From an optimization exercise on the open Yosys and OpenROAD flow, aimed at small area; shortcuts taken in it are not production practice. Where RTL was checked, it was by simulation tests only, not by an equivalence proof against the original. Not every run is shown, and edits may drop behaviour that the tests do not exercise. For runs 2, 3 and 8, only the layout was checked, not whether the RTL still works.

--- flow/design.v ---
`timescale 1ns / 1ps
module Motor_Controller
#(
parameter
      CLK_FREQUENCY     = 8'd4,       
      PWM_PERIOD        = 16'd2016,   
      SPEED_CTRL_PERIOD = 16'd2       
)
(
    input in_rst_n,
    input in_clk,
    input in_module_en,
    input in_fwd_dir,
    input in_PID_passby,
    input in_phA,
    input in_phB,
    input [15:0] in_speed_set,
    output reg [15:0] out_cur_speed,
    input [15:0] in_kp_param,
    input [15:0] in_ki_param,
    input [15:0] in_pid_out_max,
    input [15:0] in_pid_out_min,
    input [31:0] in_pid_ui_limit,
    output reg out_reg_PWMdir,
    output out_w_PWM
);
localparam CW = (PWM_PERIOD > 16'd8192) ? 15 : (PWM_PERIOD > 16'd4096) ? 14 :
                (PWM_PERIOD > 16'd2048) ? 12 : (PWM_PERIOD > 16'd1024) ? 11 :
                (PWM_PERIOD > 16'd512) ? 10 : (PWM_PERIOD > 16'd256) ? 9 :
                (PWM_PERIOD > 16'd128) ? 8 : (PWM_PERIOD > 16'd64) ? 7 :
                (PWM_PERIOD > 16'd32) ? 6 : 5;
localparam [2:0] P0F = 3'b000, P1 = 3'b001, P2 = 3'b011, P3 = 3'b010,
                 P4 = 3'b110, P5 = 3'b111, P6 = 3'b101, P0 = 3'b100;
reg [2:0] st;
wire idle = (st == P0F) | (st == P0);
wire s_p1 = (st == P1);
wire s_p2 = (st == P2);
wire s_p4 = (st == P4);
wire s_p5 = (st == P5);
wire spe;
always @(posedge in_clk) begin
    if (!in_rst_n) st <= P0F;
    else case (st)
        P0F, P0: if (in_module_en) st <= P1;
        P1: st <= P2;
        P2: st <= P3;
        P3: st <= P4;
        P4: st <= P5;
        P5: st <= P6;
        P6: if (spe) st <= P0;
        default: st <= P0F;
    endcase
end
reg [1:0] ph;             
reg [CW-1:0] count;       
reg started;              
always @(posedge in_clk) begin
    if (!in_rst_n) begin
        ph <= 2'd0;
        count <= {CW{1'b0}};
        started <= 1'b0;
    end else begin
        ph <= ph + 2'd1;
        if (ph == 2'd1) begin
            started <= 1'b1;
            if ((count & (PWM_PERIOD - 1)) == (PWM_PERIOD - 1)) count <= {CW{1'b0}};
            else count <= count + 1'b1;
        end
    end
end
assign spe = started & (ph == 2'd1) & (count == {CW{1'b0}});
reg [15:0] pwm_thres;
assign out_w_PWM = (count < pwm_thres);
reg a0, a1, b0, b1;
always @(posedge in_clk) begin
    a0 <= in_phA; a1 <= a0;
    b0 <= in_phB; b1 <= b0;
end
wire cnt_en = a0 ^ a1 ^ b0 ^ b1;
reg sA, sB, dir;
always @(posedge in_clk or negedge in_rst_n) begin
    if (!in_rst_n) begin
        sA <= 1'b0; sB <= 1'b0; dir <= 1'b0;
    end else if ((in_phA ^ sA) ^ (in_phB ^ sB)) begin
        sA <= in_phA; sB <= in_phB;
        dir <= sA ^ sB ^ in_phA ^ sA;
    end
end
reg [15:0] cnter;
wire enc_clr = (st == P0F) | s_p2;
wire [15:0] cbase = enc_clr ? 16'd0 : cnter;
wire csat = dir ? (cbase == 16'h8001) : (cbase == 16'h7fff);
always @(posedge in_clk) begin
    if (cnt_en & ~csat) cnter <= cbase + (dir ? 16'hffff : 16'h0001);
    else cnter <= cbase;
end
reg [15:0] err;
reg [31:0] ui;           
reg [31:0] x;            
reg [15:0] t16;          
reg tovh, tovl;          
reg [15:0] o5;           
reg sel7;
wire signed [15:0] ki_e = in_PID_passby ? 16'sd0 : in_ki_param;
wire signed [15:0] kp_e = in_PID_passby ? 16'sd256 : in_kp_param;
wire signed [15:0] max_e = in_PID_passby ? PWM_PERIOD : in_pid_out_max;
wire signed [15:0] min_e = in_PID_passby ? (16'd0 - PWM_PERIOD) : in_pid_out_min;
wire signed [31:0] lim = in_PID_passby ? 32'd0 : in_pid_ui_limit;
wire signed [15:0] m_a = st[0] ? ki_e : kp_e;
wire signed [31:0] prod = m_a * $signed(err);
wire signed [31:0] nlim = 32'd0 - lim;
wire gt = $signed(ui) > lim;
wire lt = $signed(ui) < nlim;
wire [31:0] clamp = gt ? lim : (lt ? nlim : ui);
wire signed [15:0] o3 = x[23:8] + t16;
wire t9 = tovh | (~tovl & ($signed(t16) > max_e));
wire t3 = tovl | (~tovh & ($signed(t16) < min_e));
wire t12 = o3 > max_e;
wire t13 = o3 < min_e;
wire cl = t9 | t3;
wire [15:0] o6 = sel7 ? max_e : o5;
wire [15:0] mag = o6[15] ? (16'd0 - o6) : o6;
always @(posedge in_clk) begin
    if (s_p1) err <= in_speed_set - (in_PID_passby ? 16'd0 : cnter);
    x <= clamp;
    t16 <= prod[23:8];
    tovh <= ~prod[31] & (prod[30:23] != 8'h00);
    tovl <= prod[31] & (prod[30:23] != 8'hff);
    o5 <= t9 ? max_e : ((t3 | t13) ? min_e : o3);
    sel7 <= t12 & ~cl;
end
always @(posedge in_clk) begin
    if (!in_rst_n) ui <= 32'd0;
    else if (s_p2) ui <= ui + prod;
    else if (s_p4 & ~cl) ui <= x;
end
always @(posedge in_clk) begin
    if (!in_rst_n) begin
        out_cur_speed <= 16'd0;
        out_reg_PWMdir <= 1'b0;
        pwm_thres <= 16'd0;
    end else begin
        if (s_p1) out_cur_speed <= cnter;
        if (s_p5) begin
            out_reg_PWMdir <= o6[15] ^ ~in_fwd_dir;
            pwm_thres <= in_PID_passby ? mag : {mag[10:0], 5'd0};
        end else if (idle & ~in_module_en) pwm_thres <= 16'd0;
    end
end
endmodule
--- flow/run.sh ---
#!/bin/bash
# synth_recipe.tcl (not shown) runs the flow's synth.tcl, then flattens the netlist and writes it again
# the make line also repeats each setting of config.mk as NAME=value (left out here)
make -C /OpenROAD-flow-scripts/flow DESIGN_CONFIG=/design/flow/config.mk WORK_HOME=/design/flow/orfs CLKGATE_MAP_FILE= SYNTH_SCRIPT=/design/flow/synth_recipe.tcl finish
--- flow/config.mk ---
export PLATFORM = sky130hd
export DESIGN_NAME = Motor_Controller
export DESIGN_NICKNAME = Motor_Controller
export VERILOG_FILES = /design/flow/design.v
export SDC_FILE = /design/flow/constraint.sdc
export NUM_CORES = 4
export LEC_CHECK = 0
export CAP_MARGIN = 20
export CORE_MARGIN = 2
export CORE_UTILIZATION = 40
export SLEW_MARGIN = 20
--- flow/constraint.sdc ---
create_clock -name core_clock -period 10.0 [get_ports {in_clk}]
set_input_delay 2.0000 -clock core_clock [delete_from_list [all_inputs] [get_ports {in_clk}]]
set_output_delay 2.0000 -clock core_clock [all_outputs]
set_load 0.01 [all_outputs]
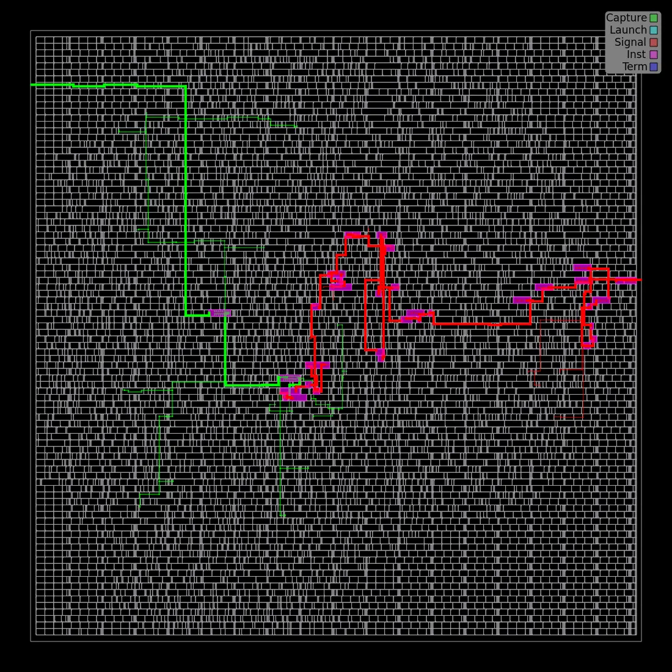
Fig. 1. The worst timing path (run 1).
Final Non-Filler Cells: 4187
Final Util: 0.478
Final WS setup: 0.264 ns
setup TNS: 0 ns

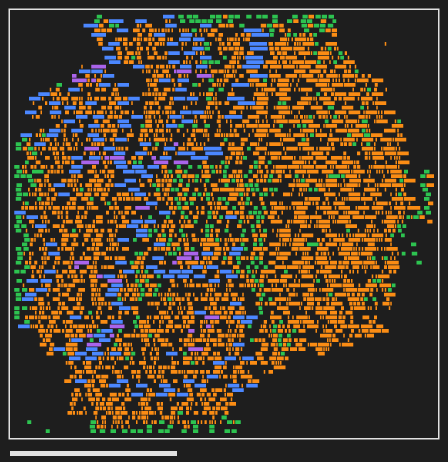
Fig. 2. Placement by cell class (run 1).
Scale bar: 100 µm.
all other logic: marked orange, cells 2734, share of their area 73%. flops: marked blue, cells 188, share of their area 14%. other buffers and delay cells: marked green, cells 387, share of their area 11%. clock drivers and dummy loads: marked purple, cells 32, share of their area 2.0%.

==> flow_metrics.py, run 1 <==
metrics = {
    "cts": {
        "clock-sinks": 188,
        "cts_tree": "done",
        "clk_pin_slew_ns": 0.07,
        "cts-root-buf": "clkbuf_16",
        "clk_path_buf_depth": 2,
        "cts_buffers": 17,
    },
    "worst_setup_path": {
        "reg2reg_from": "st[0]$_SDFFE_PN0P_",
        "start_kind": "primary input",
        "worstSetupStartpoint": "in_ki_param[4]",
        "cp_slowest_cell": "fa_1",
        "crit_path_end_kind": "flip-flop",
    },
    "final_layout": {
        "nClkBuffers": 17,
        "drive_gt1_frac": 0.103,
        "nFlopsAndLatches": 188,
        "multi_input_area_share": 0.656,
        "multiInputGateArea_mm2": 0.0197,
        "layout_commonest_cell": "inv_1",
        "stdcell_area_mm2": 0.0301,
        "fillers": 6226,
        "buffer_area_frac": 0.110,
        "clkCellAreaFrac": 0.0193,
        "mostFrequentLayoutCells": "387 x inv_1, 328 x nand2_1, 299 x ha_1",
    },
    "hold_path": {
        "hold_path.class": "reg2reg",
        "min_from": "b0$_DFF_P_",
    },
    "logic_synthesis": {
        "ys_ff_latch": 188,
        "synth_edf_count": 16,
        "syn_area_per_cell_um2": 8.35,
        "synth_top_family_by_area": "adder cells",
        "synth_fa_ha_area_frac": 0.360,
        "synthMuxAreaShare": 0.0253,
        "ys_types": 79,
        "syn_inst": 3033,
        "synthXorXnorAreaFrac": 0.0518,
        "synth_top_area_frac": 0.210,
        "synth_ff_type": "dfxtp_1",
    },
    "grt": {
        "grt_pass1_wl_mm": 117,
        "met3_usage": 0.0186,
        "gr-max-usage-layer": "met2",
        "antenna_found_initial": 0,
        "grt_max_degree": 53,
        "grt_overflow": 0,
        "globalRouteMet1Util": 0.314,
    },
    "detailed_routing": {
        "via_count": 21700,
        "firstDrtPassIters": 5,
        "routed-wl-met3_mm": 2.70,
    },
    "timing": {
        "maxSlewViolCount": 0,
        "finalHoldViolCount": 0,
        "hold_slack_ns": 0.363,
    },
    "run": {
        "max_cap_viol_count": 0,
    },
    "floorplanning": {
        "dieArea_mm2": 0.0653,
        "die_w_um": 256,
    },
    "run_status": {
        "status": "timing/DRC/antenna clean",
    },
}
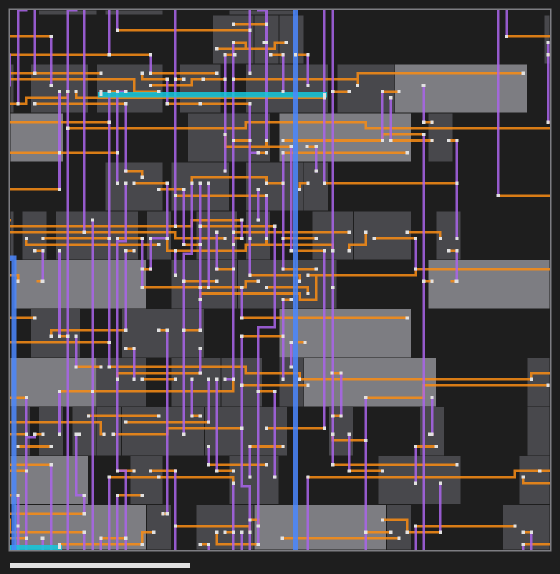
Fig. 3. Zoomed window (run 1).
Scale bar: 10 µm. Window x 49 to 79, y 177 to 207 µm. Cells in grey, sequential cells in the stronger grey; small squares are vias.
met1: marked orange. met2: marked purple. met3: marked cyan. met4: marked blue.
Most frequent: dfxtp_1 (10), nor2_1 (8), ha_1 (7). Netlist names of flops here include count (4), pwm_thres (3), ph (2). 57 logic cells have their middle in the window. Sequential cells in the window: 10.

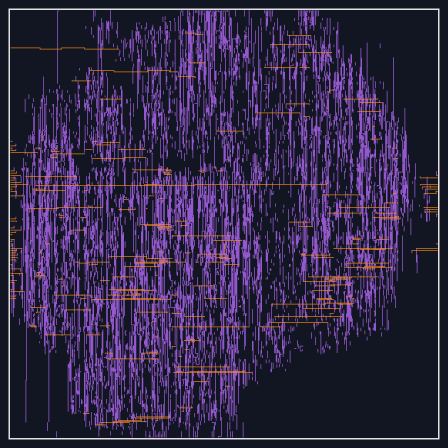
Fig. 4. Metal layers overlaid (run 1).
Two of the layers only.
met2: marked purple, wire length 33.9 mm. met3: marked orange, wire length 2700 µm.
drt total wl: 72.1 mm
gr usage total: 0.223

==> run 1: registers in the layout, summed over array words and instances, names as in the netlist, named ones only <==
name and flops:
b0 1, tovl 1, ph 2, started 1, ui 32, st 1
o5 16, out_reg_PWMdir 1, x 32, cnter 16, sel7 1, b1 1
dir 1, a0 1, a1 1, sA 1, count 11, t16 16
tovh 1, pwm_thres 16, err 16, out_cur_speed 16, sB 1
==> run 1: worst reg2reg max path, delay by kind of cell, from the launching register on <==
kind	cells	cell delay [ns]
fa+ha+maj	8	3.63
compound gates	10	1.81
simple gates	7	1.19
xor+xnor	1	0.16
mux	1	0.19
buf+inv	6	0.89
flops	1	0.98
==> run 2: a larger rewrite; changed files in full <==
==> flow/design.v <==
`timescale 1ns / 1ps
module PWM_Generator
#(parameter 
      CLK_FREQUENCY = 8'd100,     
      PWM_PERIOD			 = 16'd20000      
)
(
    input in_rst,              
    input in_clk,				 
    input [15:0] pwm_thres,	 
    output reg pwm_out,			 
    output reg out_reg_period_start    
    );
localparam
      TIMER_1US_CONTER = CLK_FREQUENCY / 2 - 1,
      PWM_PERIOD_CONTER = PWM_PERIOD - 1;
reg [8 - 1 : 0]  timer_cnter;
reg                  timer_1us;
reg [15:0] count;   
always@(posedge in_clk) begin
   if(in_rst == 1) begin
      timer_cnter <= 0;
      timer_1us <= 0;
      out_reg_period_start <= 0;
      count <= 0;
   end
   else begin
      if(timer_cnter >= TIMER_1US_CONTER) begin
         timer_1us <= ~timer_1us;
         timer_cnter <= 0;
         if(timer_1us == 0) begin
            if(count >= PWM_PERIOD_CONTER) begin
               count <= 0;
            end
            else begin
               count <= count + 1;
            end
         end
      end
      else begin
         timer_cnter <= timer_cnter + 1;
         if((count == 0) && (timer_cnter == 0) && (timer_1us == 1)) begin
            out_reg_period_start <= 1;
         end
         else begin
            out_reg_period_start <= 0;
         end
      end
   end
end
always@(*) begin
	if(count < pwm_thres)  
		pwm_out <=1;
	else
		pwm_out <=0;
end
endmodule
`timescale 1ns / 1ps
module encoder
   #(
   DUAL_CH_EN = 1'b1
   )
   (
	clk,
	rst_n,
	clr,	 
	phA,
	phB,
	dir,
	cnter,  
	upOf,
   downOf
	);
   localparam
      State0 = 2'b00,
      State1 = 2'b01,
      State2 = 2'b11,
      State3 = 2'b10;
	input clk, rst_n, clr;   
	input phA, phB;	 
	output reg dir;			 
	output  reg [15:0] cnter;			 
	reg [1:0] phADelayed, phBDelayed;	 
	output upOf;
   output downOf;
   reg [1 : 0] state;
	wire cntEn;	
	always@(posedge clk)
		begin
		phADelayed <= {phADelayed[0], phA}; 
		phBDelayed <= {phBDelayed[0], phB}; 
		end
	assign cntEn = (phADelayed[1] ^ phADelayed[0] ^
	                phBDelayed[1] ^ phBDelayed[0]);
   always@(posedge clk or negedge rst_n) begin
		if(~rst_n)
			cnter <= 16'h00000;
      else begin
         case({clr,cntEn})
            2'b00: begin
               cnter <= 0;
            end
            2'b01: begin
               if(dir == 0) begin
                  cnter <= 1;
               end
               else begin
                  cnter <= 16'hFFFF;
               end
            end
            2'b10: begin
               cnter <= cnter;
            end
            2'b11: begin
               if(dir == 0) begin
                  if(upOf == 1)
                     cnter <= cnter;
                  else
                     cnter <= cnter + 1;
               end
               else begin
                  if(downOf == 1)            
                     cnter <= cnter;            
                  else            
                     cnter <= cnter - 1;            
               end
            end
         endcase
      end
   end
   assign upOf = (cnter == 16'h7fff) ? 1 : 0;
   assign downOf = (cnter == 16'h8001) ? 1 : 0;
   always@(posedge clk or negedge rst_n) begin
      if(rst_n == 0) begin
         state <= State0;
         dir <= 0;
      end
      else if(rst_n == 1)begin
         if(1 == DUAL_CH_EN) begin
            case(state)
               State0: begin
                  if((phA == 1) && (phB == 0)) begin
                     state <= State1;
                     dir   <= 1;
                  end
                  else if((phA == 0) && (phB == 1)) begin
                     state <= State3;
                     dir   <= 0;
                  end
                  else begin
                     state <= state;
                     dir   <= dir;
                  end
               end
               State1: begin
                  if((phA == 1) && (phB == 1)) begin
                     state <= State2;
                     dir   <= 1;
                  end
                  else if((phA == 0) && (phB == 0)) begin
                     state <= State0;
                     dir   <= 0;
                  end
                  else begin
                     state <= state;
                     dir   <= dir;
                  end
               end
               State2: begin
                  if((phA == 0) && (phB == 1)) begin
                     state <= State3;
                     dir   <= 1;
                  end
                  else if((phA == 1) && (phB == 0)) begin
                     state <= State1;
                     dir   <= 0;
                  end
                  else begin
                     state <= state;
                     dir   <= dir;
                  end
               end
               State3: begin
                  if((phA == 0) && (phB == 0)) begin
                     state <= State0;
                     dir   <= 1;
                  end
                  else if((phA == 1) && (phB == 1)) begin
                     state <= State2;
                     dir   <= 0;
                  end
                  else begin
                     state <= state;
                     dir   <= dir;
                  end
               end
            endcase
         end
         else begin
            dir <= dir;
         end
      end
      else begin
         state <= state;
         dir <= dir;
      end
   end
endmodule
`timescale 1 ns / 1 ps 
(* CORE_GENERATION_INFO="pid_ctrl,hls_ip_2014_2,{HLS_INPUT_TYPE=c,HLS_INPUT_FLOAT=0,HLS_INPUT_FIXED=0,HLS_INPUT_PART=xc7z020clg484-1,HLS_INPUT_CLOCK=10.000000,HLS_INPUT_ARCH=others,HLS_SYN_CLOCK=8.354000,HLS_SYN_LAT=3,HLS_SYN_TPT=none,HLS_SYN_MEM=0,HLS_SYN_DSP=0,HLS_SYN_FF=0,HLS_SYN_LUT=0}" *)
module pid_ctrl (
        ap_clk,
        ap_rst,
        ap_start,
        ap_done,
        ap_idle,
        ap_ready,
        io_port_err_in,
        io_port_kp_parameter,
        io_port_ki_parameter,
        io_port_out_max,
        io_port_out_min,
        io_port_ui_limit,
        io_port_set_ui_temp_en,
        io_port_set_ui_temp,
        io_port_out,
        io_port_out_ap_vld,
        io_port_out_sign,
        io_port_out_sign_ap_vld,
        io_port_usign_out,
        io_port_usign_out_ap_vld
);
parameter    ap_const_logic_1 = 1'b1;
parameter    ap_const_logic_0 = 1'b0;
parameter    ap_ST_st1_fsm_0 = 2'b00;
parameter    ap_ST_st2_fsm_1 = 2'b1;
parameter    ap_ST_st3_fsm_2 = 2'b10;
parameter    ap_ST_st4_fsm_3 = 2'b11;
parameter    ap_const_lv32_0 = 32'b00000000000000000000000000000000;
parameter    ap_const_lv8_1 = 8'b1;
parameter    ap_const_lv32_8 = 32'b1000;
parameter    ap_const_lv32_1F = 32'b11111;
parameter    ap_const_lv32_17 = 32'b10111;
parameter    ap_const_lv1_1 = 1'b1;
parameter    ap_const_lv32_F = 32'b1111;
parameter    ap_const_lv16_0 = 16'b0000000000000000;
parameter    ap_true = 1'b1;
input   ap_clk;
input   ap_rst;
input   ap_start;
output   ap_done;
output   ap_idle;
output   ap_ready;
input  [15:0] io_port_err_in;
input  [15:0] io_port_kp_parameter;
input  [15:0] io_port_ki_parameter;
input  [15:0] io_port_out_max;
input  [15:0] io_port_out_min;
input  [31:0] io_port_ui_limit;
input  [7:0] io_port_set_ui_temp_en;
input  [31:0] io_port_set_ui_temp;
output  [15:0] io_port_out;
output   io_port_out_ap_vld;
output  [7:0] io_port_out_sign;
output   io_port_out_sign_ap_vld;
output  [15:0] io_port_usign_out;
output   io_port_usign_out_ap_vld;
reg ap_done;
reg ap_idle;
reg ap_ready;
reg io_port_out_ap_vld;
reg io_port_out_sign_ap_vld;
reg io_port_usign_out_ap_vld;
reg   [1:0] ap_CS_fsm;
reg   [31:0] ui_temp;
wire   [31:0] tmp_1_fu_150_p1;
reg   [31:0] tmp_1_reg_396;
wire   [31:0] tmp_6_fu_164_p2;
reg   [31:0] tmp_6_reg_401;
reg   [23:0] tmp_8_reg_410;
reg   [15:0] out_2_reg_416;
wire   [31:0] ui_temp_new_fu_222_p3;
reg   [31:0] ui_temp_new_reg_421;
reg   [15:0] tmp_11_reg_427;
wire   [0:0] sel_tmp7_fu_319_p2;
reg   [0:0] sel_tmp7_reg_437;
wire   [15:0] out_5_fu_340_p3;
reg   [15:0] out_5_reg_442;
wire   [31:0] ui_temp_new_1_fu_325_p3;
wire   [15:0] out_6_fu_354_p3;
wire   [0:0] tmp_fu_132_p2;
wire   [15:0] tmp_5_fu_158_p0;
wire   [15:0] tmp_5_fu_158_p1;
wire   [31:0] ui_temp_loc_fu_142_p3;
wire   [31:0] tmp_5_fu_158_p2;
wire   [15:0] up_temp_fu_174_p0;
wire   [15:0] up_temp_fu_174_p1;
wire   [31:0] up_temp_fu_174_p2;
wire   [31:0] tmp_s_fu_204_p2;
wire   [0:0] tmp_10_fu_210_p2;
wire   [0:0] tmp_7_fu_199_p2;
wire   [31:0] tmp_10_tmp_6_fu_215_p3;
wire   [23:0] tmp_9_fu_244_p1;
wire   [23:0] tmp_3_fu_253_p1;
wire   [15:0] out_3_fu_258_p2;
wire   [0:0] tmp_13_fu_268_p2;
wire   [0:0] tmp_9_fu_244_p2;
wire   [0:0] tmp_3_fu_253_p2;
wire   [0:0] sel_tmp1_fu_288_p2;
wire   [0:0] sel_tmp2_fu_294_p2;
wire   [31:0] sel_tmp_fu_282_p3;
wire   [0:0] sel_tmp6_demorgan_fu_307_p2;
wire   [0:0] tmp_12_fu_262_p2;
wire   [0:0] sel_tmp6_fu_313_p2;
wire   [31:0] sel_tmp3_fu_300_p3;
wire   [15:0] out_5_out_3_fu_274_p3;
wire   [15:0] out_4_fu_332_p3;
wire   [0:0] tmp_14_fu_360_p3;
wire   [15:0] tmp_15_fu_368_p2;
wire   [0:0] tmp_16_fu_383_p3;
reg   [1:0] ap_NS_fsm;
always @ (posedge ap_clk)
begin : ap_ret_ap_CS_fsm
    if (ap_rst == 1'b1) begin
        ap_CS_fsm <= ap_ST_st1_fsm_0;
    end else begin
        ap_CS_fsm <= ap_NS_fsm;
    end
end
always @(posedge ap_clk)
begin
    if ((ap_ST_st2_fsm_1 == ap_CS_fsm)) begin
        out_2_reg_416 <= {{up_temp_fu_174_p2[ap_const_lv32_17 : ap_const_lv32_8]}};
        tmp_11_reg_427 <= {{ui_temp_new_fu_222_p3[ap_const_lv32_17 : ap_const_lv32_8]}};
        tmp_8_reg_410 <= {{up_temp_fu_174_p2[ap_const_lv32_1F : ap_const_lv32_8]}};
        ui_temp_new_reg_421 <= ui_temp_new_fu_222_p3;
    end
end
always @(posedge ap_clk)
begin
    if ((ap_ST_st3_fsm_2 == ap_CS_fsm)) begin
        out_5_reg_442 <= out_5_fu_340_p3;
        sel_tmp7_reg_437 <= sel_tmp7_fu_319_p2;
    end
end
always @(posedge ap_clk)
begin
    if (ap_rst == 1'b1) begin
        ui_temp <= ap_const_lv32_0;
    end else if ((ap_ST_st3_fsm_2 == ap_CS_fsm)) begin
        ui_temp <= ui_temp_new_1_fu_325_p3;
    end
end
always @(posedge ap_clk)
begin
    if (((ap_ST_st1_fsm_0 == ap_CS_fsm) & ~(ap_start == ap_const_logic_0))) begin
        tmp_1_reg_396 <= tmp_1_fu_150_p1;
        tmp_6_reg_401 <= tmp_6_fu_164_p2;
    end
end
always @ (ap_CS_fsm)
begin
    if ((ap_ST_st4_fsm_3 == ap_CS_fsm)) begin
        ap_done = ap_const_logic_1;
    end else begin
        ap_done = ap_const_logic_0;
    end
end
always @ (ap_start or ap_CS_fsm)
begin
    if ((~(ap_const_logic_1 == ap_start) & (ap_ST_st1_fsm_0 == ap_CS_fsm))) begin
        ap_idle = ap_const_logic_1;
    end else begin
        ap_idle = ap_const_logic_0;
    end
end
always @ (ap_CS_fsm)
begin
    if ((ap_ST_st4_fsm_3 == ap_CS_fsm)) begin
        ap_ready = ap_const_logic_1;
    end else begin
        ap_ready = ap_const_logic_0;
    end
end
always @ (ap_CS_fsm)
begin
    if ((ap_ST_st4_fsm_3 == ap_CS_fsm)) begin
        io_port_out_ap_vld = ap_const_logic_1;
    end else begin
        io_port_out_ap_vld = ap_const_logic_0;
    end
end
always @ (ap_CS_fsm)
begin
    if ((ap_ST_st4_fsm_3 == ap_CS_fsm)) begin
        io_port_out_sign_ap_vld = ap_const_logic_1;
    end else begin
        io_port_out_sign_ap_vld = ap_const_logic_0;
    end
end
always @ (ap_CS_fsm)
begin
    if ((ap_ST_st4_fsm_3 == ap_CS_fsm)) begin
        io_port_usign_out_ap_vld = ap_const_logic_1;
    end else begin
        io_port_usign_out_ap_vld = ap_const_logic_0;
    end
end
always @ (ap_start or ap_CS_fsm)
begin
    case (ap_CS_fsm)
        ap_ST_st1_fsm_0 : 
        begin
            if (~(ap_start == ap_const_logic_0)) begin
                ap_NS_fsm = ap_ST_st2_fsm_1;
            end else begin
                ap_NS_fsm = ap_ST_st1_fsm_0;
            end
        end
        ap_ST_st2_fsm_1 : 
        begin
            ap_NS_fsm = ap_ST_st3_fsm_2;
        end
        ap_ST_st3_fsm_2 : 
        begin
            ap_NS_fsm = ap_ST_st4_fsm_3;
        end
        ap_ST_st4_fsm_3 : 
        begin
            ap_NS_fsm = ap_ST_st1_fsm_0;
        end
        default : 
        begin
            ap_NS_fsm = 'bx;
        end
    endcase
end
assign io_port_out = out_6_fu_354_p3;
assign io_port_out_sign = $unsigned(tmp_16_fu_383_p3);
assign io_port_usign_out = ((tmp_14_fu_360_p3)? tmp_15_fu_368_p2: out_6_fu_354_p3);
assign out_3_fu_258_p2 = (tmp_11_reg_427 + out_2_reg_416);
assign out_4_fu_332_p3 = ((tmp_9_fu_244_p2)? io_port_out_max: out_5_out_3_fu_274_p3);
assign out_5_fu_340_p3 = ((sel_tmp2_fu_294_p2)? io_port_out_min: out_4_fu_332_p3);
assign out_5_out_3_fu_274_p3 = ((tmp_13_fu_268_p2)? io_port_out_min: out_3_fu_258_p2);
assign out_6_fu_354_p3 = ((sel_tmp7_reg_437)? io_port_out_max: out_5_reg_442);
assign sel_tmp1_fu_288_p2 = (tmp_9_fu_244_p2 ^ ap_const_lv1_1);
assign sel_tmp2_fu_294_p2 = (tmp_3_fu_253_p2 & sel_tmp1_fu_288_p2);
assign sel_tmp3_fu_300_p3 = ((sel_tmp2_fu_294_p2)? tmp_6_reg_401: sel_tmp_fu_282_p3);
assign sel_tmp6_demorgan_fu_307_p2 = (tmp_9_fu_244_p2 | tmp_3_fu_253_p2);
assign sel_tmp6_fu_313_p2 = (sel_tmp6_demorgan_fu_307_p2 ^ ap_const_lv1_1);
assign sel_tmp7_fu_319_p2 = (tmp_12_fu_262_p2 & sel_tmp6_fu_313_p2);
assign sel_tmp_fu_282_p3 = ((tmp_9_fu_244_p2)? tmp_6_reg_401: ui_temp_new_reg_421);
assign tmp_10_fu_210_p2 = ($signed(tmp_6_reg_401) < $signed(tmp_s_fu_204_p2)? 1'b1: 1'b0);
assign tmp_10_tmp_6_fu_215_p3 = ((tmp_10_fu_210_p2)? tmp_s_fu_204_p2: tmp_6_reg_401);
assign tmp_12_fu_262_p2 = ($signed(out_3_fu_258_p2) > $signed(io_port_out_max)? 1'b1: 1'b0);
assign tmp_13_fu_268_p2 = ($signed(out_3_fu_258_p2) < $signed(io_port_out_min)? 1'b1: 1'b0);
assign tmp_14_fu_360_p3 = out_6_fu_354_p3[ap_const_lv32_F];
assign tmp_15_fu_368_p2 = (ap_const_lv16_0 - out_6_fu_354_p3);
assign tmp_16_fu_383_p3 = out_6_fu_354_p3[ap_const_lv32_F];
assign tmp_1_fu_150_p1 = $signed(io_port_err_in);
assign tmp_3_fu_253_p1 = $signed(io_port_out_min);
assign tmp_3_fu_253_p2 = ($signed(tmp_8_reg_410) < $signed(tmp_3_fu_253_p1)? 1'b1: 1'b0);
assign tmp_5_fu_158_p0 = io_port_ki_parameter;
assign tmp_5_fu_158_p1 = io_port_err_in;
assign tmp_5_fu_158_p2 = ($signed(tmp_5_fu_158_p0) * $signed(tmp_5_fu_158_p1));
assign tmp_6_fu_164_p2 = (ui_temp_loc_fu_142_p3 + tmp_5_fu_158_p2);
assign tmp_7_fu_199_p2 = ($signed(tmp_6_reg_401) > $signed(io_port_ui_limit)? 1'b1: 1'b0);
assign tmp_9_fu_244_p1 = $signed(io_port_out_max);
assign tmp_9_fu_244_p2 = ($signed(tmp_8_reg_410) > $signed(tmp_9_fu_244_p1)? 1'b1: 1'b0);
assign tmp_fu_132_p2 = (io_port_set_ui_temp_en == ap_const_lv8_1? 1'b1: 1'b0);
assign tmp_s_fu_204_p2 = (ap_const_lv32_0 - io_port_ui_limit);
assign ui_temp_loc_fu_142_p3 = ((tmp_fu_132_p2)? io_port_set_ui_temp: ui_temp);
assign ui_temp_new_1_fu_325_p3 = ((sel_tmp7_fu_319_p2)? ui_temp_new_reg_421: sel_tmp3_fu_300_p3);
assign ui_temp_new_fu_222_p3 = ((tmp_7_fu_199_p2)? io_port_ui_limit: tmp_10_tmp_6_fu_215_p3);
assign up_temp_fu_174_p0 = io_port_kp_parameter;
assign up_temp_fu_174_p1 = tmp_1_reg_396;
assign up_temp_fu_174_p2 = ($signed(up_temp_fu_174_p0) * $signed(up_temp_fu_174_p1));
endmodule  
`timescale 1ns / 1ps
module Motor_Controller
#(
parameter
      CLK_FREQUENCY = 8'd4,            
      PWM_PERIOD			 = 16'd2016,       
		SPEED_CTRL_PERIOD = 16'd2,     
localparam
		WIDTH = 8'd16,
	   INT_WIDTH = 8'd32
)
(
    input in_rst_n,          
    input in_clk,				 
	 input in_module_en,  
	 input in_fwd_dir,   
	 input in_PID_passby,
	 input in_phA,          
	 input in_phB,          
	 input [WIDTH - 1 : 0] in_speed_set,
	 output reg [WIDTH - 1 : 0] out_cur_speed,
	 input [WIDTH - 1 : 0] in_kp_param,
	 input [WIDTH - 1 : 0] in_ki_param,
	 input [WIDTH - 1 : 0] in_pid_out_max,
	 input [WIDTH - 1 : 0] in_pid_out_min,
	 input [31 : 0] in_pid_ui_limit,
	 output reg out_reg_PWMdir,
	 output out_w_PWM     
    );
localparam
    STATE0 = 2'd0,
    STATE1 = 2'd1,
    STATE2 = 2'd2,
    STATE3 = 2'd3
	 ;
reg [1 : 0] reg_calc_state;
reg reg_encoder_clr_n;
reg reg_pid_start;
wire w_pid_done;
reg [WIDTH - 1 : 0] reg_err;
wire [WIDTH - 1 : 0] w_pid_out;
wire [7 : 0] w_pid_out_sign;
reg [WIDTH - 1 : 0] reg_pwm_thres;
wire w_pwm_period_start;
wire [WIDTH - 1 : 0] w_encoder_cnter;
reg reg_speed_period_end;
reg [15 : 0] reg_speed_ctrl_period_cnter;
wire dir;
wire upOf;
wire downOf;
always@(posedge in_clk) begin
    if(in_rst_n == 0) begin
	     reg_calc_state         <= STATE0;
		  reg_encoder_clr_n  <= 0;
		  reg_pid_start <= 0;
		  out_reg_PWMdir <= 0;
		  out_cur_speed <= 0;
		  reg_pwm_thres <= 0;
	 end
	 else begin
	     case(reg_calc_state)
		      STATE0: begin
				    if(in_module_en == 1) begin
					     reg_calc_state  <= STATE1;
						  reg_encoder_clr_n <= 1;
				    end
					 else begin
					     reg_pwm_thres <= 0;
					 end
				end
				STATE1: begin
				    reg_calc_state  <= STATE2;
				    reg_encoder_clr_n <= 0;
					 out_cur_speed <= w_encoder_cnter;
					 reg_err <= in_speed_set - ((in_PID_passby == 0) ? w_encoder_cnter : 16'd0);
					 reg_pid_start <= 1;
				end
				STATE2: begin
				    reg_encoder_clr_n <= 1;
					 if(w_pid_done == 1) begin
				        reg_calc_state  <= STATE3;
						  reg_pid_start <= 0;
						  if(in_fwd_dir == 1) begin
						      out_reg_PWMdir <= w_pid_out_sign[0];
						  end
						  else begin
						      out_reg_PWMdir <= ~w_pid_out_sign[0];
						  end
						  reg_pwm_thres <= ((in_PID_passby == 0) ? {w_pid_out[10 : 0], 5'd0} : w_pid_out[15 : 0]);
					 end 
				end
				STATE3: begin
				    if(reg_speed_period_end == 1) begin
				        reg_calc_state  <= STATE0;
					 end
				end
		  endcase
	 end
end
always@(posedge in_clk) begin
    if(in_rst_n == 0) begin
		  reg_speed_ctrl_period_cnter <= 1;
    end
	 else begin
	     if(w_pwm_period_start == 1) begin
		      if( reg_speed_ctrl_period_cnter >= SPEED_CTRL_PERIOD) begin
					 reg_speed_ctrl_period_cnter <= 1;
				end
		      else begin
				    reg_speed_ctrl_period_cnter <= reg_speed_ctrl_period_cnter + 1;
			    end
		  end
	 end
end
always@(posedge in_clk) begin
    if(in_rst_n == 0) begin
	     reg_speed_period_end <= 0;
    end
	 else begin
	     if((w_pwm_period_start == 1)  && ( reg_speed_ctrl_period_cnter >= SPEED_CTRL_PERIOD)) begin
		      reg_speed_period_end <= 1;
		  end
		  else begin
		      reg_speed_period_end <= 0;
		  end
	 end
end
PWM_Generator
#(
    .CLK_FREQUENCY   (CLK_FREQUENCY),
    .PWM_PERIOD           (PWM_PERIOD)
)
 PWM_Generator_inst0
 (
    .in_rst			                     (~ in_rst_n), 
    .in_clk			                  (in_clk), 
    .pwm_thres		               (reg_pwm_thres), 
    .pwm_out			               (out_w_PWM), 
    .out_reg_period_start    (w_pwm_period_start)
    );
encoder
#(
    .DUAL_CH_EN(1'b1)
) encoder_inst0 (
    .clk       (in_clk), 
    .rst_n    (in_rst_n), 
    .clr        (reg_encoder_clr_n), 
    .phA     (in_phA), 
    .phB     (in_phB), 
    .dir       (dir), 
    .cnter   (w_encoder_cnter), 
    .upOf   (upOf), 
    .downOf(downOf)
    );
pid_ctrl pid_ctrl_inst0 (
    .ap_clk		(in_clk), 
    .ap_rst		(~in_rst_n), 
    .ap_start   (reg_pid_start), 
    .ap_done  (w_pid_done), 
    .ap_idle    (), 
    .ap_ready (), 
    .io_port_err_in                        (reg_err), 
    .io_port_kp_parameter           ((in_PID_passby == 0) ? in_kp_param : 16'd256), 
    .io_port_ki_parameter            ((in_PID_passby == 0) ? in_ki_param : 16'd0), 
    .io_port_out_max                   ((in_PID_passby == 0) ? in_pid_out_max : PWM_PERIOD), 
    .io_port_out_min                    ((in_PID_passby == 0) ? in_pid_out_min : (0 - PWM_PERIOD)), 
    .io_port_ui_limit                     ((in_PID_passby == 0) ? in_pid_ui_limit : 16'd0), 
    .io_port_set_ui_temp_en        (8'd0), 
    .io_port_set_ui_temp              (32'd0), 
    .io_port_out                                (), 
    .io_port_out_ap_vld(), 
    .io_port_out_sign                         (w_pid_out_sign),     
    .io_port_out_sign_ap_vld(), 
    .io_port_usign_out                     (w_pid_out), 
    .io_port_usign_out_ap_vld()
    );
endmodule
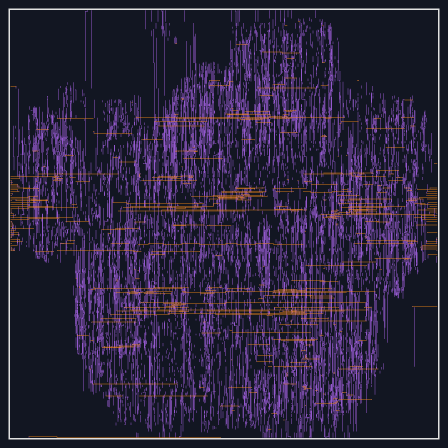
Fig. 5. Metal layers overlaid (run 2).
Two of the layers only.
drt wl/cell: 18.0 µm
gr usage total: 0.205
vias: 28500

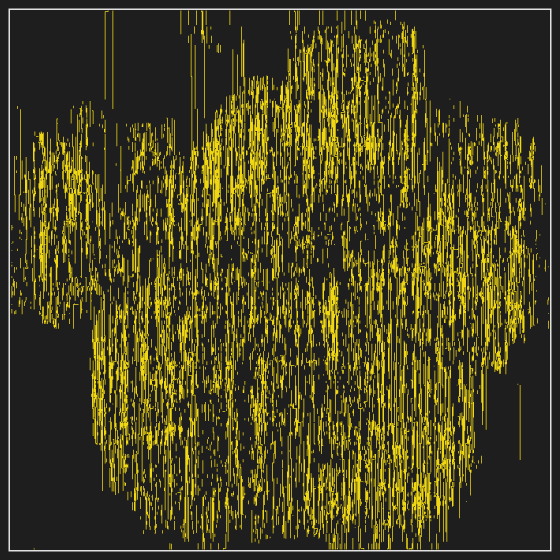
Fig. 6. Met2 routing (run 2).
The layer carries 45.1 mm of wire. The wires run mostly vertical. 4365 nets have wire on it. The longest straight run is 72.0 µm. The layer holds 45% of the routed length.

==> flow_metrics.py, run 2 <==
metrics = {
    "run_status": {
        "status": "timing/DRC/antenna clean",
    },
    "logic_synthesis": {
        "synth_edf_count": 137,
        "synth_ff_type": "edfxtp_1",
        "synth_top_area_frac": 0.289,
        "synth_top_family_by_area": "adder cells",
        "ys_types": 84,
        "synthTopCellsByCount": "696 x inv_1, 557 x fa_1, 397 x nand2_1",
        "ys_ff_latch": 274,
        "synthXorXnorAreaFrac": 0.0372,
        "synth_fa_ha_area_frac": 0.417,
    },
    "grt": {
        "antenna_found_initial": 6,
        "met3_usage": 0.0361,
        "grt_max_degree": 82,
        "grt_pass1_wl_mm": 160,
        "grt_overflow": 0,
        "globalRouteMet1Util": 0.289,
        "gr-max-usage-layer": "met2",
    },
    "worst_setup_path": {
        "reg2reg_from": "reg_err[1]$_DFFE_PP_",
        "crit_type": "in2reg",
        "start_kind": "primary input",
        "worstSetupStartpoint": "in_ki_param[15]",
        "cp_slowest_cell": "fa_1",
        "crit_path_end_kind": "flip-flop",
    },
    "cts": {
        "cts_buffers": 34,
        "cts-root-buf": "clkbuf_16",
        "cts_tree": "done",
        "clock-sinks": 274,
        "clk_pin_slew_ns": 0.05,
        "clk_path_buf_depth": 3,
    },
    "final_layout": {
        "drive_gt1_frac": 0.0353,
        "fillers": 9299,
        "layout_commonest_cell": "inv_1",
        "mostFrequentLayoutCells": "695 x inv_1, 557 x fa_1, 396 x nand2_1",
    },
    "detailed_routing": {
        "routed-wl-met3_mm": 6.09,
        "met2_length_mm": 45.1,
        "firstDrtPassIters": 5,
        "drt-total-wl_mm": 99.7,
    },
    "timing": {
        "slew_headroom": 0.227,
        "maxSlewViolCount": 0,
        "finalHoldViolCount": 0,
        "fin_tns_setup_ns": 0,
    },
    "floorplanning": {
        "dieArea_mm2": 0.0991,
    },
    "hold_path": {
        "min_from": "encoder_inst0.phADelayed[0]$_DFF_P_",
        "hold_path.class": "reg2reg",
    },
}
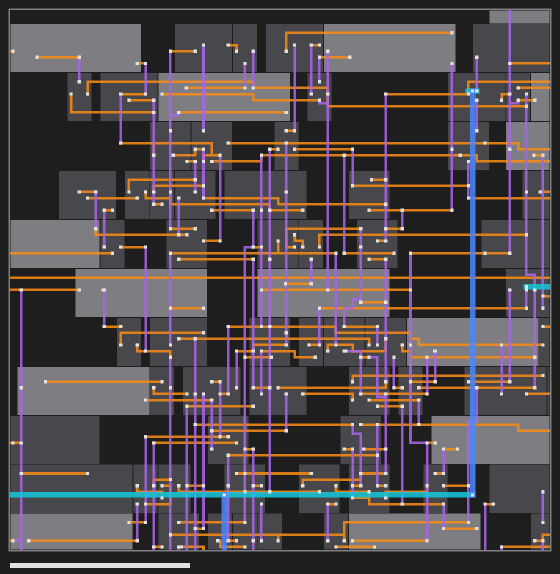
Fig. 7. Zoomed window (run 2).
Scale bar: 10 µm. Window x 64 to 94, y 221 to 251 µm. Cells in grey, sequential cells in the stronger grey; small squares are vias.
met1: marked orange. met2: marked purple. met3: marked cyan. met4: marked blue.
Netlist names of flops here include reg_speed_ctrl_period_cnter (11). 65 logic cells have their middle in the window. Most frequent: nor2_1 (13), dfxtp_1 (11), and3_1 (6). Sequential cells in the window: 11.

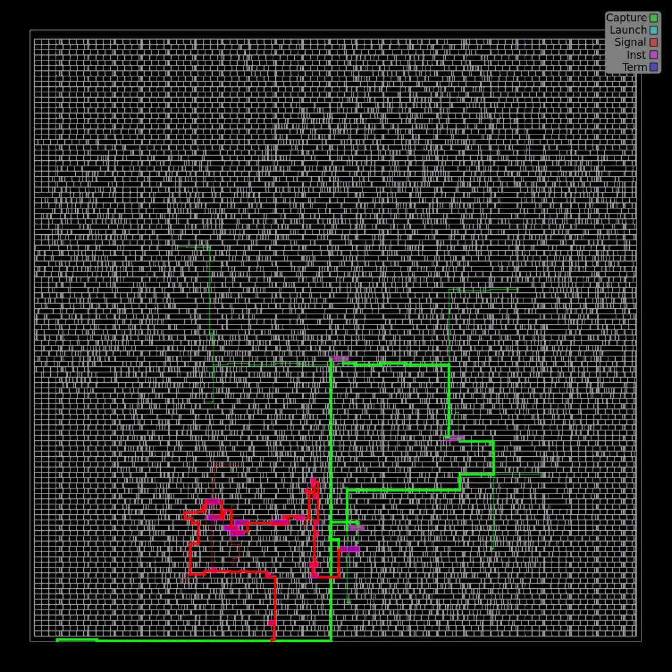
Fig. 8. The worst timing path (run 2).
Final Util: 0.447
Period minus WS final: 8.56 ns

## run 2: through the flow
step	std cells	util	setup slack [ns]	instance area, µm²	hold slack [ns]
after CTS	5537	0.447	1.43	42600	0.363
final	5540	0.447	1.44	42600	0.361
after floorplan	4166	-	1.12	38700	0.349
after detailed placement	5476	0.435	0.802	41400	0.355
after global routing	5540	0.447	0.919	42600	0.367
after global placement	5476	0.435	0.903	41400	0.354
## run 2: layout make-up
type / count / area [µm²] / area share
multi-input cells: 3051 / 28500 / 0.669
flip-flops and latches: 274 / 6950 / 0.163
inverters: 696 / 2610 / 0.0613
repair buffers: 193 / 1810 / 0.0424
well taps: 1265 / 1580 / 0.0371
clock buffers: 47 / 1000 / 0.0235
clock inverters: 14 / 165 / 0.00387
Fig. 9: run 2, placement by cell class
Scale bar: 100 µm.
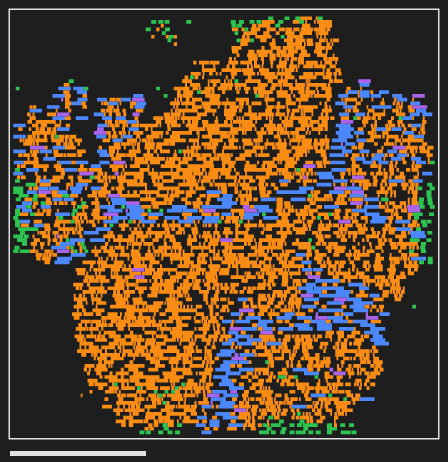

==> run 3: too many edits to list; what changed since run 2 <==
flow/design.v: 655 -> 1012 lines; modules unchanged: 0
  Motor_Controller: edited, 176 -> 151 lines
  mac16: new, 860 lines
  removed: PWM_Generator, encoder, pid_ctrl
==> module Motor_Controller as of run 3 <==
module Motor_Controller
#(
parameter
      CLK_FREQUENCY     = 8'd4,       
      PWM_PERIOD        = 16'd2016,   
      SPEED_CTRL_PERIOD = 16'd2       
)
(
    input in_rst_n,
    input in_clk,
    input in_module_en,
    input in_fwd_dir,
    input in_PID_passby,
    input in_phA,
    input in_phB,
    input [15:0] in_speed_set,
    output reg [15:0] out_cur_speed,
    input [15:0] in_kp_param,
    input [15:0] in_ki_param,
    input [15:0] in_pid_out_max,
    input [15:0] in_pid_out_min,
    input [31:0] in_pid_ui_limit,
    output reg out_reg_PWMdir,
    output out_w_PWM
);
localparam CW = (PWM_PERIOD > 16'd8192) ? 15 : (PWM_PERIOD > 16'd4096) ? 14 :
                (PWM_PERIOD > 16'd2048) ? 12 : (PWM_PERIOD > 16'd1024) ? 11 :
                (PWM_PERIOD > 16'd512) ? 10 : (PWM_PERIOD > 16'd256) ? 9 :
                (PWM_PERIOD > 16'd128) ? 8 : (PWM_PERIOD > 16'd64) ? 7 :
                (PWM_PERIOD > 16'd32) ? 6 : 5;
localparam [2:0] P0F = 3'b000, P1 = 3'b001, P2 = 3'b011, P3 = 3'b010,
                 P4 = 3'b110, P5 = 3'b111, P6 = 3'b101, P0 = 3'b100;
reg [2:0] st;
wire idle = (st == P0F) | (st == P0);
wire s_p1 = (st == P1);
wire s_p2 = (st == P2);
wire s_p4 = (st == P4);
wire s_p5 = (st == P5);
wire spe;
always @(posedge in_clk) begin
    if (!in_rst_n) st <= P0F;
    else case (st)
        P0F, P0: if (in_module_en) st <= P1;
        P1: st <= P2;
        P2: st <= P3;
        P3: st <= P4;
        P4: st <= P5;
        P5: st <= P6;
        P6: if (spe) st <= P0;
        default: st <= P0F;
    endcase
end
reg [1:0] ph;             
reg [CW-1:0] count;       
reg started;              
always @(posedge in_clk) begin
    if (!in_rst_n) begin
        ph <= 2'd0;
        count <= {CW{1'b0}};
        started <= 1'b0;
    end else begin
        ph <= ph + 2'd1;
        if (ph == 2'd1) begin
            started <= 1'b1;
            if ((count & (PWM_PERIOD - 1)) == (PWM_PERIOD - 1)) count <= {CW{1'b0}};
            else count <= count + 1'b1;
        end
    end
end
assign spe = started & (ph == 2'd1) & (count == {CW{1'b0}});
reg [15:0] pwm_thres;
assign out_w_PWM = (count < pwm_thres);
reg a0, a1, b0, b1;
always @(posedge in_clk) begin
    a0 <= in_phA; a1 <= a0;
    b0 <= in_phB; b1 <= b0;
end
wire cnt_en = a0 ^ a1 ^ b0 ^ b1;
reg sA, sB, dir;
always @(posedge in_clk or negedge in_rst_n) begin
    if (!in_rst_n) begin
        sA <= 1'b0; sB <= 1'b0; dir <= 1'b0;
    end else if ((in_phA ^ sA) ^ (in_phB ^ sB)) begin
        sA <= in_phA; sB <= in_phB;
        dir <= sA ^ sB ^ in_phA ^ sA;
    end
end
reg [15:0] cnter;
wire enc_clr = (st == P0F) | s_p2;
wire [15:0] cbase = enc_clr ? 16'd0 : cnter;
wire csat = dir ? (cbase == 16'h8001) : (cbase == 16'h7fff);
always @(posedge in_clk) begin
    if (cnt_en & ~csat) cnter <= cbase + (dir ? 16'hffff : 16'h0001);
    else cnter <= cbase;
end
reg [15:0] err;
reg [31:0] ui;           
reg [31:0] x;            
reg [15:0] t16;          
reg tovh, tovl;          
reg [15:0] o5;           
reg sel7;
wire signed [15:0] ki_e = in_PID_passby ? 16'sd0 : in_ki_param;
wire signed [15:0] kp_e = in_PID_passby ? 16'sd256 : in_kp_param;
wire signed [15:0] max_e = in_PID_passby ? PWM_PERIOD : in_pid_out_max;
wire signed [15:0] min_e = in_PID_passby ? (16'd0 - PWM_PERIOD) : in_pid_out_min;
wire signed [31:0] lim = in_PID_passby ? 32'd0 : in_pid_ui_limit;
wire [15:0] m_a = st[0] ? ki_e : kp_e;
wire [31:0] m_c = st[0] ? ui : 32'd0;
wire [31:0] prod;
mac16 u_mac (.a(m_a), .b(err), .c(m_c), .s(prod));
wire signed [31:0] nlim = 32'd0 - lim;
wire gt = $signed(ui) > lim;
wire lt = $signed(ui) < nlim;
wire [31:0] clamp = gt ? lim : (lt ? nlim : ui);
wire signed [15:0] o3 = x[23:8] + t16;
wire t9 = tovh | (~tovl & ($signed(t16) > max_e));
wire t3 = tovl | (~tovh & ($signed(t16) < min_e));
wire t12 = o3 > max_e;
wire t13 = o3 < min_e;
wire cl = t9 | t3;
wire [15:0] o6 = sel7 ? max_e : o5;
wire [15:0] mag = o6[15] ? (16'd0 - o6) : o6;
always @(posedge in_clk) begin
    if (s_p1) err <= in_speed_set - (in_PID_passby ? 16'd0 : cnter);
    x <= clamp;
    t16 <= prod[23:8];
    tovh <= ~prod[31] & (prod[30:23] != 8'h00);
    tovl <= prod[31] & (prod[30:23] != 8'hff);
    o5 <= t9 ? max_e : ((t3 | t13) ? min_e : o3);
    sel7 <= t12 & ~cl;
end
always @(posedge in_clk) begin
    if (!in_rst_n) ui <= 32'd0;
    else if (s_p2) ui <= prod;
    else if (s_p4 & ~cl) ui <= x;
end
always @(posedge in_clk) begin
    if (!in_rst_n) begin
        out_cur_speed <= 16'd0;
        out_reg_PWMdir <= 1'b0;
        pwm_thres <= 16'd0;
    end else begin
        if (s_p1) out_cur_speed <= cnter;
        if (s_p5) begin
            out_reg_PWMdir <= o6[15] ^ ~in_fwd_dir;
            pwm_thres <= in_PID_passby ? mag : {mag[10:0], 5'd0};
        end else if (idle & ~in_module_en) pwm_thres <= 16'd0;
    end
end
endmodule
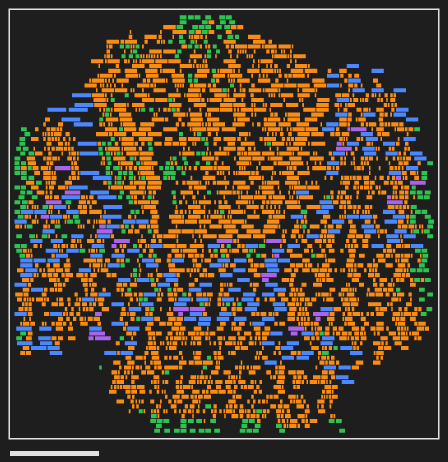
Fig. 10. Placement by cell class (run 3).
Scale bar: 50 µm.
Seq area share: 0.152
CORE AREA: 0.0550 mm²
post-layout instance area: 0.0259 mm²
FP Rows: 86
Final Util: 0.471

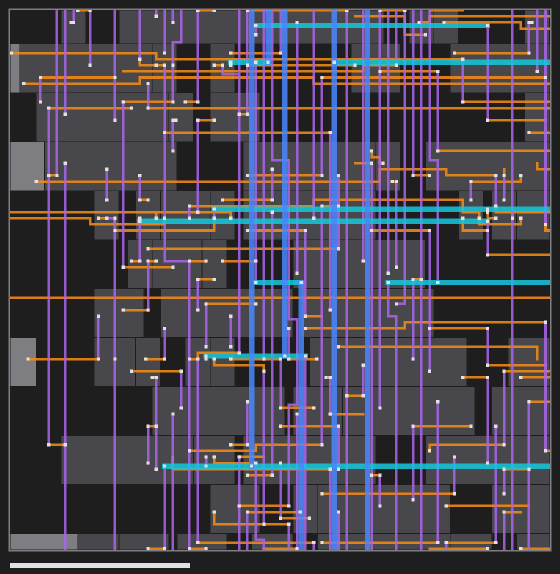
Fig. 11. Zoomed window (run 3).
Scale bar: 10 µm. Window x 45 to 75, y 165 to 195 µm. Cells in grey, sequential cells in the stronger grey; small squares are vias.
met2: marked purple. met4: marked blue. met3: marked cyan. met1: marked orange.
Sequential cells in the window: 0. Most frequent: fa_1 (18), nand2_1 (11), inv_1 (9). 49 logic cells have their middle in the window.

==> flow_metrics.py, run 3 <==
metrics = {
    "run_status": {
        "status": "complete, but fails checks",
        "so.violations": "setup timing",
    },
    "timing": {
        "setup_violations": 19,
        "fin_tns_setup_ns": -32.73,
        "clock.fmax_mhz": 75.0,
        "slew_headroom": 0.297,
        "rsz0062_at_grt": "yes",
        "timing.final.ws_setup_ns": -3.33,
        "min_period_ns": 13.33,
        "maxSlewViolCount": 0,
        "finalHoldViolCount": 0,
    },
    "worst_setup_path": {
        "reg2reg_from": "st[0]$_SDFFE_PN0P_",
        "cp.required_ns": 10.38,
        "cp.depth": 48,
        "critPathMaxFanout": 4,
        "arrival_ns": 13.70,
        "cp_slowest_cell": "fa_1",
        "r2r_cells": 47,
        "crit_path_end_kind": "flip-flop",
        "crit_type": "in2reg",
        "max_stage_delay_ns": 0.49,
        "start_kind": "primary input",
        "worstSetupStartpoint": "in_ki_param[0]",
    },
    "cts": {
        "cts_buffers": 17,
        "clk_pin_slew_ns": 0.08,
        "postCtsSetupRepairBufs": 9,
        "cts-root-buf": "clkbuf_16",
        "clk_path_buf_depth": 2,
        "cts_tree": "done",
        "clock-sinks": 188,
    },
    "detailed_routing": {
        "firstDrtPassIters": 5,
        "met2_length_mm": 34.6,
        "maxUsedRoutingLayer": "met4",
        "dr.first_iter.drc_count": 1166,
        "ant_nets": 0,
        "wl_met1_mm": 29.3,
        "routed-wl-met3_mm": 3.86,
        "drc_errors": 0,
    },
    "grt": {
        "grt_max_degree": 53,
        "grt_overflow": 0,
        "met3_usage": 0.0388,
        "gr-max-usage-layer": "met2",
        "grt_pass1_wl_mm": 110,
        "antenna_found_initial": 0,
        "globalRouteMet1Util": 0.308,
    },
    "logic_synthesis": {
        "synthArstFlopShare": 0.0160,
        "yosysMostFrequentCell": "nand2_1",
        "ys_ff_latch": 188,
        "synth_ff_type": "dfxtp_1",
        "ys_types": 79,
        "yosys.area.top_type": "fa_1",
        "yosysWarnings": 1,
        "synthTopCellsByCount": "316 x nand2_1, 270 x inv_1, 258 x fa_1",
        "syn_area_per_cell_um2": 8.75,
        "synth_top_area_frac": 0.233,
        "synth_edf_count": 16,
        "syn_inst": 2534,
        "ys_seq_area_frac": 0.178,
    },
    "placement": {
        "preCtsSetupSlack_ns": -4.29,
        "placedCellCount": 3434,
    },
    "final_layout": {
        "mostFrequentLayoutCells": "313 x nand2_1, 261 x inv_1, 229 x fa_1",
        "top_regs": "ui: 32 flops, x: 32 flops",
        "drive_gt1_frac": 0.108,
        "fillers": 5262,
        "layout_commonest_cell": "nand2_1",
        "fin_cells": 3476,
    },
    "hold_path": {
        "hold_path.class": "reg2reg",
        "min_from": "a0$_DFF_P_",
    },
    "floorplanning": {
        "ios": 137,
        "dieArea_mm2": 0.0573,
        "die_w_um": 239,
    },
    "run": {
        "max_cap_viol_count": 0,
    },
}
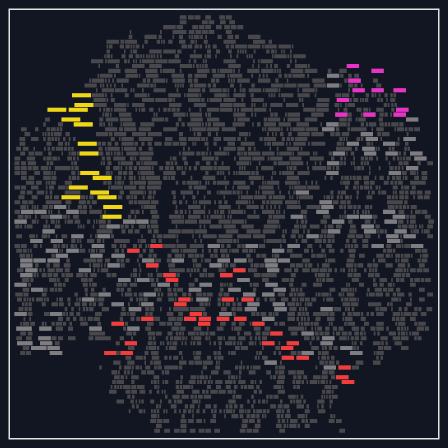
Fig. 12. Where the registers sit (run 3).
err: marked yellow, flops 16. x: marked red, flops 32, where bottom middle. count: marked magenta, flops 11, where top right.
Another 129 sequential cells are not coloured.

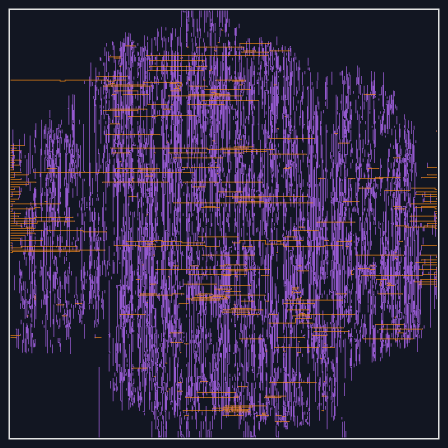
Fig. 13. Metal layers overlaid (run 3).
Two of the layers only.
met2: marked purple, wire length 34.6 mm. met3: marked orange, wire length 3860 µm.
drt total wl: 70.3 mm
gr usage total: 0.250
drt wl/cell: 20.2 µm
vias: 18900

## run 3: cells by family (layout without fill, tap and decap cells)
| group | after synthesis | in the layout | share of synthesized area |
|---|---|---|---|
| adders and majority gates | 462 | 462 | 0.348 |
| DFF | 188 | 188 | 0.178 |
| muxes | 110 | 110 | 0.0511 |
| and+or+nand+nor | 824 | 824 | 0.180 |
| xor gates and xnor gates | 95 | 95 | 0.0375 |
| AOI/OAI and AO/OA | 472 | 472 | 0.139 |
| buffers and inverters | 383 | 577 | 0.0663 |
## run 3: cell type report
type,count,area (µm²),share of cell area
Clock buffer,19,464,0.0179
Clock inverter,13,119,0.00459
Inverter,272,1020,0.0394
Multi-Input combinational cell,1963,17000,0.657
Sequential cell,188,3940,0.152
Tap cell,748,936,0.0362
Timing Repair Buffer,273,2410,0.0930
## run 3: metrics by stage
stage | hold WS (ns) | instance area (µm²) | utilization
2_1_floorplan | 0.349 | 22400 | -
3_3_place_gp | 0.353 | 25100 | 0.457
3_5_place_dp | 0.357 | 25100 | 0.457
4_1_cts | 0.367 | 25800 | 0.470
5_1_grt | 0.374 | 25900 | 0.471
6_report | 0.364 | 25900 | 0.471
Fig. 14: run 3, the worst timing path
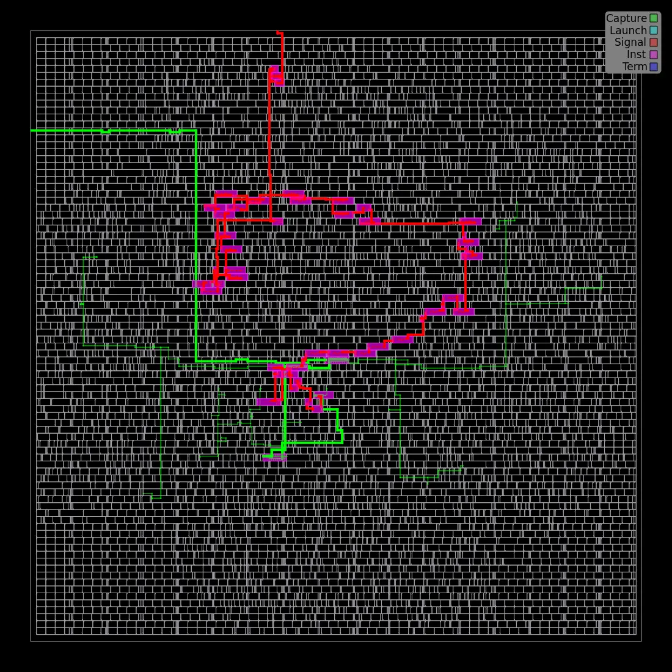

## Run 4: large edit since run 3, in outline
flow/design.v: 1012 -> 1133 lines; modules unchanged: 0
  Motor_Controller: edited, 151 -> 197 lines
  slt: new, 11 lines
  inc32: new, 9 lines
  mac16: edited, 860 -> 915 lines
==> module inc32 as of run 4 <==
module inc32 (input [31:0] a, output [31:0] y);
wire [32:0] c;
assign c[0] = 1'b1;
genvar i;
generate for (i = 0; i < 32; i = i + 1) begin : g
    assign y[i] = a[i] ^ c[i];
    assign c[i+1] = a[i] & c[i];
end endgenerate
endmodule
==> module Motor_Controller as of run 4 <==
module Motor_Controller
#(
parameter
      CLK_FREQUENCY     = 8'd4,       
      PWM_PERIOD        = 16'd2016,   
      SPEED_CTRL_PERIOD = 16'd2       
)
(
    input in_rst_n,
    input in_clk,
    input in_module_en,
    input in_fwd_dir,
    input in_PID_passby,
    input in_phA,
    input in_phB,
    input [15:0] in_speed_set,
    output reg [15:0] out_cur_speed,
    input [15:0] in_kp_param,
    input [15:0] in_ki_param,
    input [15:0] in_pid_out_max,
    input [15:0] in_pid_out_min,
    input [31:0] in_pid_ui_limit,
    output reg out_reg_PWMdir,
    output out_w_PWM
);
localparam CW = (PWM_PERIOD > 16'd8192) ? 15 : (PWM_PERIOD > 16'd4096) ? 13 :
                (PWM_PERIOD > 16'd2048) ? 12 : (PWM_PERIOD > 16'd1024) ? 11 :
                (PWM_PERIOD > 16'd512) ? 10 : (PWM_PERIOD > 16'd256) ? 9 :
                (PWM_PERIOD > 16'd128) ? 8 : (PWM_PERIOD > 16'd64) ? 7 :
                (PWM_PERIOD > 16'd32) ? 6 : 5;
localparam [CW-1:0] LAST = PWM_PERIOD - 1;
localparam [2:0] P0F = 3'b000, P1 = 3'b001, P2 = 3'b011, P3 = 3'b010,
                 P4 = 3'b110, P5 = 3'b111, P6 = 3'b101, P0 = 3'b100;
reg [2:0] st;
wire idle = (st == P0F) | (st == P0);
wire s_p1 = (st == P1);
wire s_p2 = (st == P2);
wire s_p4 = (st == P4);
wire s_p5 = (st == P5);
wire spe;
always @(posedge in_clk) begin
    if (!in_rst_n) st <= P0F;
    else case (st)
        P0F, P0: if (in_module_en) st <= P1;
        P1: st <= P2;
        P2: st <= P3;
        P3: st <= P4;
        P4: st <= P5;
        P5: st <= P6;
        P6: if (spe) st <= P0;
        default: st <= P0F;
    endcase
end
reg [1:0] ph;             
reg [CW-1:0] count;       
reg started;              
wire tick = (ph == 2'd1);
wire [CW:0] cc;           
wire [CW-1:0] cnext;
assign cc[0] = tick;
genvar i;
generate for (i = 0; i < CW; i = i + 1) begin : g_cnt
    assign cnext[i] = count[i] ^ cc[i];
    assign cc[i+1] = count[i] & cc[i];
end endgenerate
wire czero = ~in_rst_n | (tick & ((count & LAST) == LAST));
always @(posedge in_clk) begin
    if (!in_rst_n) begin
        ph <= 2'd0;
        started <= 1'b0;
    end else begin
        ph <= ph + 2'd1;
        if (tick) started <= 1'b1;
    end
    count <= czero ? {CW{1'b0}} : cnext;
end
assign spe = started & tick & (count == {CW{1'b0}});
reg [15:0] pwm_thres;
wire [CW:0] pc;
assign pc[0] = 1'b0;
generate for (i = 0; i < CW; i = i + 1) begin : g_pwm
    assign pc[i+1] = (pwm_thres[i] & ~count[i]) | (pwm_thres[i] & pc[i]) | (~count[i] & pc[i]);
end endgenerate
assign out_w_PWM = pc[CW] | (|pwm_thres[15:CW]);
reg a0, a1, b0, b1;
always @(posedge in_clk) begin
    a0 <= in_phA; a1 <= a0;
    b0 <= in_phB; b1 <= b0;
end
wire cnt_en = a0 ^ a1 ^ b0 ^ b1;
reg sA, sB, dir;
always @(posedge in_clk or negedge in_rst_n) begin
    if (!in_rst_n) begin
        sA <= 1'b0; sB <= 1'b0; dir <= 1'b0;
    end else if ((in_phA ^ sA) ^ (in_phB ^ sB)) begin
        sA <= in_phA; sB <= in_phB;
        dir <= sB ^ in_phA;
    end
end
reg [15:0] cnter;
wire enc_clr = (st == P0F) | s_p2;
wire [15:0] cbase = enc_clr ? 16'd0 : cnter;
wire [16:0] ec;
wire [15:0] enext;
assign ec[0] = 1'b0;
generate for (i = 0; i < 16; i = i + 1) begin : g_enc
    wire bi = (i == 0) ? cnt_en : (cnt_en & dir);
    assign enext[i] = cbase[i] ^ bi ^ ec[i];
    assign ec[i+1] = (cbase[i] & bi) | (cbase[i] & ec[i]) | (bi & ec[i]);
end endgenerate
wire csat = enext[15] & ~(|enext[14:0]);
wire csat_up = csat & ~dir;
always @(posedge in_clk) begin
    cnter <= {enext[15] & ~csat_up, enext[14:1] | {14{csat_up}}, enext[0] | csat};
end
reg [15:0] err;
reg [31:0] ui;           
reg [31:0] x;            
reg [15:0] t16;          
reg tovh, tovl;          
reg [15:0] o5;           
reg sel7;
wire [16:0] rc;
wire [15:0] err_d;
assign rc[0] = 1'b1;
generate for (i = 0; i < 16; i = i + 1) begin : g_err
    wire bi = ~cnter[i] | in_PID_passby;
    assign err_d[i] = in_speed_set[i] ^ bi ^ rc[i];
    assign rc[i+1] = (in_speed_set[i] & bi) | (in_speed_set[i] & rc[i]) | (bi & rc[i]);
end endgenerate
wire [15:0] ki_e = in_PID_passby ? 16'd0 : in_ki_param;
wire [15:0] kp_e = in_PID_passby ? 16'd256 : in_kp_param;
wire [15:0] max_e = in_PID_passby ? PWM_PERIOD : in_pid_out_max;
wire [15:0] min_e = in_PID_passby ? (16'd0 - PWM_PERIOD) : in_pid_out_min;
wire [15:0] m_a = st[0] ? ki_e : kp_e;
wire [31:0] m_c = st[0] ? ui : 32'd0;
wire [31:0] prod;
mac16 u_mac (.a(m_a), .b(err), .c(m_c), .s(prod));
wire [31:0] lim = in_pid_ui_limit;
wire [31:0] nlim;
inc32 u_neg (.a(~lim), .y(nlim));
wire gt, lt;
slt #(32) u_gt (.a(lim), .b(ui), .y(gt));
wire [31:0] clamp = gt ? lim : (lt ? nlim : ui);
slt #(32) u_lt (.a(ui), .b(nlim), .y(lt));
wire [16:0] oc;
wire [15:0] o3;
assign oc[0] = 1'b0;
generate for (i = 0; i < 16; i = i + 1) begin : g_o3
    assign o3[i] = x[i+8] ^ t16[i] ^ oc[i];
    assign oc[i+1] = (x[i+8] & t16[i]) | (x[i+8] & oc[i]) | (t16[i] & oc[i]);
end endgenerate
wire c9, c3, t12, t13;
slt #(16) u_c9 (.a(max_e), .b(t16), .y(c9));
slt #(16) u_c3 (.a(t16), .b(min_e), .y(c3));
slt #(16) u_12 (.a(max_e), .b(o3), .y(t12));
slt #(16) u_13 (.a(o3), .b(min_e), .y(t13));
wire t9 = tovh | (~tovl & c9);
wire t3 = tovl | (~tovh & c3);
wire cl = t9 | t3;
wire [15:0] o6 = sel7 ? max_e : o5;
wire [16:0] mc;
wire [15:0] mag;
assign mc[0] = o6[15];
generate for (i = 0; i < 16; i = i + 1) begin : g_mag
    wire v = o6[i] ^ o6[15];
    assign mag[i] = v ^ mc[i];
    assign mc[i+1] = v & mc[i];
end endgenerate
always @(posedge in_clk) begin
    if (s_p1) err <= err_d;
    x <= in_PID_passby ? 32'd0 : clamp;
    t16 <= prod[23:8];
    tovh <= ~prod[31] & (prod[30:23] != 8'h00);
    tovl <= prod[31] & (prod[30:23] != 8'hff);
    o5 <= t9 ? max_e : ((t3 | t13) ? min_e : o3);
    sel7 <= t12 & ~cl;
end
always @(posedge in_clk) begin
    if (!in_rst_n) ui <= 32'd0;
    else if (s_p2) ui <= prod;
    else if (s_p4 & ~cl) ui <= x;
end
always @(posedge in_clk) begin
    if (!in_rst_n) begin
        out_cur_speed <= 16'd0;
        out_reg_PWMdir <= 1'b0;
        pwm_thres <= 16'd0;
    end else begin
        if (s_p1) out_cur_speed <= cnter;
        if (s_p5) begin
            out_reg_PWMdir <= o6[15] ^ ~in_fwd_dir;
            pwm_thres <= in_PID_passby ? mag : {mag[10:0], 5'd0};
        end else if (idle & ~in_module_en) pwm_thres <= 16'd0;
    end
end
endmodule
==> module slt as of run 4 <==
module slt #(parameter N = 16) (input [N-1:0] a, input [N-1:0] b, output y);
wire [N:0] c;
assign c[0] = 1'b0;
genvar i;
generate for (i = 0; i < N; i = i + 1) begin : g
    wire ai = (i == N-1) ? ~a[i] : a[i];
    wire bi = (i == N-1) ? ~b[i] : b[i];
    assign c[i+1] = (bi & ~ai) | (bi & c[i]) | (~ai & c[i]);
end endgenerate
assign y = c[N];
endmodule
--- a/flow/config.mk
+++ b/flow/config.mk
@@ -6,4 +6,5 @@
 export NUM_CORES = 4
 export LEC_CHECK = 0
+export ABC_AREA = 1
 export CAP_MARGIN = 20
 export CORE_MARGIN = 2
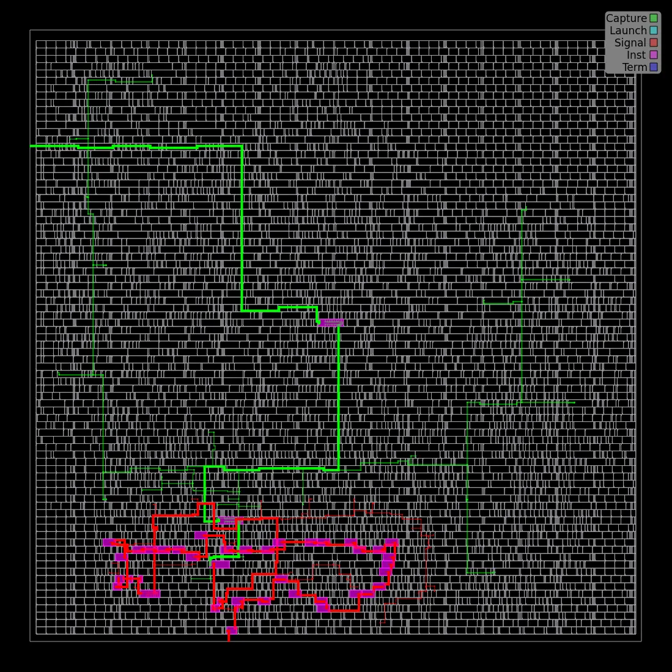
Fig. 15. The worst timing path (run 4).
Final WS setup: 0.644 ns
Final Util: 0.462

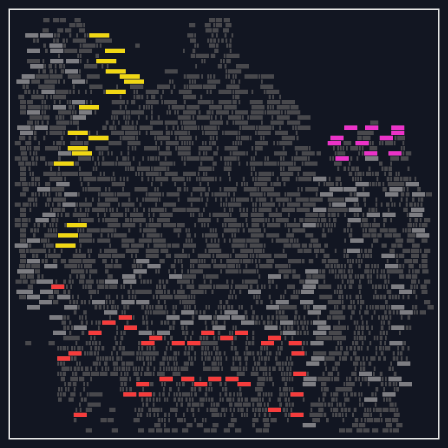
Fig. 16. Where the registers sit (run 4).
total area of sequential cells: 0.00394 mm²
Seq area share: 0.174

==> flow_metrics.py, run 4 <==
metrics = {
    "run_status": {
        "status": "timing/DRC/antenna clean",
    },
    "worst_setup_path": {
        "cp.required_ns": 10.38,
        "crit_type": "in2reg",
        "arrival_ns": 9.74,
        "crit_path_end_kind": "flip-flop",
        "start_kind": "primary input",
        "critPathMaxFanout": 59,
        "worstSetupStartpoint": "in_pid_ui_limit[0]",
    },
    "grt": {
        "antenna_found_initial": 1,
    },
    "logic_synthesis": {
        "synth_fa_ha_area_frac": 0.356,
        "synthXorXnorAreaFrac": 0.0167,
        "synth_edf_count": 16,
        "synthArstFlopShare": 0.0160,
        "synth_ff_type": "dfxtp_1",
        "ys_types": 46,
        "synth_compound_area_frac": 0.0994,
        "syn_inst": 2614,
        "ys_seq_area_frac": 0.198,
        "ys_ff_latch": 188,
        "synth_simple_gate_area_frac": 0.201,
        "synthMuxAreaShare": 0.00113,
    },
    "detailed_routing": {
        "dr.first_iter.drc_count": 1178,
        "ant_nets": 0,
        "drc_errors": 0,
    },
    "final_layout": {
        "fillers": 5036,
        "mostFrequentLayoutCells": "562 x nand2_1, 549 x inv_1, 292 x fa_1",
        "nClkBuffers": 24,
        "multiInputGateArea_mm2": 0.0134,
        "biggestCellCategory": "multi-input combinational cells",
        "multi_input_area_share": 0.592,
        "buffers": 185,
        "nFlopsAndLatches": 188,
        "top_regs": "ui: 32 flops, x: 32 flops",
        "buffer_area_frac": 0.0777,
        "layout_commonest_cell": "nand2_1",
        "n_all_inverters": 565,
    },
    "timing": {
        "rsz0062_at_grt": "no",
        "clock.fmax_mhz": 107,
        "fin_tns_setup_ns": 0,
        "min_period_ns": 9.36,
        "maxSlewViolCount": 0,
        "finalHoldViolCount": 0,
        "setup_violations": 0,
    },
    "cts": {
        "clk_pin_slew_ns": 0.07,
        "cts_tree": "done",
        "cts-root-buf": "clkbuf_16",
        "clock-sinks": 188,
        "clk_path_buf_depth": 2,
    },
    "run": {
        "max_cap_viol_count": 0,
    },
    "placement": {
        "dpl_cell_area_mm2": 0.0221,
    },
    "floorplanning": {
        "die_w_um": 227,
    },
}
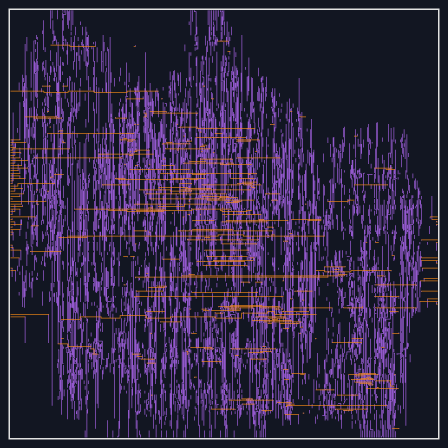
Fig. 17. Metal layers overlaid (run 4).
Two of the layers only.
drt wl/cell: 17.4 µm
vias: 17100
drt total wl: 59.2 mm
gr usage total: 0.242

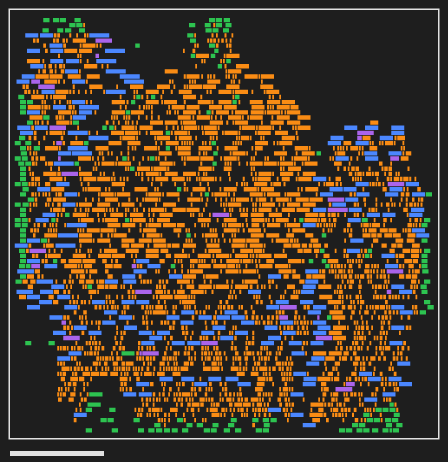
Fig. 18. Placement by cell class (run 4).
Scale bar: 50 µm.
CORE AREA: 0.0491 mm²
post-layout instance area: 0.0227 mm²
FP Rows: 81

## run 4: changes by cell type after synthesis, moves of 50 or more
cell / previous run / this run
nand3_1: 22 / 114
nor2b_1: 50 / 0
mux2i_1: 84 / 0
nand2_1: 316 / 562
nor2_1: 146 / 284
ha_1: 203 / 99
inv_1: 270 / 549
xnor2_1: 80 / 14
and2_1: 130 / 0
## run 4: critical path: cells and delay by family
family / cells / cell delay [ns]
AO/OA/AOI/OAI: 2 / 0.31
XOR/XNOR: 1 / 0.23
adder cells (fa/ha/maj): 30 / 5.99
buffers and inverters: 4 / 0.86
AND/OR/NAND/NOR: 3 / 0.30
## run 4: layer usage
layer | GRT usage | vias to the layer above | wire length (µm)
met5 | 0 | - | 0
met4 | 0.120 | 0 | 2690
met3 | 0.0432 | 124 | 3570
met2 | 0.417 | 543 | 29000
met1 | 0.293 | 8238 | 23900
li1 | - | 8211 | -
## run 4: stage by stage
stage	setup slack [ns]	utilization	instances	hold slack (ns)
4_1_cts	0.677	0.462	3399	0.369
2_1_floorplan	0.846	-	2614	0.349
6_report	0.644	0.462	3400	0.371
3_5_place_dp	0.167	0.450	3367	0.364
5_1_grt	0.144	0.462	3400	0.377
3_3_place_gp	0.255	0.450	3367	0.354
Fig. 19: run 4, zoomed window
Scale bar: 10 µm. Window x 42 to 72, y 155 to 185 µm. Cells in grey, sequential cells in the stronger grey; small squares are vias.
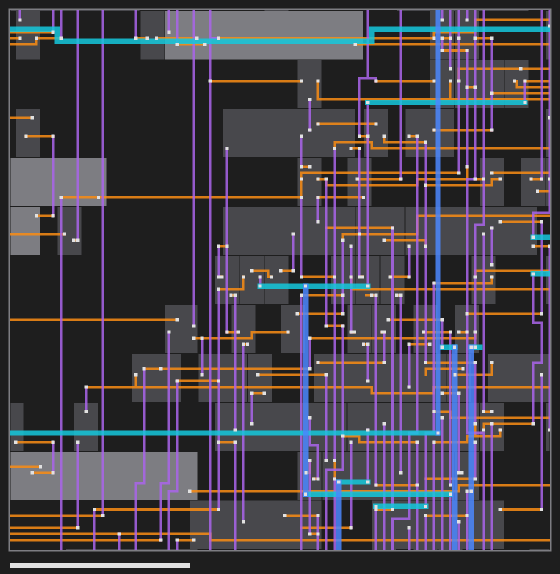

==> run 5: changes to the inputs <==
--- a/flow/config.mk
+++ b/flow/config.mk
@@ -6,5 +6,4 @@
 export NUM_CORES = 4
 export LEC_CHECK = 0
-export ABC_AREA = 1
 export CAP_MARGIN = 20
 export CORE_MARGIN = 2
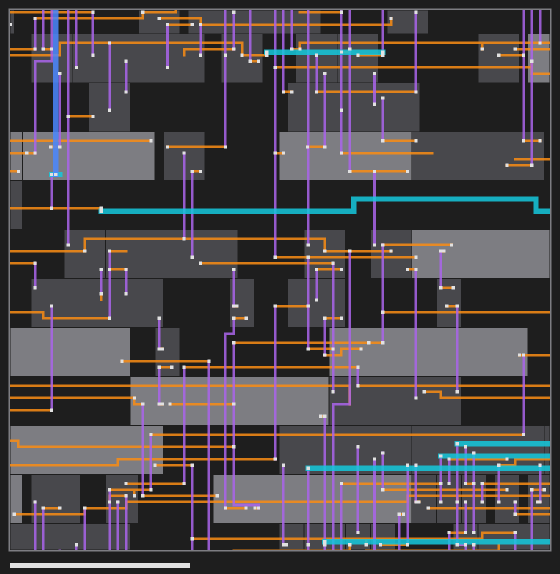
Fig. 20. Zoomed window (run 5).
Scale bar: 10 µm. Window x 43 to 73, y 159 to 189 µm. Cells in grey, sequential cells in the stronger grey; small squares are vias.

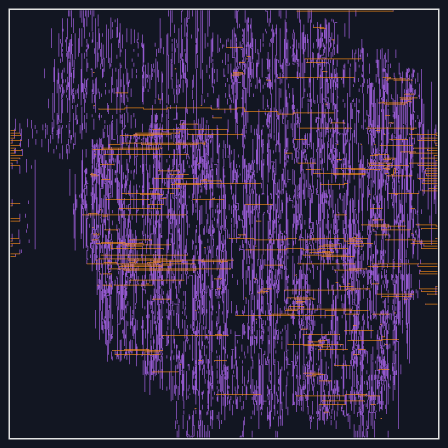
Fig. 21. Metal layers overlaid (run 5).
Two of the layers only.
met2: marked purple, wire length 29.1 mm. met3: marked orange, wire length 3600 µm.
vias: 16900
drt wl/cell: 20.1 µm
gr usage total: 0.240
drt total wl: 62.2 mm

==> flow_metrics.py, run 5 <==
metrics = {
    "hold_path": {
        "holdPathStages": 0,
        "hold_path.class": "reg2reg",
        "hold_end": "a1$_DFF_P_",
        "min_from": "a0$_DFF_P_",
    },
    "worst_setup_path": {
        "start_kind": "primary input",
        "arrival_ns": 10.07,
        "worstSetupStartpoint": "in_pid_ui_limit[1]",
        "cp_slowest_cell": "clkdlybuf4s50_1",
        "crit_path_end_kind": "flip-flop",
        "crit_type": "in2reg",
        "cp-endpoint": "x[13]$_SDFF_PP0_",
        "max_stage_delay_ns": 0.49,
        "crit_buf_inv": 4,
        "path_delay_family": "adder cells",
        "cp.required_ns": 10.39,
        "critPathMaxFanout": 15,
        "r2r_cells": 26,
        "r2r_slack_ns": 0.71,
        "reg2reg_from": "t16[0]$_DFF_P_",
        "cp.depth": 40,
    },
    "timing": {
        "timing.final.ws_setup_ns": 0.315,
        "fin_tns_setup_ns": 0,
        "fin_crit_sh": 0.969,
        "setup_violations": 0,
        "clock.fmax_mhz": 103,
        "hold_slack_ns": 0.369,
        "min_period_ns": 9.69,
        "slew_headroom": 0.295,
        "maxSlewViolCount": 0,
        "finalHoldViolCount": 0,
    },
    "logic_synthesis": {
        "syn_area_mm2": 0.0207,
        "ys_seq_area_frac": 0.190,
        "synth_area_leaders": "fa_1 28%, dfxtp_1 16%, inv_1 6.4%",
        "ys_ff_latch": 188,
        "synthTopCellsByCount": "352 x inv_1, 292 x fa_1, 237 x nand2_1",
        "yosys.area.top_type": "fa_1",
        "ys_types": 88,
        "yosysWarnings": 1,
        "synth_ff_type": "dfxtp_1",
        "synthArstFlopShare": 0.0160,
        "syn_area_per_cell_um2": 8.95,
        "syn_inst": 2311,
        "synth_top_area_frac": 0.283,
        "yosysMostFrequentCell": "inv_1",
        "synth_edf_count": 16,
    },
    "floorplanning": {
        "start_util": 0.404,
        "num_rows": 83,
        "dieArea_mm2": 0.0536,
        "core_mm2": 0.0512,
        "die_w_um": 231,
        "die_h_um": 231,
        "ios": 137,
    },
    "run_status": {
        "status": "timing/DRC/antenna clean",
    },
    "run": {
        "max_cap_viol_count": 0,
    },
    "final_layout": {
        "ff_latch_area_mm2": 0.00394,
        "multiInputGateArea_mm2": 0.0150,
        "fin_cells": 3091,
        "area_delta_synth_final_pct": 13.6,
        "fillers": 4892,
        "layout_commonest_cell": "inv_1",
        "stdcell_area_mm2": 0.0235,
        "mostFrequentLayoutCells": "352 x inv_1, 292 x fa_1, 237 x nand2_1",
        "drive_gt1_frac": 0.0568,
        "top_regs": "ui: 32 flops, x: 32 flops",
    },
    "cts": {
        "cts_buffers": 17,
        "cts-root-buf": "clkbuf_16",
        "postCtsSetupRepairBufs": 0,
        "cts.hold.buffers_added": 0,
        "cts_resized": 0,
        "clk_path_buf_depth": 2,
        "cts_tree": "done",
        "clk_pin_slew_ns": 0.08,
        "clock-sinks": 188,
    },
    "placement": {
        "dpl_cell_area_mm2": 0.0228,
        "gp_congestion": 0.954,
        "placedCellCount": 3059,
        "preCtsSetupSlack_ns": -0.152,
        "io_buffers": 136,
    },
    "detailed_routing": {
        "ant_nets": 0,
        "drc_errors": 0,
        "dr.first_iter.drc_count": 1217,
        "firstDrtPassIters": 5,
    },
    "grt": {
        "first_global_vias": 18000,
        "grt_overflow": 0,
        "grt_pass1_wl_mm": 99.8,
        "grt_max_degree": 98,
        "antenna_found_initial": 0,
    },
}
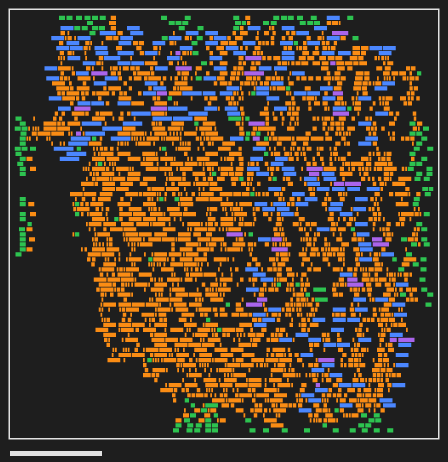
Fig. 22. Placement by cell class (run 5).
Scale bar: 50 µm.
clock drivers and dummy loads: marked purple, cells 32, share of their area 2.8%. all other logic: marked orange, cells 2007, share of their area 72%. other buffers and delay cells: marked green, cells 184, share of their area 7.8%. flops: marked blue, cells 188, share of their area 17%.

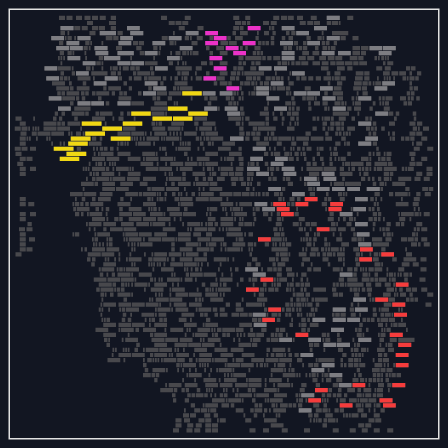
Fig. 23. Where the registers sit (run 5).
count: marked magenta, flops 11, where top middle. x: marked red, flops 32. err: marked yellow, flops 16, where top left.
Seq area share: 0.168
Final Util: 0.459

==> run 5: cell count changes after synthesis, moves of 83 or more <==
cell	before	now
nand2_1	562	237
nor2_1	284	102
inv_1	549	352
nand3_1	114	31
nor2b_1	0	89
and2_1	0	144
==> run 5: cell families (layout without fill, tap and decap cells) <==
family	count (synthesis)	count (layout)	share of synthesized area
AOI/OAI and AO/OA	394	394	0.136
DFF	188	188	0.190
muxes	75	75	0.0375
and+or+nand+nor	740	740	0.183
buffers and inverters	471	571	0.0878
xor gates and xnor gates	40	40	0.0169
adders and majority gates	403	403	0.348
==> run 5: area by class of cell <==
| cell class | instances | share of cell area |
|---|---|---|
| multi-input combinational | 1652 | 0.637 |
| sequential | 188 | 0.168 |
| clock buffer | 17 | 0.0181 |
| inverter | 355 | 0.0567 |
| clock inverter | 15 | 0.00921 |
| timing repair buffer | 184 | 0.0752 |
| tap | 680 | 0.0362 |
==> run 5: layer usage <==
layer | vias to the layer above | track usage | part of all wire
met3 | 124 | 0.0392 | 0.058
met1 | 8433 | 0.317 | 0.44
met2 | 559 | 0.394 | 0.47
met4 | 0 | 0.0931 | 0.034
li1 | 7795 | - | -
met5 | - | 0 | 0
Fig. 24: run 5, the worst timing path
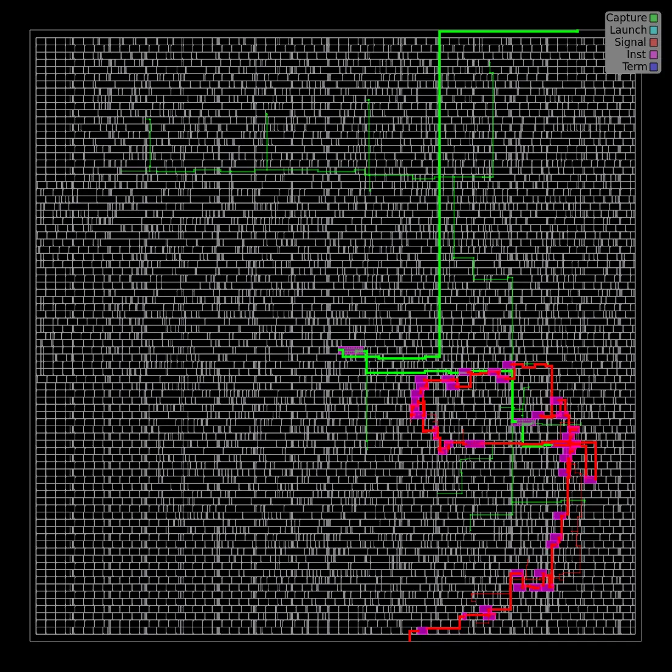

==> run 6: changes to the inputs <==
==> flow/flow/run.sh (new file) <==
#!/bin/bash
# Own layout flow: the standard synthesis, then a signal-polarity clean-up of
# the mapped netlist (flow/polopt.py: removes inverters around full adders and
# picks inverted/non-inverted gate twins), then the standard layout of that
# netlist, with the smallest buffer on the ports.
set -euo pipefail
W=$(pwd)
R=$W/orfs/results/$FLOW_PLATFORM/Motor_Controller/base
LIB=$FLOW_HOME/platforms/$FLOW_PLATFORM/lib/sky130_fd_sc_hd__tt_025C_1v80.lib
bash standard.sh synth > $W/synth.log 2>&1
cp $R/1_2_yosys.v $W/1_2_yosys.std.v
python3 $W/flow/polopt.py $W/1_2_yosys.std.v $R/1_2_yosys.v $LIB > $W/polopt.log 2>&1
rm -f $R/1_synth.odb
bash standard.sh 'BUFFER_PORTS_ARGS=-buffer_cell sky130_fd_sc_hd__buf_1' finish > $W/layout.log 2>&1
==> flow/flow/polopt.py (new file) <==
#!/usr/bin/env python3
"""Signal-polarity optimisation of a mapped sky130hd netlist (after synthesis).

Every internal inverter is dissolved; then each full adder may be used in
inverted polarity (a full adder is self-dual: FA(~a,~b,~c) = (~sum, ~cout)),
and each simple gate may be swapped for its output-inverted twin (and2 <->
nand2, a21o <-> a21oi, ...).  A local search picks the choice with the least
cell area (inverters added where a consumer needs the other polarity plus the
area change of swapped gates).  Flip-flops, ports and the logic function are
left unchanged.

usage: polopt.py in.v out.v liberty.lib"""
import re, sys, random, math

src, dst, lib = sys.argv[1], sys.argv[2], sys.argv[3]
text = open(src).read()
libtxt = open(lib).read()
AREA = {}
for m in re.finditer(r'cell \("(sky130_fd_sc_hd__\w+)"\)\s*\{(.*?)\n\s*area\s*:\s*([\d.]+)', libtxt, re.S):
    AREA[m.group(1)] = float(m.group(3))
INV_AREA = AREA['sky130_fd_sc_hd__inv_1']

PAIRS = [('and2', 'nand2'), ('and3', 'nand3'), ('and4', 'nand4'), ('or2', 'nor2'), ('or3', 'nor3'),
         ('or4', 'nor4'), ('xor2', 'xnor2'), ('xor3', 'xnor3'), ('a21o', 'a21oi'), ('o21a', 'o21ai'),
         ('a22o', 'a22oi'), ('o22a', 'o22ai'), ('a211o', 'a211oi'), ('o211a', 'o211ai'),
         ('a31o', 'a31oi'), ('o31a', 'o31ai'), ('a2bb2o', 'a2bb2oi'), ('o2bb2a', 'o2bb2ai'),
         ('a32o', 'a32oi'), ('o32a', 'o32ai'), ('a221o', 'a221oi'), ('o221a', 'o221ai'),
         ('a311o', 'a311oi'), ('o311a', 'o311ai'), ('a2111o', 'a2111oi'), ('o2111a', 'o2111ai'),
         ('and2b', 'nand2b'), ('or2b', 'nor2b'), ('and3b', 'nand3b'), ('or3b', 'nor3b'),
         ('and4b', 'nand4b'), ('or4b', 'nor4b'), ('a21bo', 'a21boi'), ('o21ba', 'o21bai'),
         ('mux2', 'mux2i'), ('and4bb', 'nand4bb'), ('or4bb', 'nor4bb'), ('a41o', 'a41oi'),
         ('o41a', 'o41ai'), ('buf', 'inv'), ('clkbuf', 'clkinv')]
TWIN = {}
for a, b in PAIRS:
    TWIN[a] = b
    TWIN[b] = a
def twin_type(typ):
    m = re.match(r'sky130_fd_sc_hd__(\w+?)_(\d+)$', typ)
    if not m or m.group(1) not in TWIN:
        return None
    t = TWIN[m.group(1)]
    for d in (m.group(2), '1', '2'):
        cand = 'sky130_fd_sc_hd__%s_%s' % (t, d)
        if cand in AREA:
            return cand
    return None

OUTPINS = {'X', 'Y', 'Q', 'Q_N', 'SUM', 'COUT', 'HI', 'LO'}
cell_re = re.compile(r'^(\s*)(sky130_fd_sc_hd__\w+)\s+(\\\S+\s|\S+)\s*\((.*?)\);\n', re.M | re.S)
pin_re = re.compile(r'\.(\w+)\(\s*(.*?)\s*\)\s*(?:,|$)', re.S)
cells = []
for m in cell_re.finditer(text):
    typ, name, body = m.group(2), m.group(3), m.group(4)
    pins = [(p, n.strip()) for p, n in pin_re.findall(body)]
    cells.append({'typ': typ, 'name': name, 'pins': pins, 'span': m.span()})

ports = set()
for m in re.finditer(r'^\s*(input|output|inout)\s+(\[[^\]]*\]\s*)?(\S+?)\s*;', text, re.M):
    ports.add(m.group(3))
fixed = set()
for m in re.finditer(r'^\s*assign\s+(.*?);', text, re.M | re.S):
    for tok in re.findall(r'\\\S+|[A-Za-z_][\w$]*(?:\[\d+\])?', m.group(1)):
        fixed.add(tok.strip())
def base(n):
    return n.lstrip('\\').strip().split('[')[0]
def is_fixed(n):
    return n in fixed or base(n) in ports or "'" in n
def is_inv(c):
    return re.match(r'sky130_fd_sc_hd__(clk)?inv_\d+$', c['typ']) is not None
def is_fa(c):
    return re.match(r'sky130_fd_sc_hd__fa_\d+$', c['typ']) is not None

drv = {}
for i, c in enumerate(cells):
    for p, n in c['pins']:
        if p in OUTPINS:
            drv[n] = (i, p)
coll = set()
for i, c in enumerate(cells):
    if is_inv(c):
        d = dict(c['pins'])
        if not is_fixed(d['A']) and not is_fixed(d['Y']):
            coll.add(i)
memo = {}
def root(n):
    if n in memo:
        return memo[n]
    if n in drv and drv[n][0] in coll:
        r, par = root(dict(cells[drv[n][0]]['pins'])['A'])
        res = (r, par ^ 1)
    else:
        res = (n, 0)
    memo[n] = res
    return res

cons = []
for i, c in enumerate(cells):
    if i in coll:
        continue
    for k, (p, n) in enumerate(c['pins']):
        if p in OUTPINS or p == 'CLK':
            continue
        r, par = root(n)
        cons.append((i, k, r, par))

# flippable cells: kind 'fa' (inputs and outputs flip) or 'gate' (output flips, type swaps)
flip = {}
kind = {}
delta = {}
for i, c in enumerate(cells):
    if i in coll:
        continue
    outs_fixed = any(is_fixed(n) for p, n in c['pins'] if p in OUTPINS)
    if outs_fixed:
        continue
    if is_fa(c):
        flip[i] = 0; kind[i] = 'fa'; delta[i] = 0.0
    else:
        t = twin_type(c['typ'])
        if t and sum(1 for p, n in c['pins'] if p in OUTPINS) == 1:
            flip[i] = 0; kind[i] = 'gate'; delta[i] = AREA[t] - AREA[c['typ']]

def q(r):
    if r in drv and drv[r][0] in flip:
        return flip[drv[r][0]]
    return 0
cnt = {}
by_cell = {}
for (i, k, r, par) in cons:
    need = par ^ (flip[i] if kind.get(i) == 'fa' else 0)
    cnt.setdefault(r, [0, 0])[need] += 1
    if kind.get(i) == 'fa':
        by_cell.setdefault(i, []).append((r, par))
outs = {i: [n for p, n in cells[i]['pins'] if p in OUTPINS] for i in flip}
def rcost(r):
    c = cnt.get(r)
    if c is None:
        return 0.0
    return INV_AREA if c[1 - q(r)] > 0 else 0.0
def ccost(i):
    return delta[i] if flip[i] else 0.0
def toggle(i):
    for (r, par) in by_cell.get(i, []):
        need = par ^ flip[i]
        cnt[r][need] -= 1
        cnt[r][need ^ 1] += 1
    flip[i] ^= 1
def total():
    return sum(rcost(r) for r in cnt) + sum(ccost(i) for i in flip)
start = total()
random.seed(7)
keys = list(flip)
aff_of = {i: set(r for r, _ in by_cell.get(i, [])) | set(outs[i]) for i in keys}
cur = start
best = start
best_flip = dict(flip)
T = 3.0
steps = 400 * len(keys)
for s in range(steps):
    i = random.choice(keys)
    aff = aff_of[i]
    before = sum(rcost(r) for r in aff) + ccost(i)
    toggle(i)
    after = sum(rcost(r) for r in aff) + ccost(i)
    d = after - before
    if d <= 0 or random.random() < math.exp(-d / T):
        cur += d
        if cur < best - 1e-9:
            best = cur
            best_flip = dict(flip)
    else:
        toggle(i)
    T = max(0.05, 3.0 * (1 - s / steps))
# restore best
for i in keys:
    if flip[i] != best_flip[i]:
        toggle(i)
final = total()

newinv = {}
extra_wires = []
extra_cells = []
def esc(n):
    return n + ' ' if n.startswith('\\') else n
def net_for(r, need):
    if need == q(r):
        return r
    if r not in newinv:
        k = len(newinv)
        w = 'pinv_%d_n' % k
        newinv[r] = w
        extra_wires.append('  wire %s;\n' % w)
        extra_cells.append('  sky130_fd_sc_hd__inv_1 pinv_%d (\n    .A(%s),\n    .Y(%s)\n  );\n' % (k, esc(r), w))
    return newinv[r]
newpins = {}
for (i, k, r, par) in cons:
    need = par ^ (flip[i] if kind.get(i) == 'fa' else 0)
    newpins[(i, k)] = net_for(r, need)

out = []
pos = 0
nswap = 0
for i, c in enumerate(cells):
    s, e = c['span']
    out.append(text[pos:s])
    pos = e
    if i in coll:
        continue
    typ = c['typ']
    swap = kind.get(i) == 'gate' and flip[i]
    if swap:
        typ = twin_type(typ)
        nswap += 1
    pins = []
    for k, (p, n) in enumerate(c['pins']):
        if swap and p in ('X', 'Y'):
            p = 'Y' if p == 'X' else 'X'
        pins.append('    .%s(%s)' % (p, esc(newpins.get((i, k), n))))
    name = c['name'] if c['name'].endswith(' ') or not c['name'].startswith('\\') else c['name'] + ' '
    out.append('  %s %s(\n%s\n  );\n' % (typ, name if name.endswith(' ') else name + ' ', ',\n'.join(pins)))
tail = text[pos:]
body = ''.join(out)
idx = body.find('  sky130_fd_sc_hd__')
body = body[:idx] + ''.join(extra_wires) + body[idx:]
tail = tail.replace('endmodule', ''.join(extra_cells) + 'endmodule', 1)
open(dst, 'w').write(body + tail)
print('polopt: %d cells, %d inverters dissolved, %d added, %d FAs inverted, %d gates swapped; '
      'polarity cost %.1f -> %.1f um2' % (len(cells), len(coll), len(newinv),
      sum(1 for i in flip if kind[i] == 'fa' and flip[i]), nswap, start, final))
==> flow/standard.sh (new file) <==
#!/bin/bash
# synth_recipe.tcl (not shown) runs the flow's synth.tcl, then flattens the netlist and writes it again
# the make line also repeats each setting of config.mk as NAME=value (left out here)
make -C /OpenROAD-flow-scripts/flow DESIGN_CONFIG=/design/flow/config.mk WORK_HOME=/design/flow/orfs CLKGATE_MAP_FILE= SYNTH_SCRIPT=/design/flow/synth_recipe.tcl "${@:-finish}"
removed: flow/run.sh
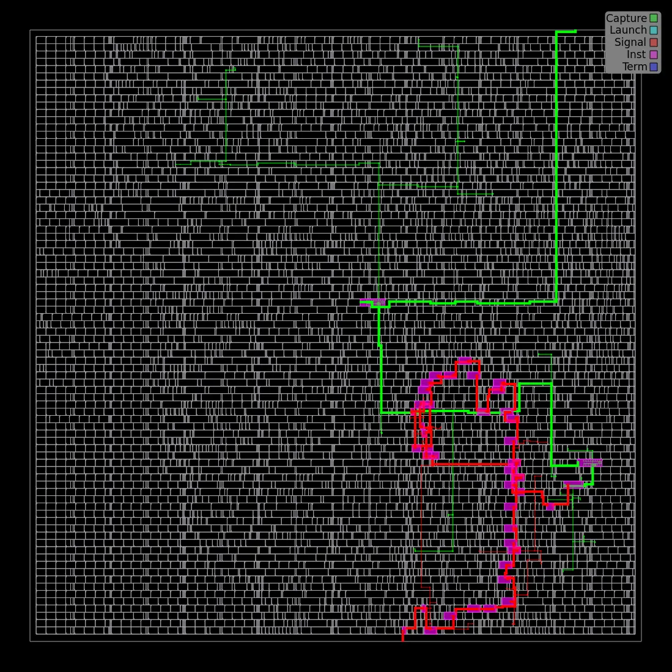
Fig. 25. The worst timing path (run 6).
Final WS setup: 0.611 ns
Final Util: 0.439
Period minus WS final: 9.39 ns
Final Non-Filler Cells: 2901

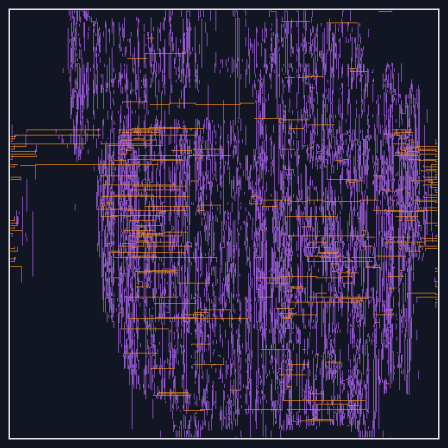
Fig. 26. Metal layers overlaid (run 6).
Two of the layers only.
met2: marked purple, wire length 28.3 mm. met3: marked orange, wire length 3290 µm.

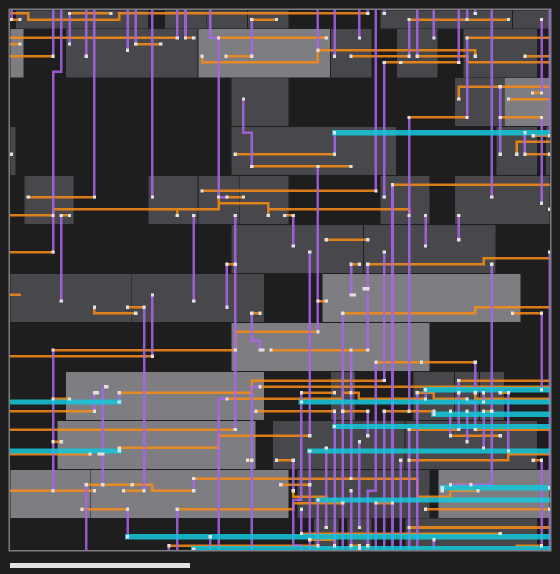
Fig. 27. Zoomed window (run 6).
Scale bar: 10 µm. Window x 42 to 72, y 156 to 186 µm. Cells in grey, sequential cells in the stronger grey; small squares are vias.
met3: marked cyan. met2: marked purple. met1: marked orange.
Sequential cells in the window: 7. 35 logic cells have their middle in the window. Netlist names of flops here include err (6), cnter (1). Most frequent: fa_1 (10), edfxtp_1 (6).

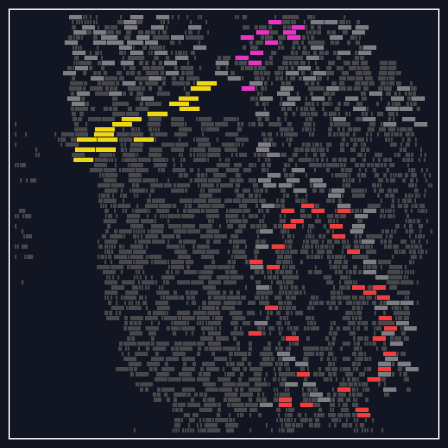
Fig. 28. Where the registers sit (run 6).
count: marked magenta, flops 11, where top middle. err: marked yellow, flops 16, where top left. x: marked red, flops 32.
Seq area share: 0.180

==> flow_metrics.py, run 6 <==
metrics = {
    "timing": {
        "hold_slack_ns": 0.366,
        "fin_crit_sh": 0.939,
        "clock.fmax_mhz": 107,
        "maxSlewViolCount": 0,
        "slew_headroom": 0.289,
        "finalHoldViolCount": 0,
        "setup_violations": 0,
        "fin_tns_setup_ns": 0,
        "rsz0062_at_grt": "no",
        "tightest_slew_ns": 1.06,
        "finClkSkew_ns": 0.0134,
    },
    "placement": {
        "placedCellCount": 2868,
        "dpl.hpwl_mm": 46.0,
        "gp_congestion": 0.947,
        "preCtsSetupSlack_ns": 0.205,
        "io_buffers": 136,
        "dpl_cell_area_mm2": 0.0212,
    },
    "cts": {
        "clk_path_buf_depth": 2,
        "cts_resized": 0,
        "clk_pin_slew_ns": 0.08,
        "postCtsSetupRepairBufs": 0,
        "worstSkewPairLatency_ns": 0.47,
        "htreeDepth": 4,
        "clock-sinks": 188,
        "cts.hold.buffers_added": 0,
        "cts_buffers": 17,
        "cts_tree": "done",
        "cts-root-buf": "clkbuf_16",
    },
    "hold_path": {
        "holdPathStages": 0,
        "min_from": "a0$_DFF_P_",
        "hold_path.class": "reg2reg",
        "hold_end": "a1$_DFF_P_",
    },
    "grt": {
        "track_usage": 0.233,
        "antenna_found_initial": 0,
        "first_global_vias": 17100,
        "grt_overflow": 0,
        "grt_pass1_wl_mm": 95.5,
        "grt_max_degree": 116,
    },
    "final_layout": {
        "layout_commonest_cell": "fa_1",
        "top_regs": "ui: 32 flops, x: 32 flops",
        "ff_latch_area_mm2": 0.00394,
        "layout.nets": 2726,
        "area_delta_synth_final_pct": 8.93,
        "fillers": 4909,
        "drive_gt1_frac": 0.0547,
        "antenna_cells": 0,
        "multiInputGateArea_mm2": 0.0150,
        "mostFrequentLayoutCells": "292 x fa_1, 241 x nand2_1, 179 x inv_1",
        "stdcell_area_mm2": 0.0219,
    },
    "worst_setup_path": {
        "r2r_end": "o5[0]$_DFF_P_",
        "arrival_ns": 9.77,
        "cp.required_ns": 10.38,
        "cp_common_cell": "ha_1",
        "max_stage_delay_ns": 0.34,
        "worstSetupStartpoint": "in_pid_ui_limit[1]",
        "cp_slowest_cell": "o31a_1",
        "start_kind": "primary input",
        "r2r_cells": 26,
        "r2r_slack_ns": 0.93,
        "reg2reg_from": "t16[0]$_DFF_P_",
        "crit_type": "in2reg",
        "cp-endpoint": "x[12]$_SDFF_PP0_",
        "crit_path_end_kind": "flip-flop",
        "critPathMaxFanout": 16,
    },
    "detailed_routing": {
        "drc_errors": 0,
        "firstDrtPassIters": 6,
        "drt-total-wl_mm": 59.4,
        "wl_per_cell_um": 20.5,
        "routed_via_density": 5.61,
        "via_count": 16300,
        "dr.first_iter.drc_count": 1112,
        "ant_nets": 0,
    },
    "logic_synthesis": {
        "syn_inst": 2151,
        "syn_area_mm2": 0.0201,
        "yosysWarnings": 1,
        "syn_area_per_cell_um2": 9.35,
    },
    "floorplanning": {
        "num_rows": 82,
        "dieArea_mm2": 0.0521,
        "start_util": 0.403,
        "core_mm2": 0.0499,
        "ios": 137,
        "die_w_um": 228,
        "die_h_um": 228,
    },
    "run_status": {
        "status": "timing/DRC/antenna clean",
    },
    "run": {
        "max_cap_viol_count": 0,
    },
}
## run 6: per-layer routing
metal / global-route usage / share of wire / vias to the layer above
li1: - / - / 7426
met1: 0.311 / 0.44 / 8186
met2: 0.393 / 0.48 / 552
met3: 0.0294 / 0.055 / 98
met4: 0.0770 / 0.028 / 0
met5: 0 / 0 / -
## run 6: critical path, delay by kind of cell
family	cells	cell delay, ns
buffers and inverters	4	0.52
muxes	1	0.17
adders and majority gates	28	5.72
and+or+nand+nor	1	0.07
AOI/OAI and AO/OA	6	1.29
## run 6: cell type report
| cell class | count | area share |
|---|---|---|
| Clock buffer | 17 | 0.0194 |
| Tap cell | 672 | 0.0384 |
| Inverter | 184 | 0.0315 |
| Timing Repair Buffer | 173 | 0.0386 |
| Sequential cell | 188 | 0.180 |
| Clock inverter | 15 | 0.00869 |
| Multi-Input combinational cell | 1652 | 0.683 |
Fig. 29: run 6, placement by cell class
Scale bar: 50 µm.
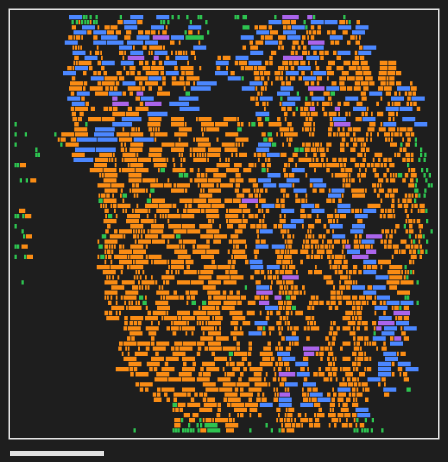

==> run 7: changes to the inputs <==
--- a/flow/design.v
+++ b/flow/design.v
@@ -115,11 +115,11 @@
     cnter <= {enext[15] & ~csat_up, enext[14:1] | {14{csat_up}}, enext[0] | csat};
 end
-reg [15:0] err;
 reg [31:0] ui;           
 reg [31:0] x;            
 reg [15:0] t16;          
 reg tovh, tovl;          
-reg [15:0] o5;           
-reg sel7;
+wire [15:0] err = t16;
+wire [15:0] o5 = t16;
+wire sel7 = tovh;
 wire [16:0] rc;
 wire [15:0] err_d;
@@ -170,11 +170,9 @@
 end endgenerate
 always @(posedge in_clk) begin
-    if (s_p1) err <= err_d;
     x <= in_PID_passby ? 32'd0 : clamp;
-    t16 <= prod[23:8];
-    tovh <= ~prod[31] & (prod[30:23] != 8'h00);
+    if (~st[1]) t16 <= err_d;
+    else if (~st[0]) t16 <= st[2] ? (t9 ? max_e : ((t3 | t13) ? min_e : o3)) : prod[23:8];
+    tovh <= st[2] ? (t12 & ~cl) : (~prod[31] & (prod[30:23] != 8'h00));
     tovl <= prod[31] & (prod[30:23] != 8'hff);
-    o5 <= t9 ? max_e : ((t3 | t13) ? min_e : o3);
-    sel7 <= t12 & ~cl;
 end
 always @(posedge in_clk) begin
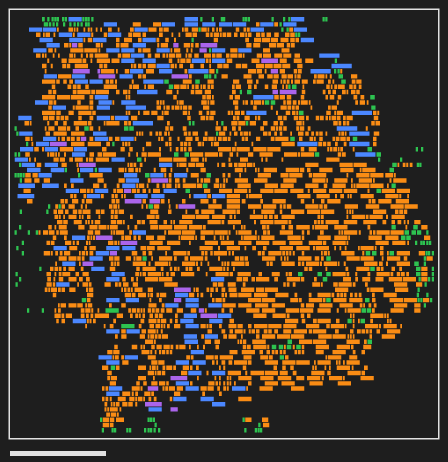
Fig. 30. Placement by cell class (run 7).
Scale bar: 50 µm.
Final Util: 0.446
CORE AREA: 0.0477 mm²
FP Rows: 80
post-layout instance area: 0.0213 mm²
Seq area share: 0.154

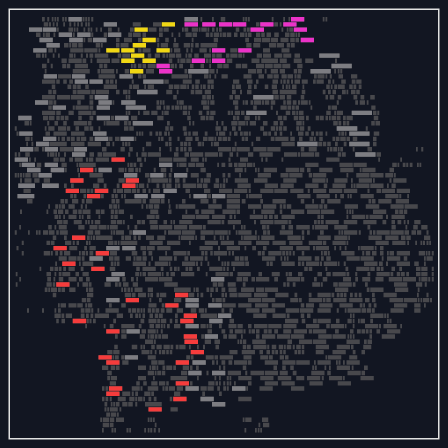
Fig. 31. Where the registers sit (run 7).
count: marked yellow, flops 11. pwm_thres: marked magenta, flops 16, where top middle. x: marked red, flops 32.
total area of sequential cells: 0.00328 mm²

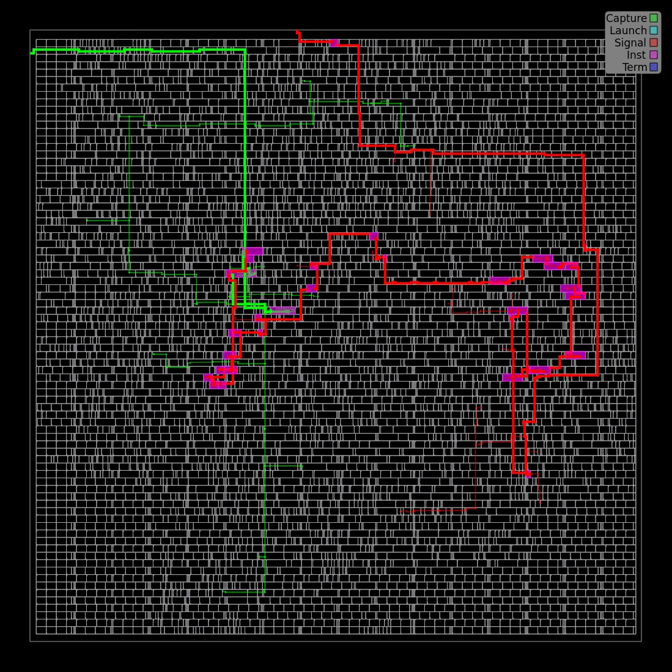
Fig. 32. The worst timing path (run 7).
Final WS setup: 0.511 ns
Period minus WS final: 9.49 ns
Final Non-Filler Cells: 2848

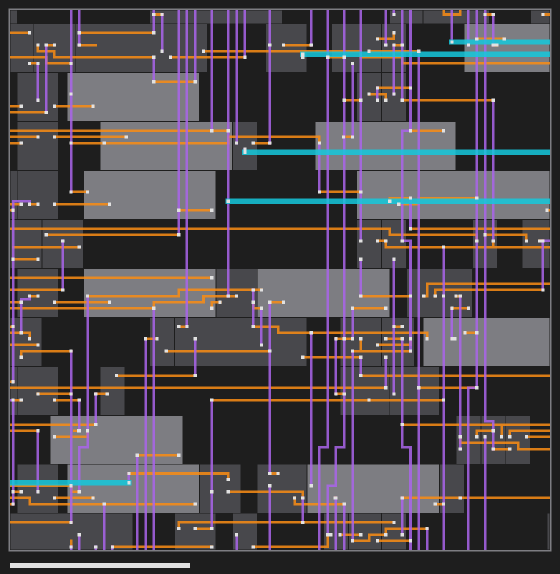
Fig. 33. Zoomed window (run 7).
Scale bar: 10 µm. Window x 41 to 71, y 153 to 183 µm. Cells in grey, sequential cells in the stronger grey; small squares are vias.
met3: marked cyan. met2: marked purple. met1: marked orange.
Sequential cells in the window: 11. Netlist names of flops here include cnter (6), st (2), t16 (2). Most frequent: or2_2 (8), nor2_1 (8), dfxtp_1 (8). 51 logic cells have their middle in the window.

==> flow_metrics.py, run 7 <==
metrics = {
    "floorplanning": {
        "dieArea_mm2": 0.0501,
        "die_w_um": 224,
        "ios": 137,
        "die_h_um": 224,
        "start_util": 0.405,
    },
    "final_layout": {
        "layout_commonest_cell": "fa_1",
        "mostFrequentLayoutCells": "292 x fa_1, 186 x inv_1, 162 x nand2_1",
        "top_regs": "ui: 32 flops, x: 32 flops",
        "area_delta_synth_final_pct": 10.2,
        "layout.nets": 2727,
        "drive_gt1_frac": 0.0726,
    },
    "worst_setup_path": {
        "r2r_cells": 29,
        "max_stage_delay_ns": 0.56,
        "r2r_slack_ns": 1.13,
        "crit_path_end_kind": "flip-flop",
        "cp-endpoint": "tovh$_DFF_P_",
        "reg2reg_from": "st[0]$_SDFFE_PN0P_",
        "r2r_end": "tovh$_DFF_P_",
        "critPathMaxFanout": 21,
        "cp.required_ns": 10.35,
        "arrival_ns": 9.84,
        "cp_slowest_cell": "fa_1",
        "cp_common_cell": "fa_1",
        "crit_type": "in2reg",
        "worstSetupStartpoint": "in_PID_passby",
        "start_kind": "primary input",
    },
    "timing": {
        "fin_tns_setup_ns": 0,
        "clock.fmax_mhz": 105,
        "maxSlewViolCount": 0,
        "finClkSkew_ns": 0.0158,
        "slew_headroom": 0.272,
        "setup_violations": 0,
        "fin_crit_sh": 0.949,
        "rsz0062_at_grt": "no",
        "finalHoldViolCount": 0,
        "tightest_slew_ns": 1.09,
        "hold_slack_ns": 0.370,
    },
    "detailed_routing": {
        "via_count": 16600,
        "firstDrtPassIters": 6,
        "wl_per_cell_um": 23.1,
        "ant_nets": 0,
        "drt-total-wl_mm": 65.7,
        "routed_via_density": 5.82,
        "drc_errors": 0,
        "dr.first_iter.drc_count": 1753,
    },
    "logic_synthesis": {
        "yosysWarnings": 1,
        "syn_area_per_cell_um2": 9.13,
        "syn_inst": 2116,
        "syn_area_mm2": 0.0193,
    },
    "cts": {
        "cts_resized": 0,
        "cts_tree": "done",
        "worstSkewPairLatency_ns": 0.46,
        "htreeDepth": 4,
        "postCtsSetupRepairBufs": 0,
        "clk_pin_slew_ns": 0.07,
        "cts.hold.buffers_added": 0,
        "cts-root-buf": "clkbuf_16",
        "clk_path_buf_depth": 2,
        "cts_buffers": 17,
        "clock-sinks": 155,
    },
    "run": {
        "max_cap_viol_count": 0,
    },
    "placement": {
        "gp_congestion": 0.949,
        "dpl_cell_area_mm2": 0.0207,
        "dpl.hpwl_mm": 52.1,
        "preCtsSetupSlack_ns": 0.0618,
        "io_buffers": 136,
        "placedCellCount": 2813,
    },
    "grt": {
        "grt_pass1_wl_mm": 101,
        "first_global_vias": 16900,
        "grt_max_degree": 98,
        "track_usage": 0.267,
        "grt_overflow": 0,
        "antenna_found_initial": 4,
    },
    "hold_path": {
        "holdPathStages": 0,
        "hold_end": "b1$_DFF_P_",
        "min_from": "b0$_DFF_P_",
        "hold_path.class": "reg2reg",
    },
    "run_status": {
        "status": "timing/DRC/antenna clean",
    },
}
[run 7: routing by layer]
layer	wire [µm]	vias up	track usage
met5	11	-	0
met4	2970	2	0.111
met3	6310	169	0.0561
met2	28500	824	0.407
met1	27900	8191	0.369
li1	-	7403	-
[run 7: worst max-delay path, delay by kind of cell]
kind	cells	cell delay, ns
simple gates	5	0.97
fa+ha+maj	13	4.86
xor+xnor	3	0.49
buf+inv	5	0.75
compound gates	3	0.74
[run 7: final cells by class]
type	count	area, µm²
fillers	4626	26500
multi-input cells	1647	14900
flip-flops and latches	155	3280
repair buffers	207	1070
well taps	615	769
inverters	189	709
clock buffers	17	425
clock inverters	15	165
diodes	3	7.51
Fig. 34: run 7, metal layers overlaid
Two of the layers only.
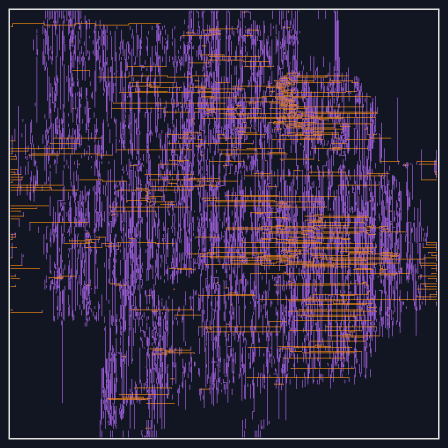

==> run 8: changes to the inputs <==
--- a/flow/design.v
+++ b/flow/design.v
@@ -77,5 +77,6 @@
 end
 assign spe = started & tick & (count == {CW{1'b0}});
-reg [15:0] pwm_thres;
+reg [CW-1:0] pwm_thres;
+reg thres_big;
 wire [CW:0] pc;
 assign pc[0] = 1'b0;
@@ -83,5 +84,5 @@
     assign pc[i+1] = (pwm_thres[i] & ~count[i]) | (pwm_thres[i] & pc[i]) | (~count[i] & pc[i]);
 end endgenerate
-assign out_w_PWM = pc[CW] | (|pwm_thres[15:CW]);
+assign out_w_PWM = pc[CW] | thres_big;
 reg a0, a1, b0, b1;
 always @(posedge in_clk) begin
@@ -169,4 +170,5 @@
     assign mc[i+1] = v & mc[i];
 end endgenerate
+wire [15:0] thr16 = in_PID_passby ? mag : {mag[10:0], 5'd0};
 always @(posedge in_clk) begin
     x <= in_PID_passby ? 32'd0 : clamp;
@@ -185,11 +187,16 @@
         out_cur_speed <= 16'd0;
         out_reg_PWMdir <= 1'b0;
-        pwm_thres <= 16'd0;
+        pwm_thres <= {CW{1'b0}};
+        thres_big <= 1'b0;
     end else begin
         if (s_p1) out_cur_speed <= cnter;
         if (s_p5) begin
             out_reg_PWMdir <= o6[15] ^ ~in_fwd_dir;
-            pwm_thres <= in_PID_passby ? mag : {mag[10:0], 5'd0};
-        end else if (idle & ~in_module_en) pwm_thres <= 16'd0;
+            pwm_thres <= thr16[CW-1:0];
+            thres_big <= |thr16[15:CW];
+        end else if (idle & ~in_module_en) begin
+            pwm_thres <= {CW{1'b0}};
+            thres_big <= 1'b0;
+        end
     end
 end
--- a/flow/config.mk
+++ b/flow/config.mk
@@ -9,3 +9,4 @@
 export CORE_MARGIN = 2
 export CORE_UTILIZATION = 40
+export CTS_BUF_LIST = sky130_fd_sc_hd__clkbuf_4 sky130_fd_sc_hd__clkbuf_8
 export SLEW_MARGIN = 20
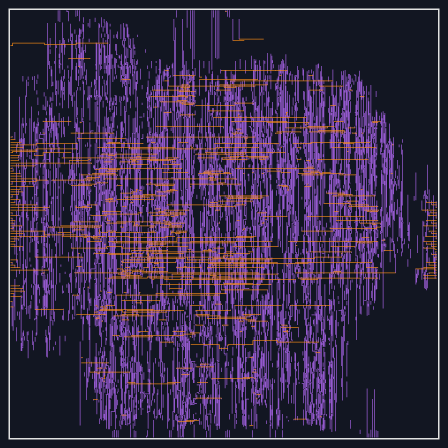
Fig. 35. Metal layers overlaid (run 8).
Two of the layers only.
gr usage total: 0.287
vias: 17100
drt wl/cell: 24.7 µm

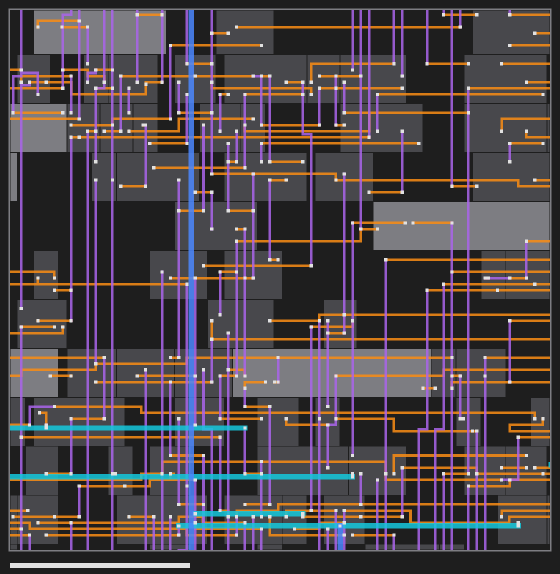
Fig. 36. Zoomed window (run 8).
Scale bar: 10 µm. Window x 41 to 71, y 152 to 182 µm. Cells in grey, sequential cells in the stronger grey; small squares are vias.
met1: marked orange. met4: marked blue. met2: marked purple. met3: marked cyan.
Sequential cells in the window: 3. Netlist names of flops here include t16 (2), pwm_thres (1). 57 logic cells have their middle in the window. Most frequent: ha_1 (9), buf_4 (5).

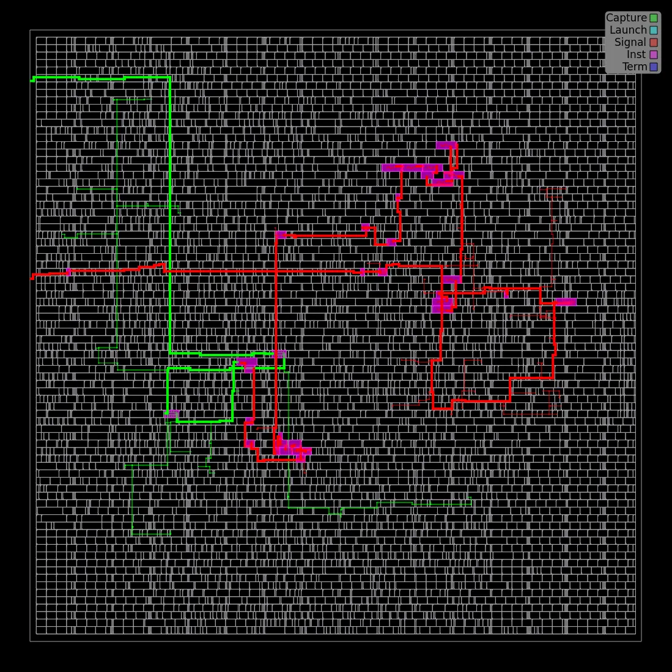
Fig. 37. The worst timing path (run 8).
Final Non-Filler Cells: 2834
Final WS setup: 0.443 ns
Final Util: 0.442
Period minus WS final: 9.56 ns

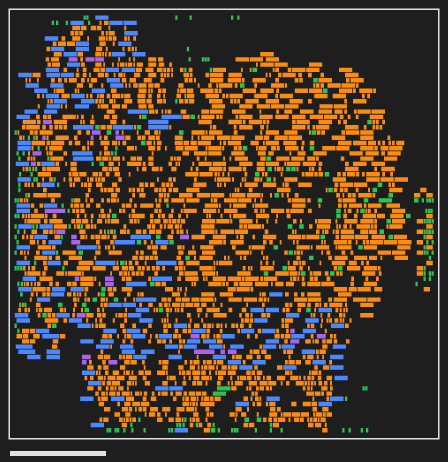
Fig. 38. Placement by cell class (run 8).
Scale bar: 50 µm.
flops: marked blue, cells 151, share of their area 16%. clock drivers and dummy loads: marked purple, cells 30, share of their area 1.9%. all other logic: marked orange, cells 1824, share of their area 77%. other buffers and delay cells: marked green, cells 211, share of their area 5.5%.

==> flow_metrics.py, run 8 <==
metrics = {
    "placement": {
        "dpl.hpwl_mm": 54.9,
        "io_buffers": 136,
    },
    "cts": {
        "cts.hold.buffers_added": 0,
        "clk_pin_slew_ns": 0.08,
        "cts_buffers": 17,
        "clk_path_buf_depth": 2,
        "postCtsSetupRepairBufs": 0,
        "cts_resized": 0,
        "htreeDepth": 4,
    },
    "hold_path": {
        "hold_end": "a1$_DFF_P_",
    },
    "worst_setup_path": {
        "max_stage_delay_ns": 0.52,
        "reg2reg_from": "st[0]$_SDFFE_PN0P_",
        "path_delay_family": "adder cells",
        "cp_slowest_cell": "fa_1",
        "start_kind": "primary input",
    },
    "grt": {
        "grt_max_degree": 60,
    },
    "run_status": {
        "status": "timing/DRC/antenna clean",
    },
    "detailed_routing": {
        "maxUsedRoutingLayer": "met5",
        "drc_errors": 0,
        "routed-wl-met3_mm": 5.76,
    },
    "floorplanning": {
        "core_mm2": 0.0475,
    },
    "final_layout": {
        "top_regs": "ui: 32 flops, x: 32 flops",
    },
    "logic_synthesis": {
        "syn_inst": 2098,
    },
}
-- run 8: changes by cell type in the layout (fill, tap and decap cells not counted), sizes merged, moves of 13 or more --
cell,previous run,this run
o21ai,83,53
a21boi,29,4
inv,196,183
o41ai,3,32
a31oi,20,44
nor2b,87,71
-- run 8: area by class of cell --
cell class,instances,area [µm²]
clock inverter,7,95.1
sequential,151,3200
multi-input combinational,1640,14800
inverter,184,701
antenna,3,7.51
fill,4697,26500
tap,615,769
timing repair buffer,211,1110
clock buffer,23,292
-- run 8: metrics by stage --
step	setup WS [ns]	hold WS [ns]	instance area (µm²)
final	0.443	0.371	21000
after global routing	0.133	0.390	21000
after CTS	0.558	0.377	21000
after detailed placement	0.0309	0.364	20600
after global placement	0.121	0.354	20600
after floorplan	0.0328	0.349	19200

[separate check: timing with driven ports]
The results above use ideal ports. As a check the final layouts listed here were re-extracted and re-timed, cells and wires unchanged.
Step 1, drivers: a clkbuf_16 drives in_clk and a buf_2 each remaining input, both assumed.
Step 2 also shifts input and output timing later by t, the mid clock arrival at the registers, as if the neighbouring blocks saw the same clock.
Three values: no drivers, after step 1, after step 2; two values: the first two.
run | shift t [ns] | setup slack, ns | latest minus earliest clock arrival (ns)
run 1 | 0.500 | 0.264 / 0.287 / -0.213 | 0.015 / 0.015
run 2 | 0.626 | 1.444 / 1.477 / 0.851 | 0.033 / 0.032
run 3 | 0.528 | -3.326 / -3.318 / -3.846 | 0.017 / 0.017
run 4 | 0.538 | 0.644 / 0.677 / 0.138 | 0.010 / 0.011
run 5 | 0.530 | 0.315 / 0.349 / -0.182 | 0.022 / 0.021
run 6 | 0.524 | 0.611 / 0.646 / 0.122 | 0.015 / 0.015
run 7 | 0.508 | 0.511 / 0.536 / 0.028 | 0.016 / 0.016
run 8 | 0.545 | 0.443 / 0.464 / -0.081 | 0.014 / 0.014
With both steps, setup timing fails in run 1, run 5 and run 8, where it was met with ideal ports. The setup slack of run 2, which loses most, moves by +0.033 ns with the drivers and by -0.593 ns with both steps.
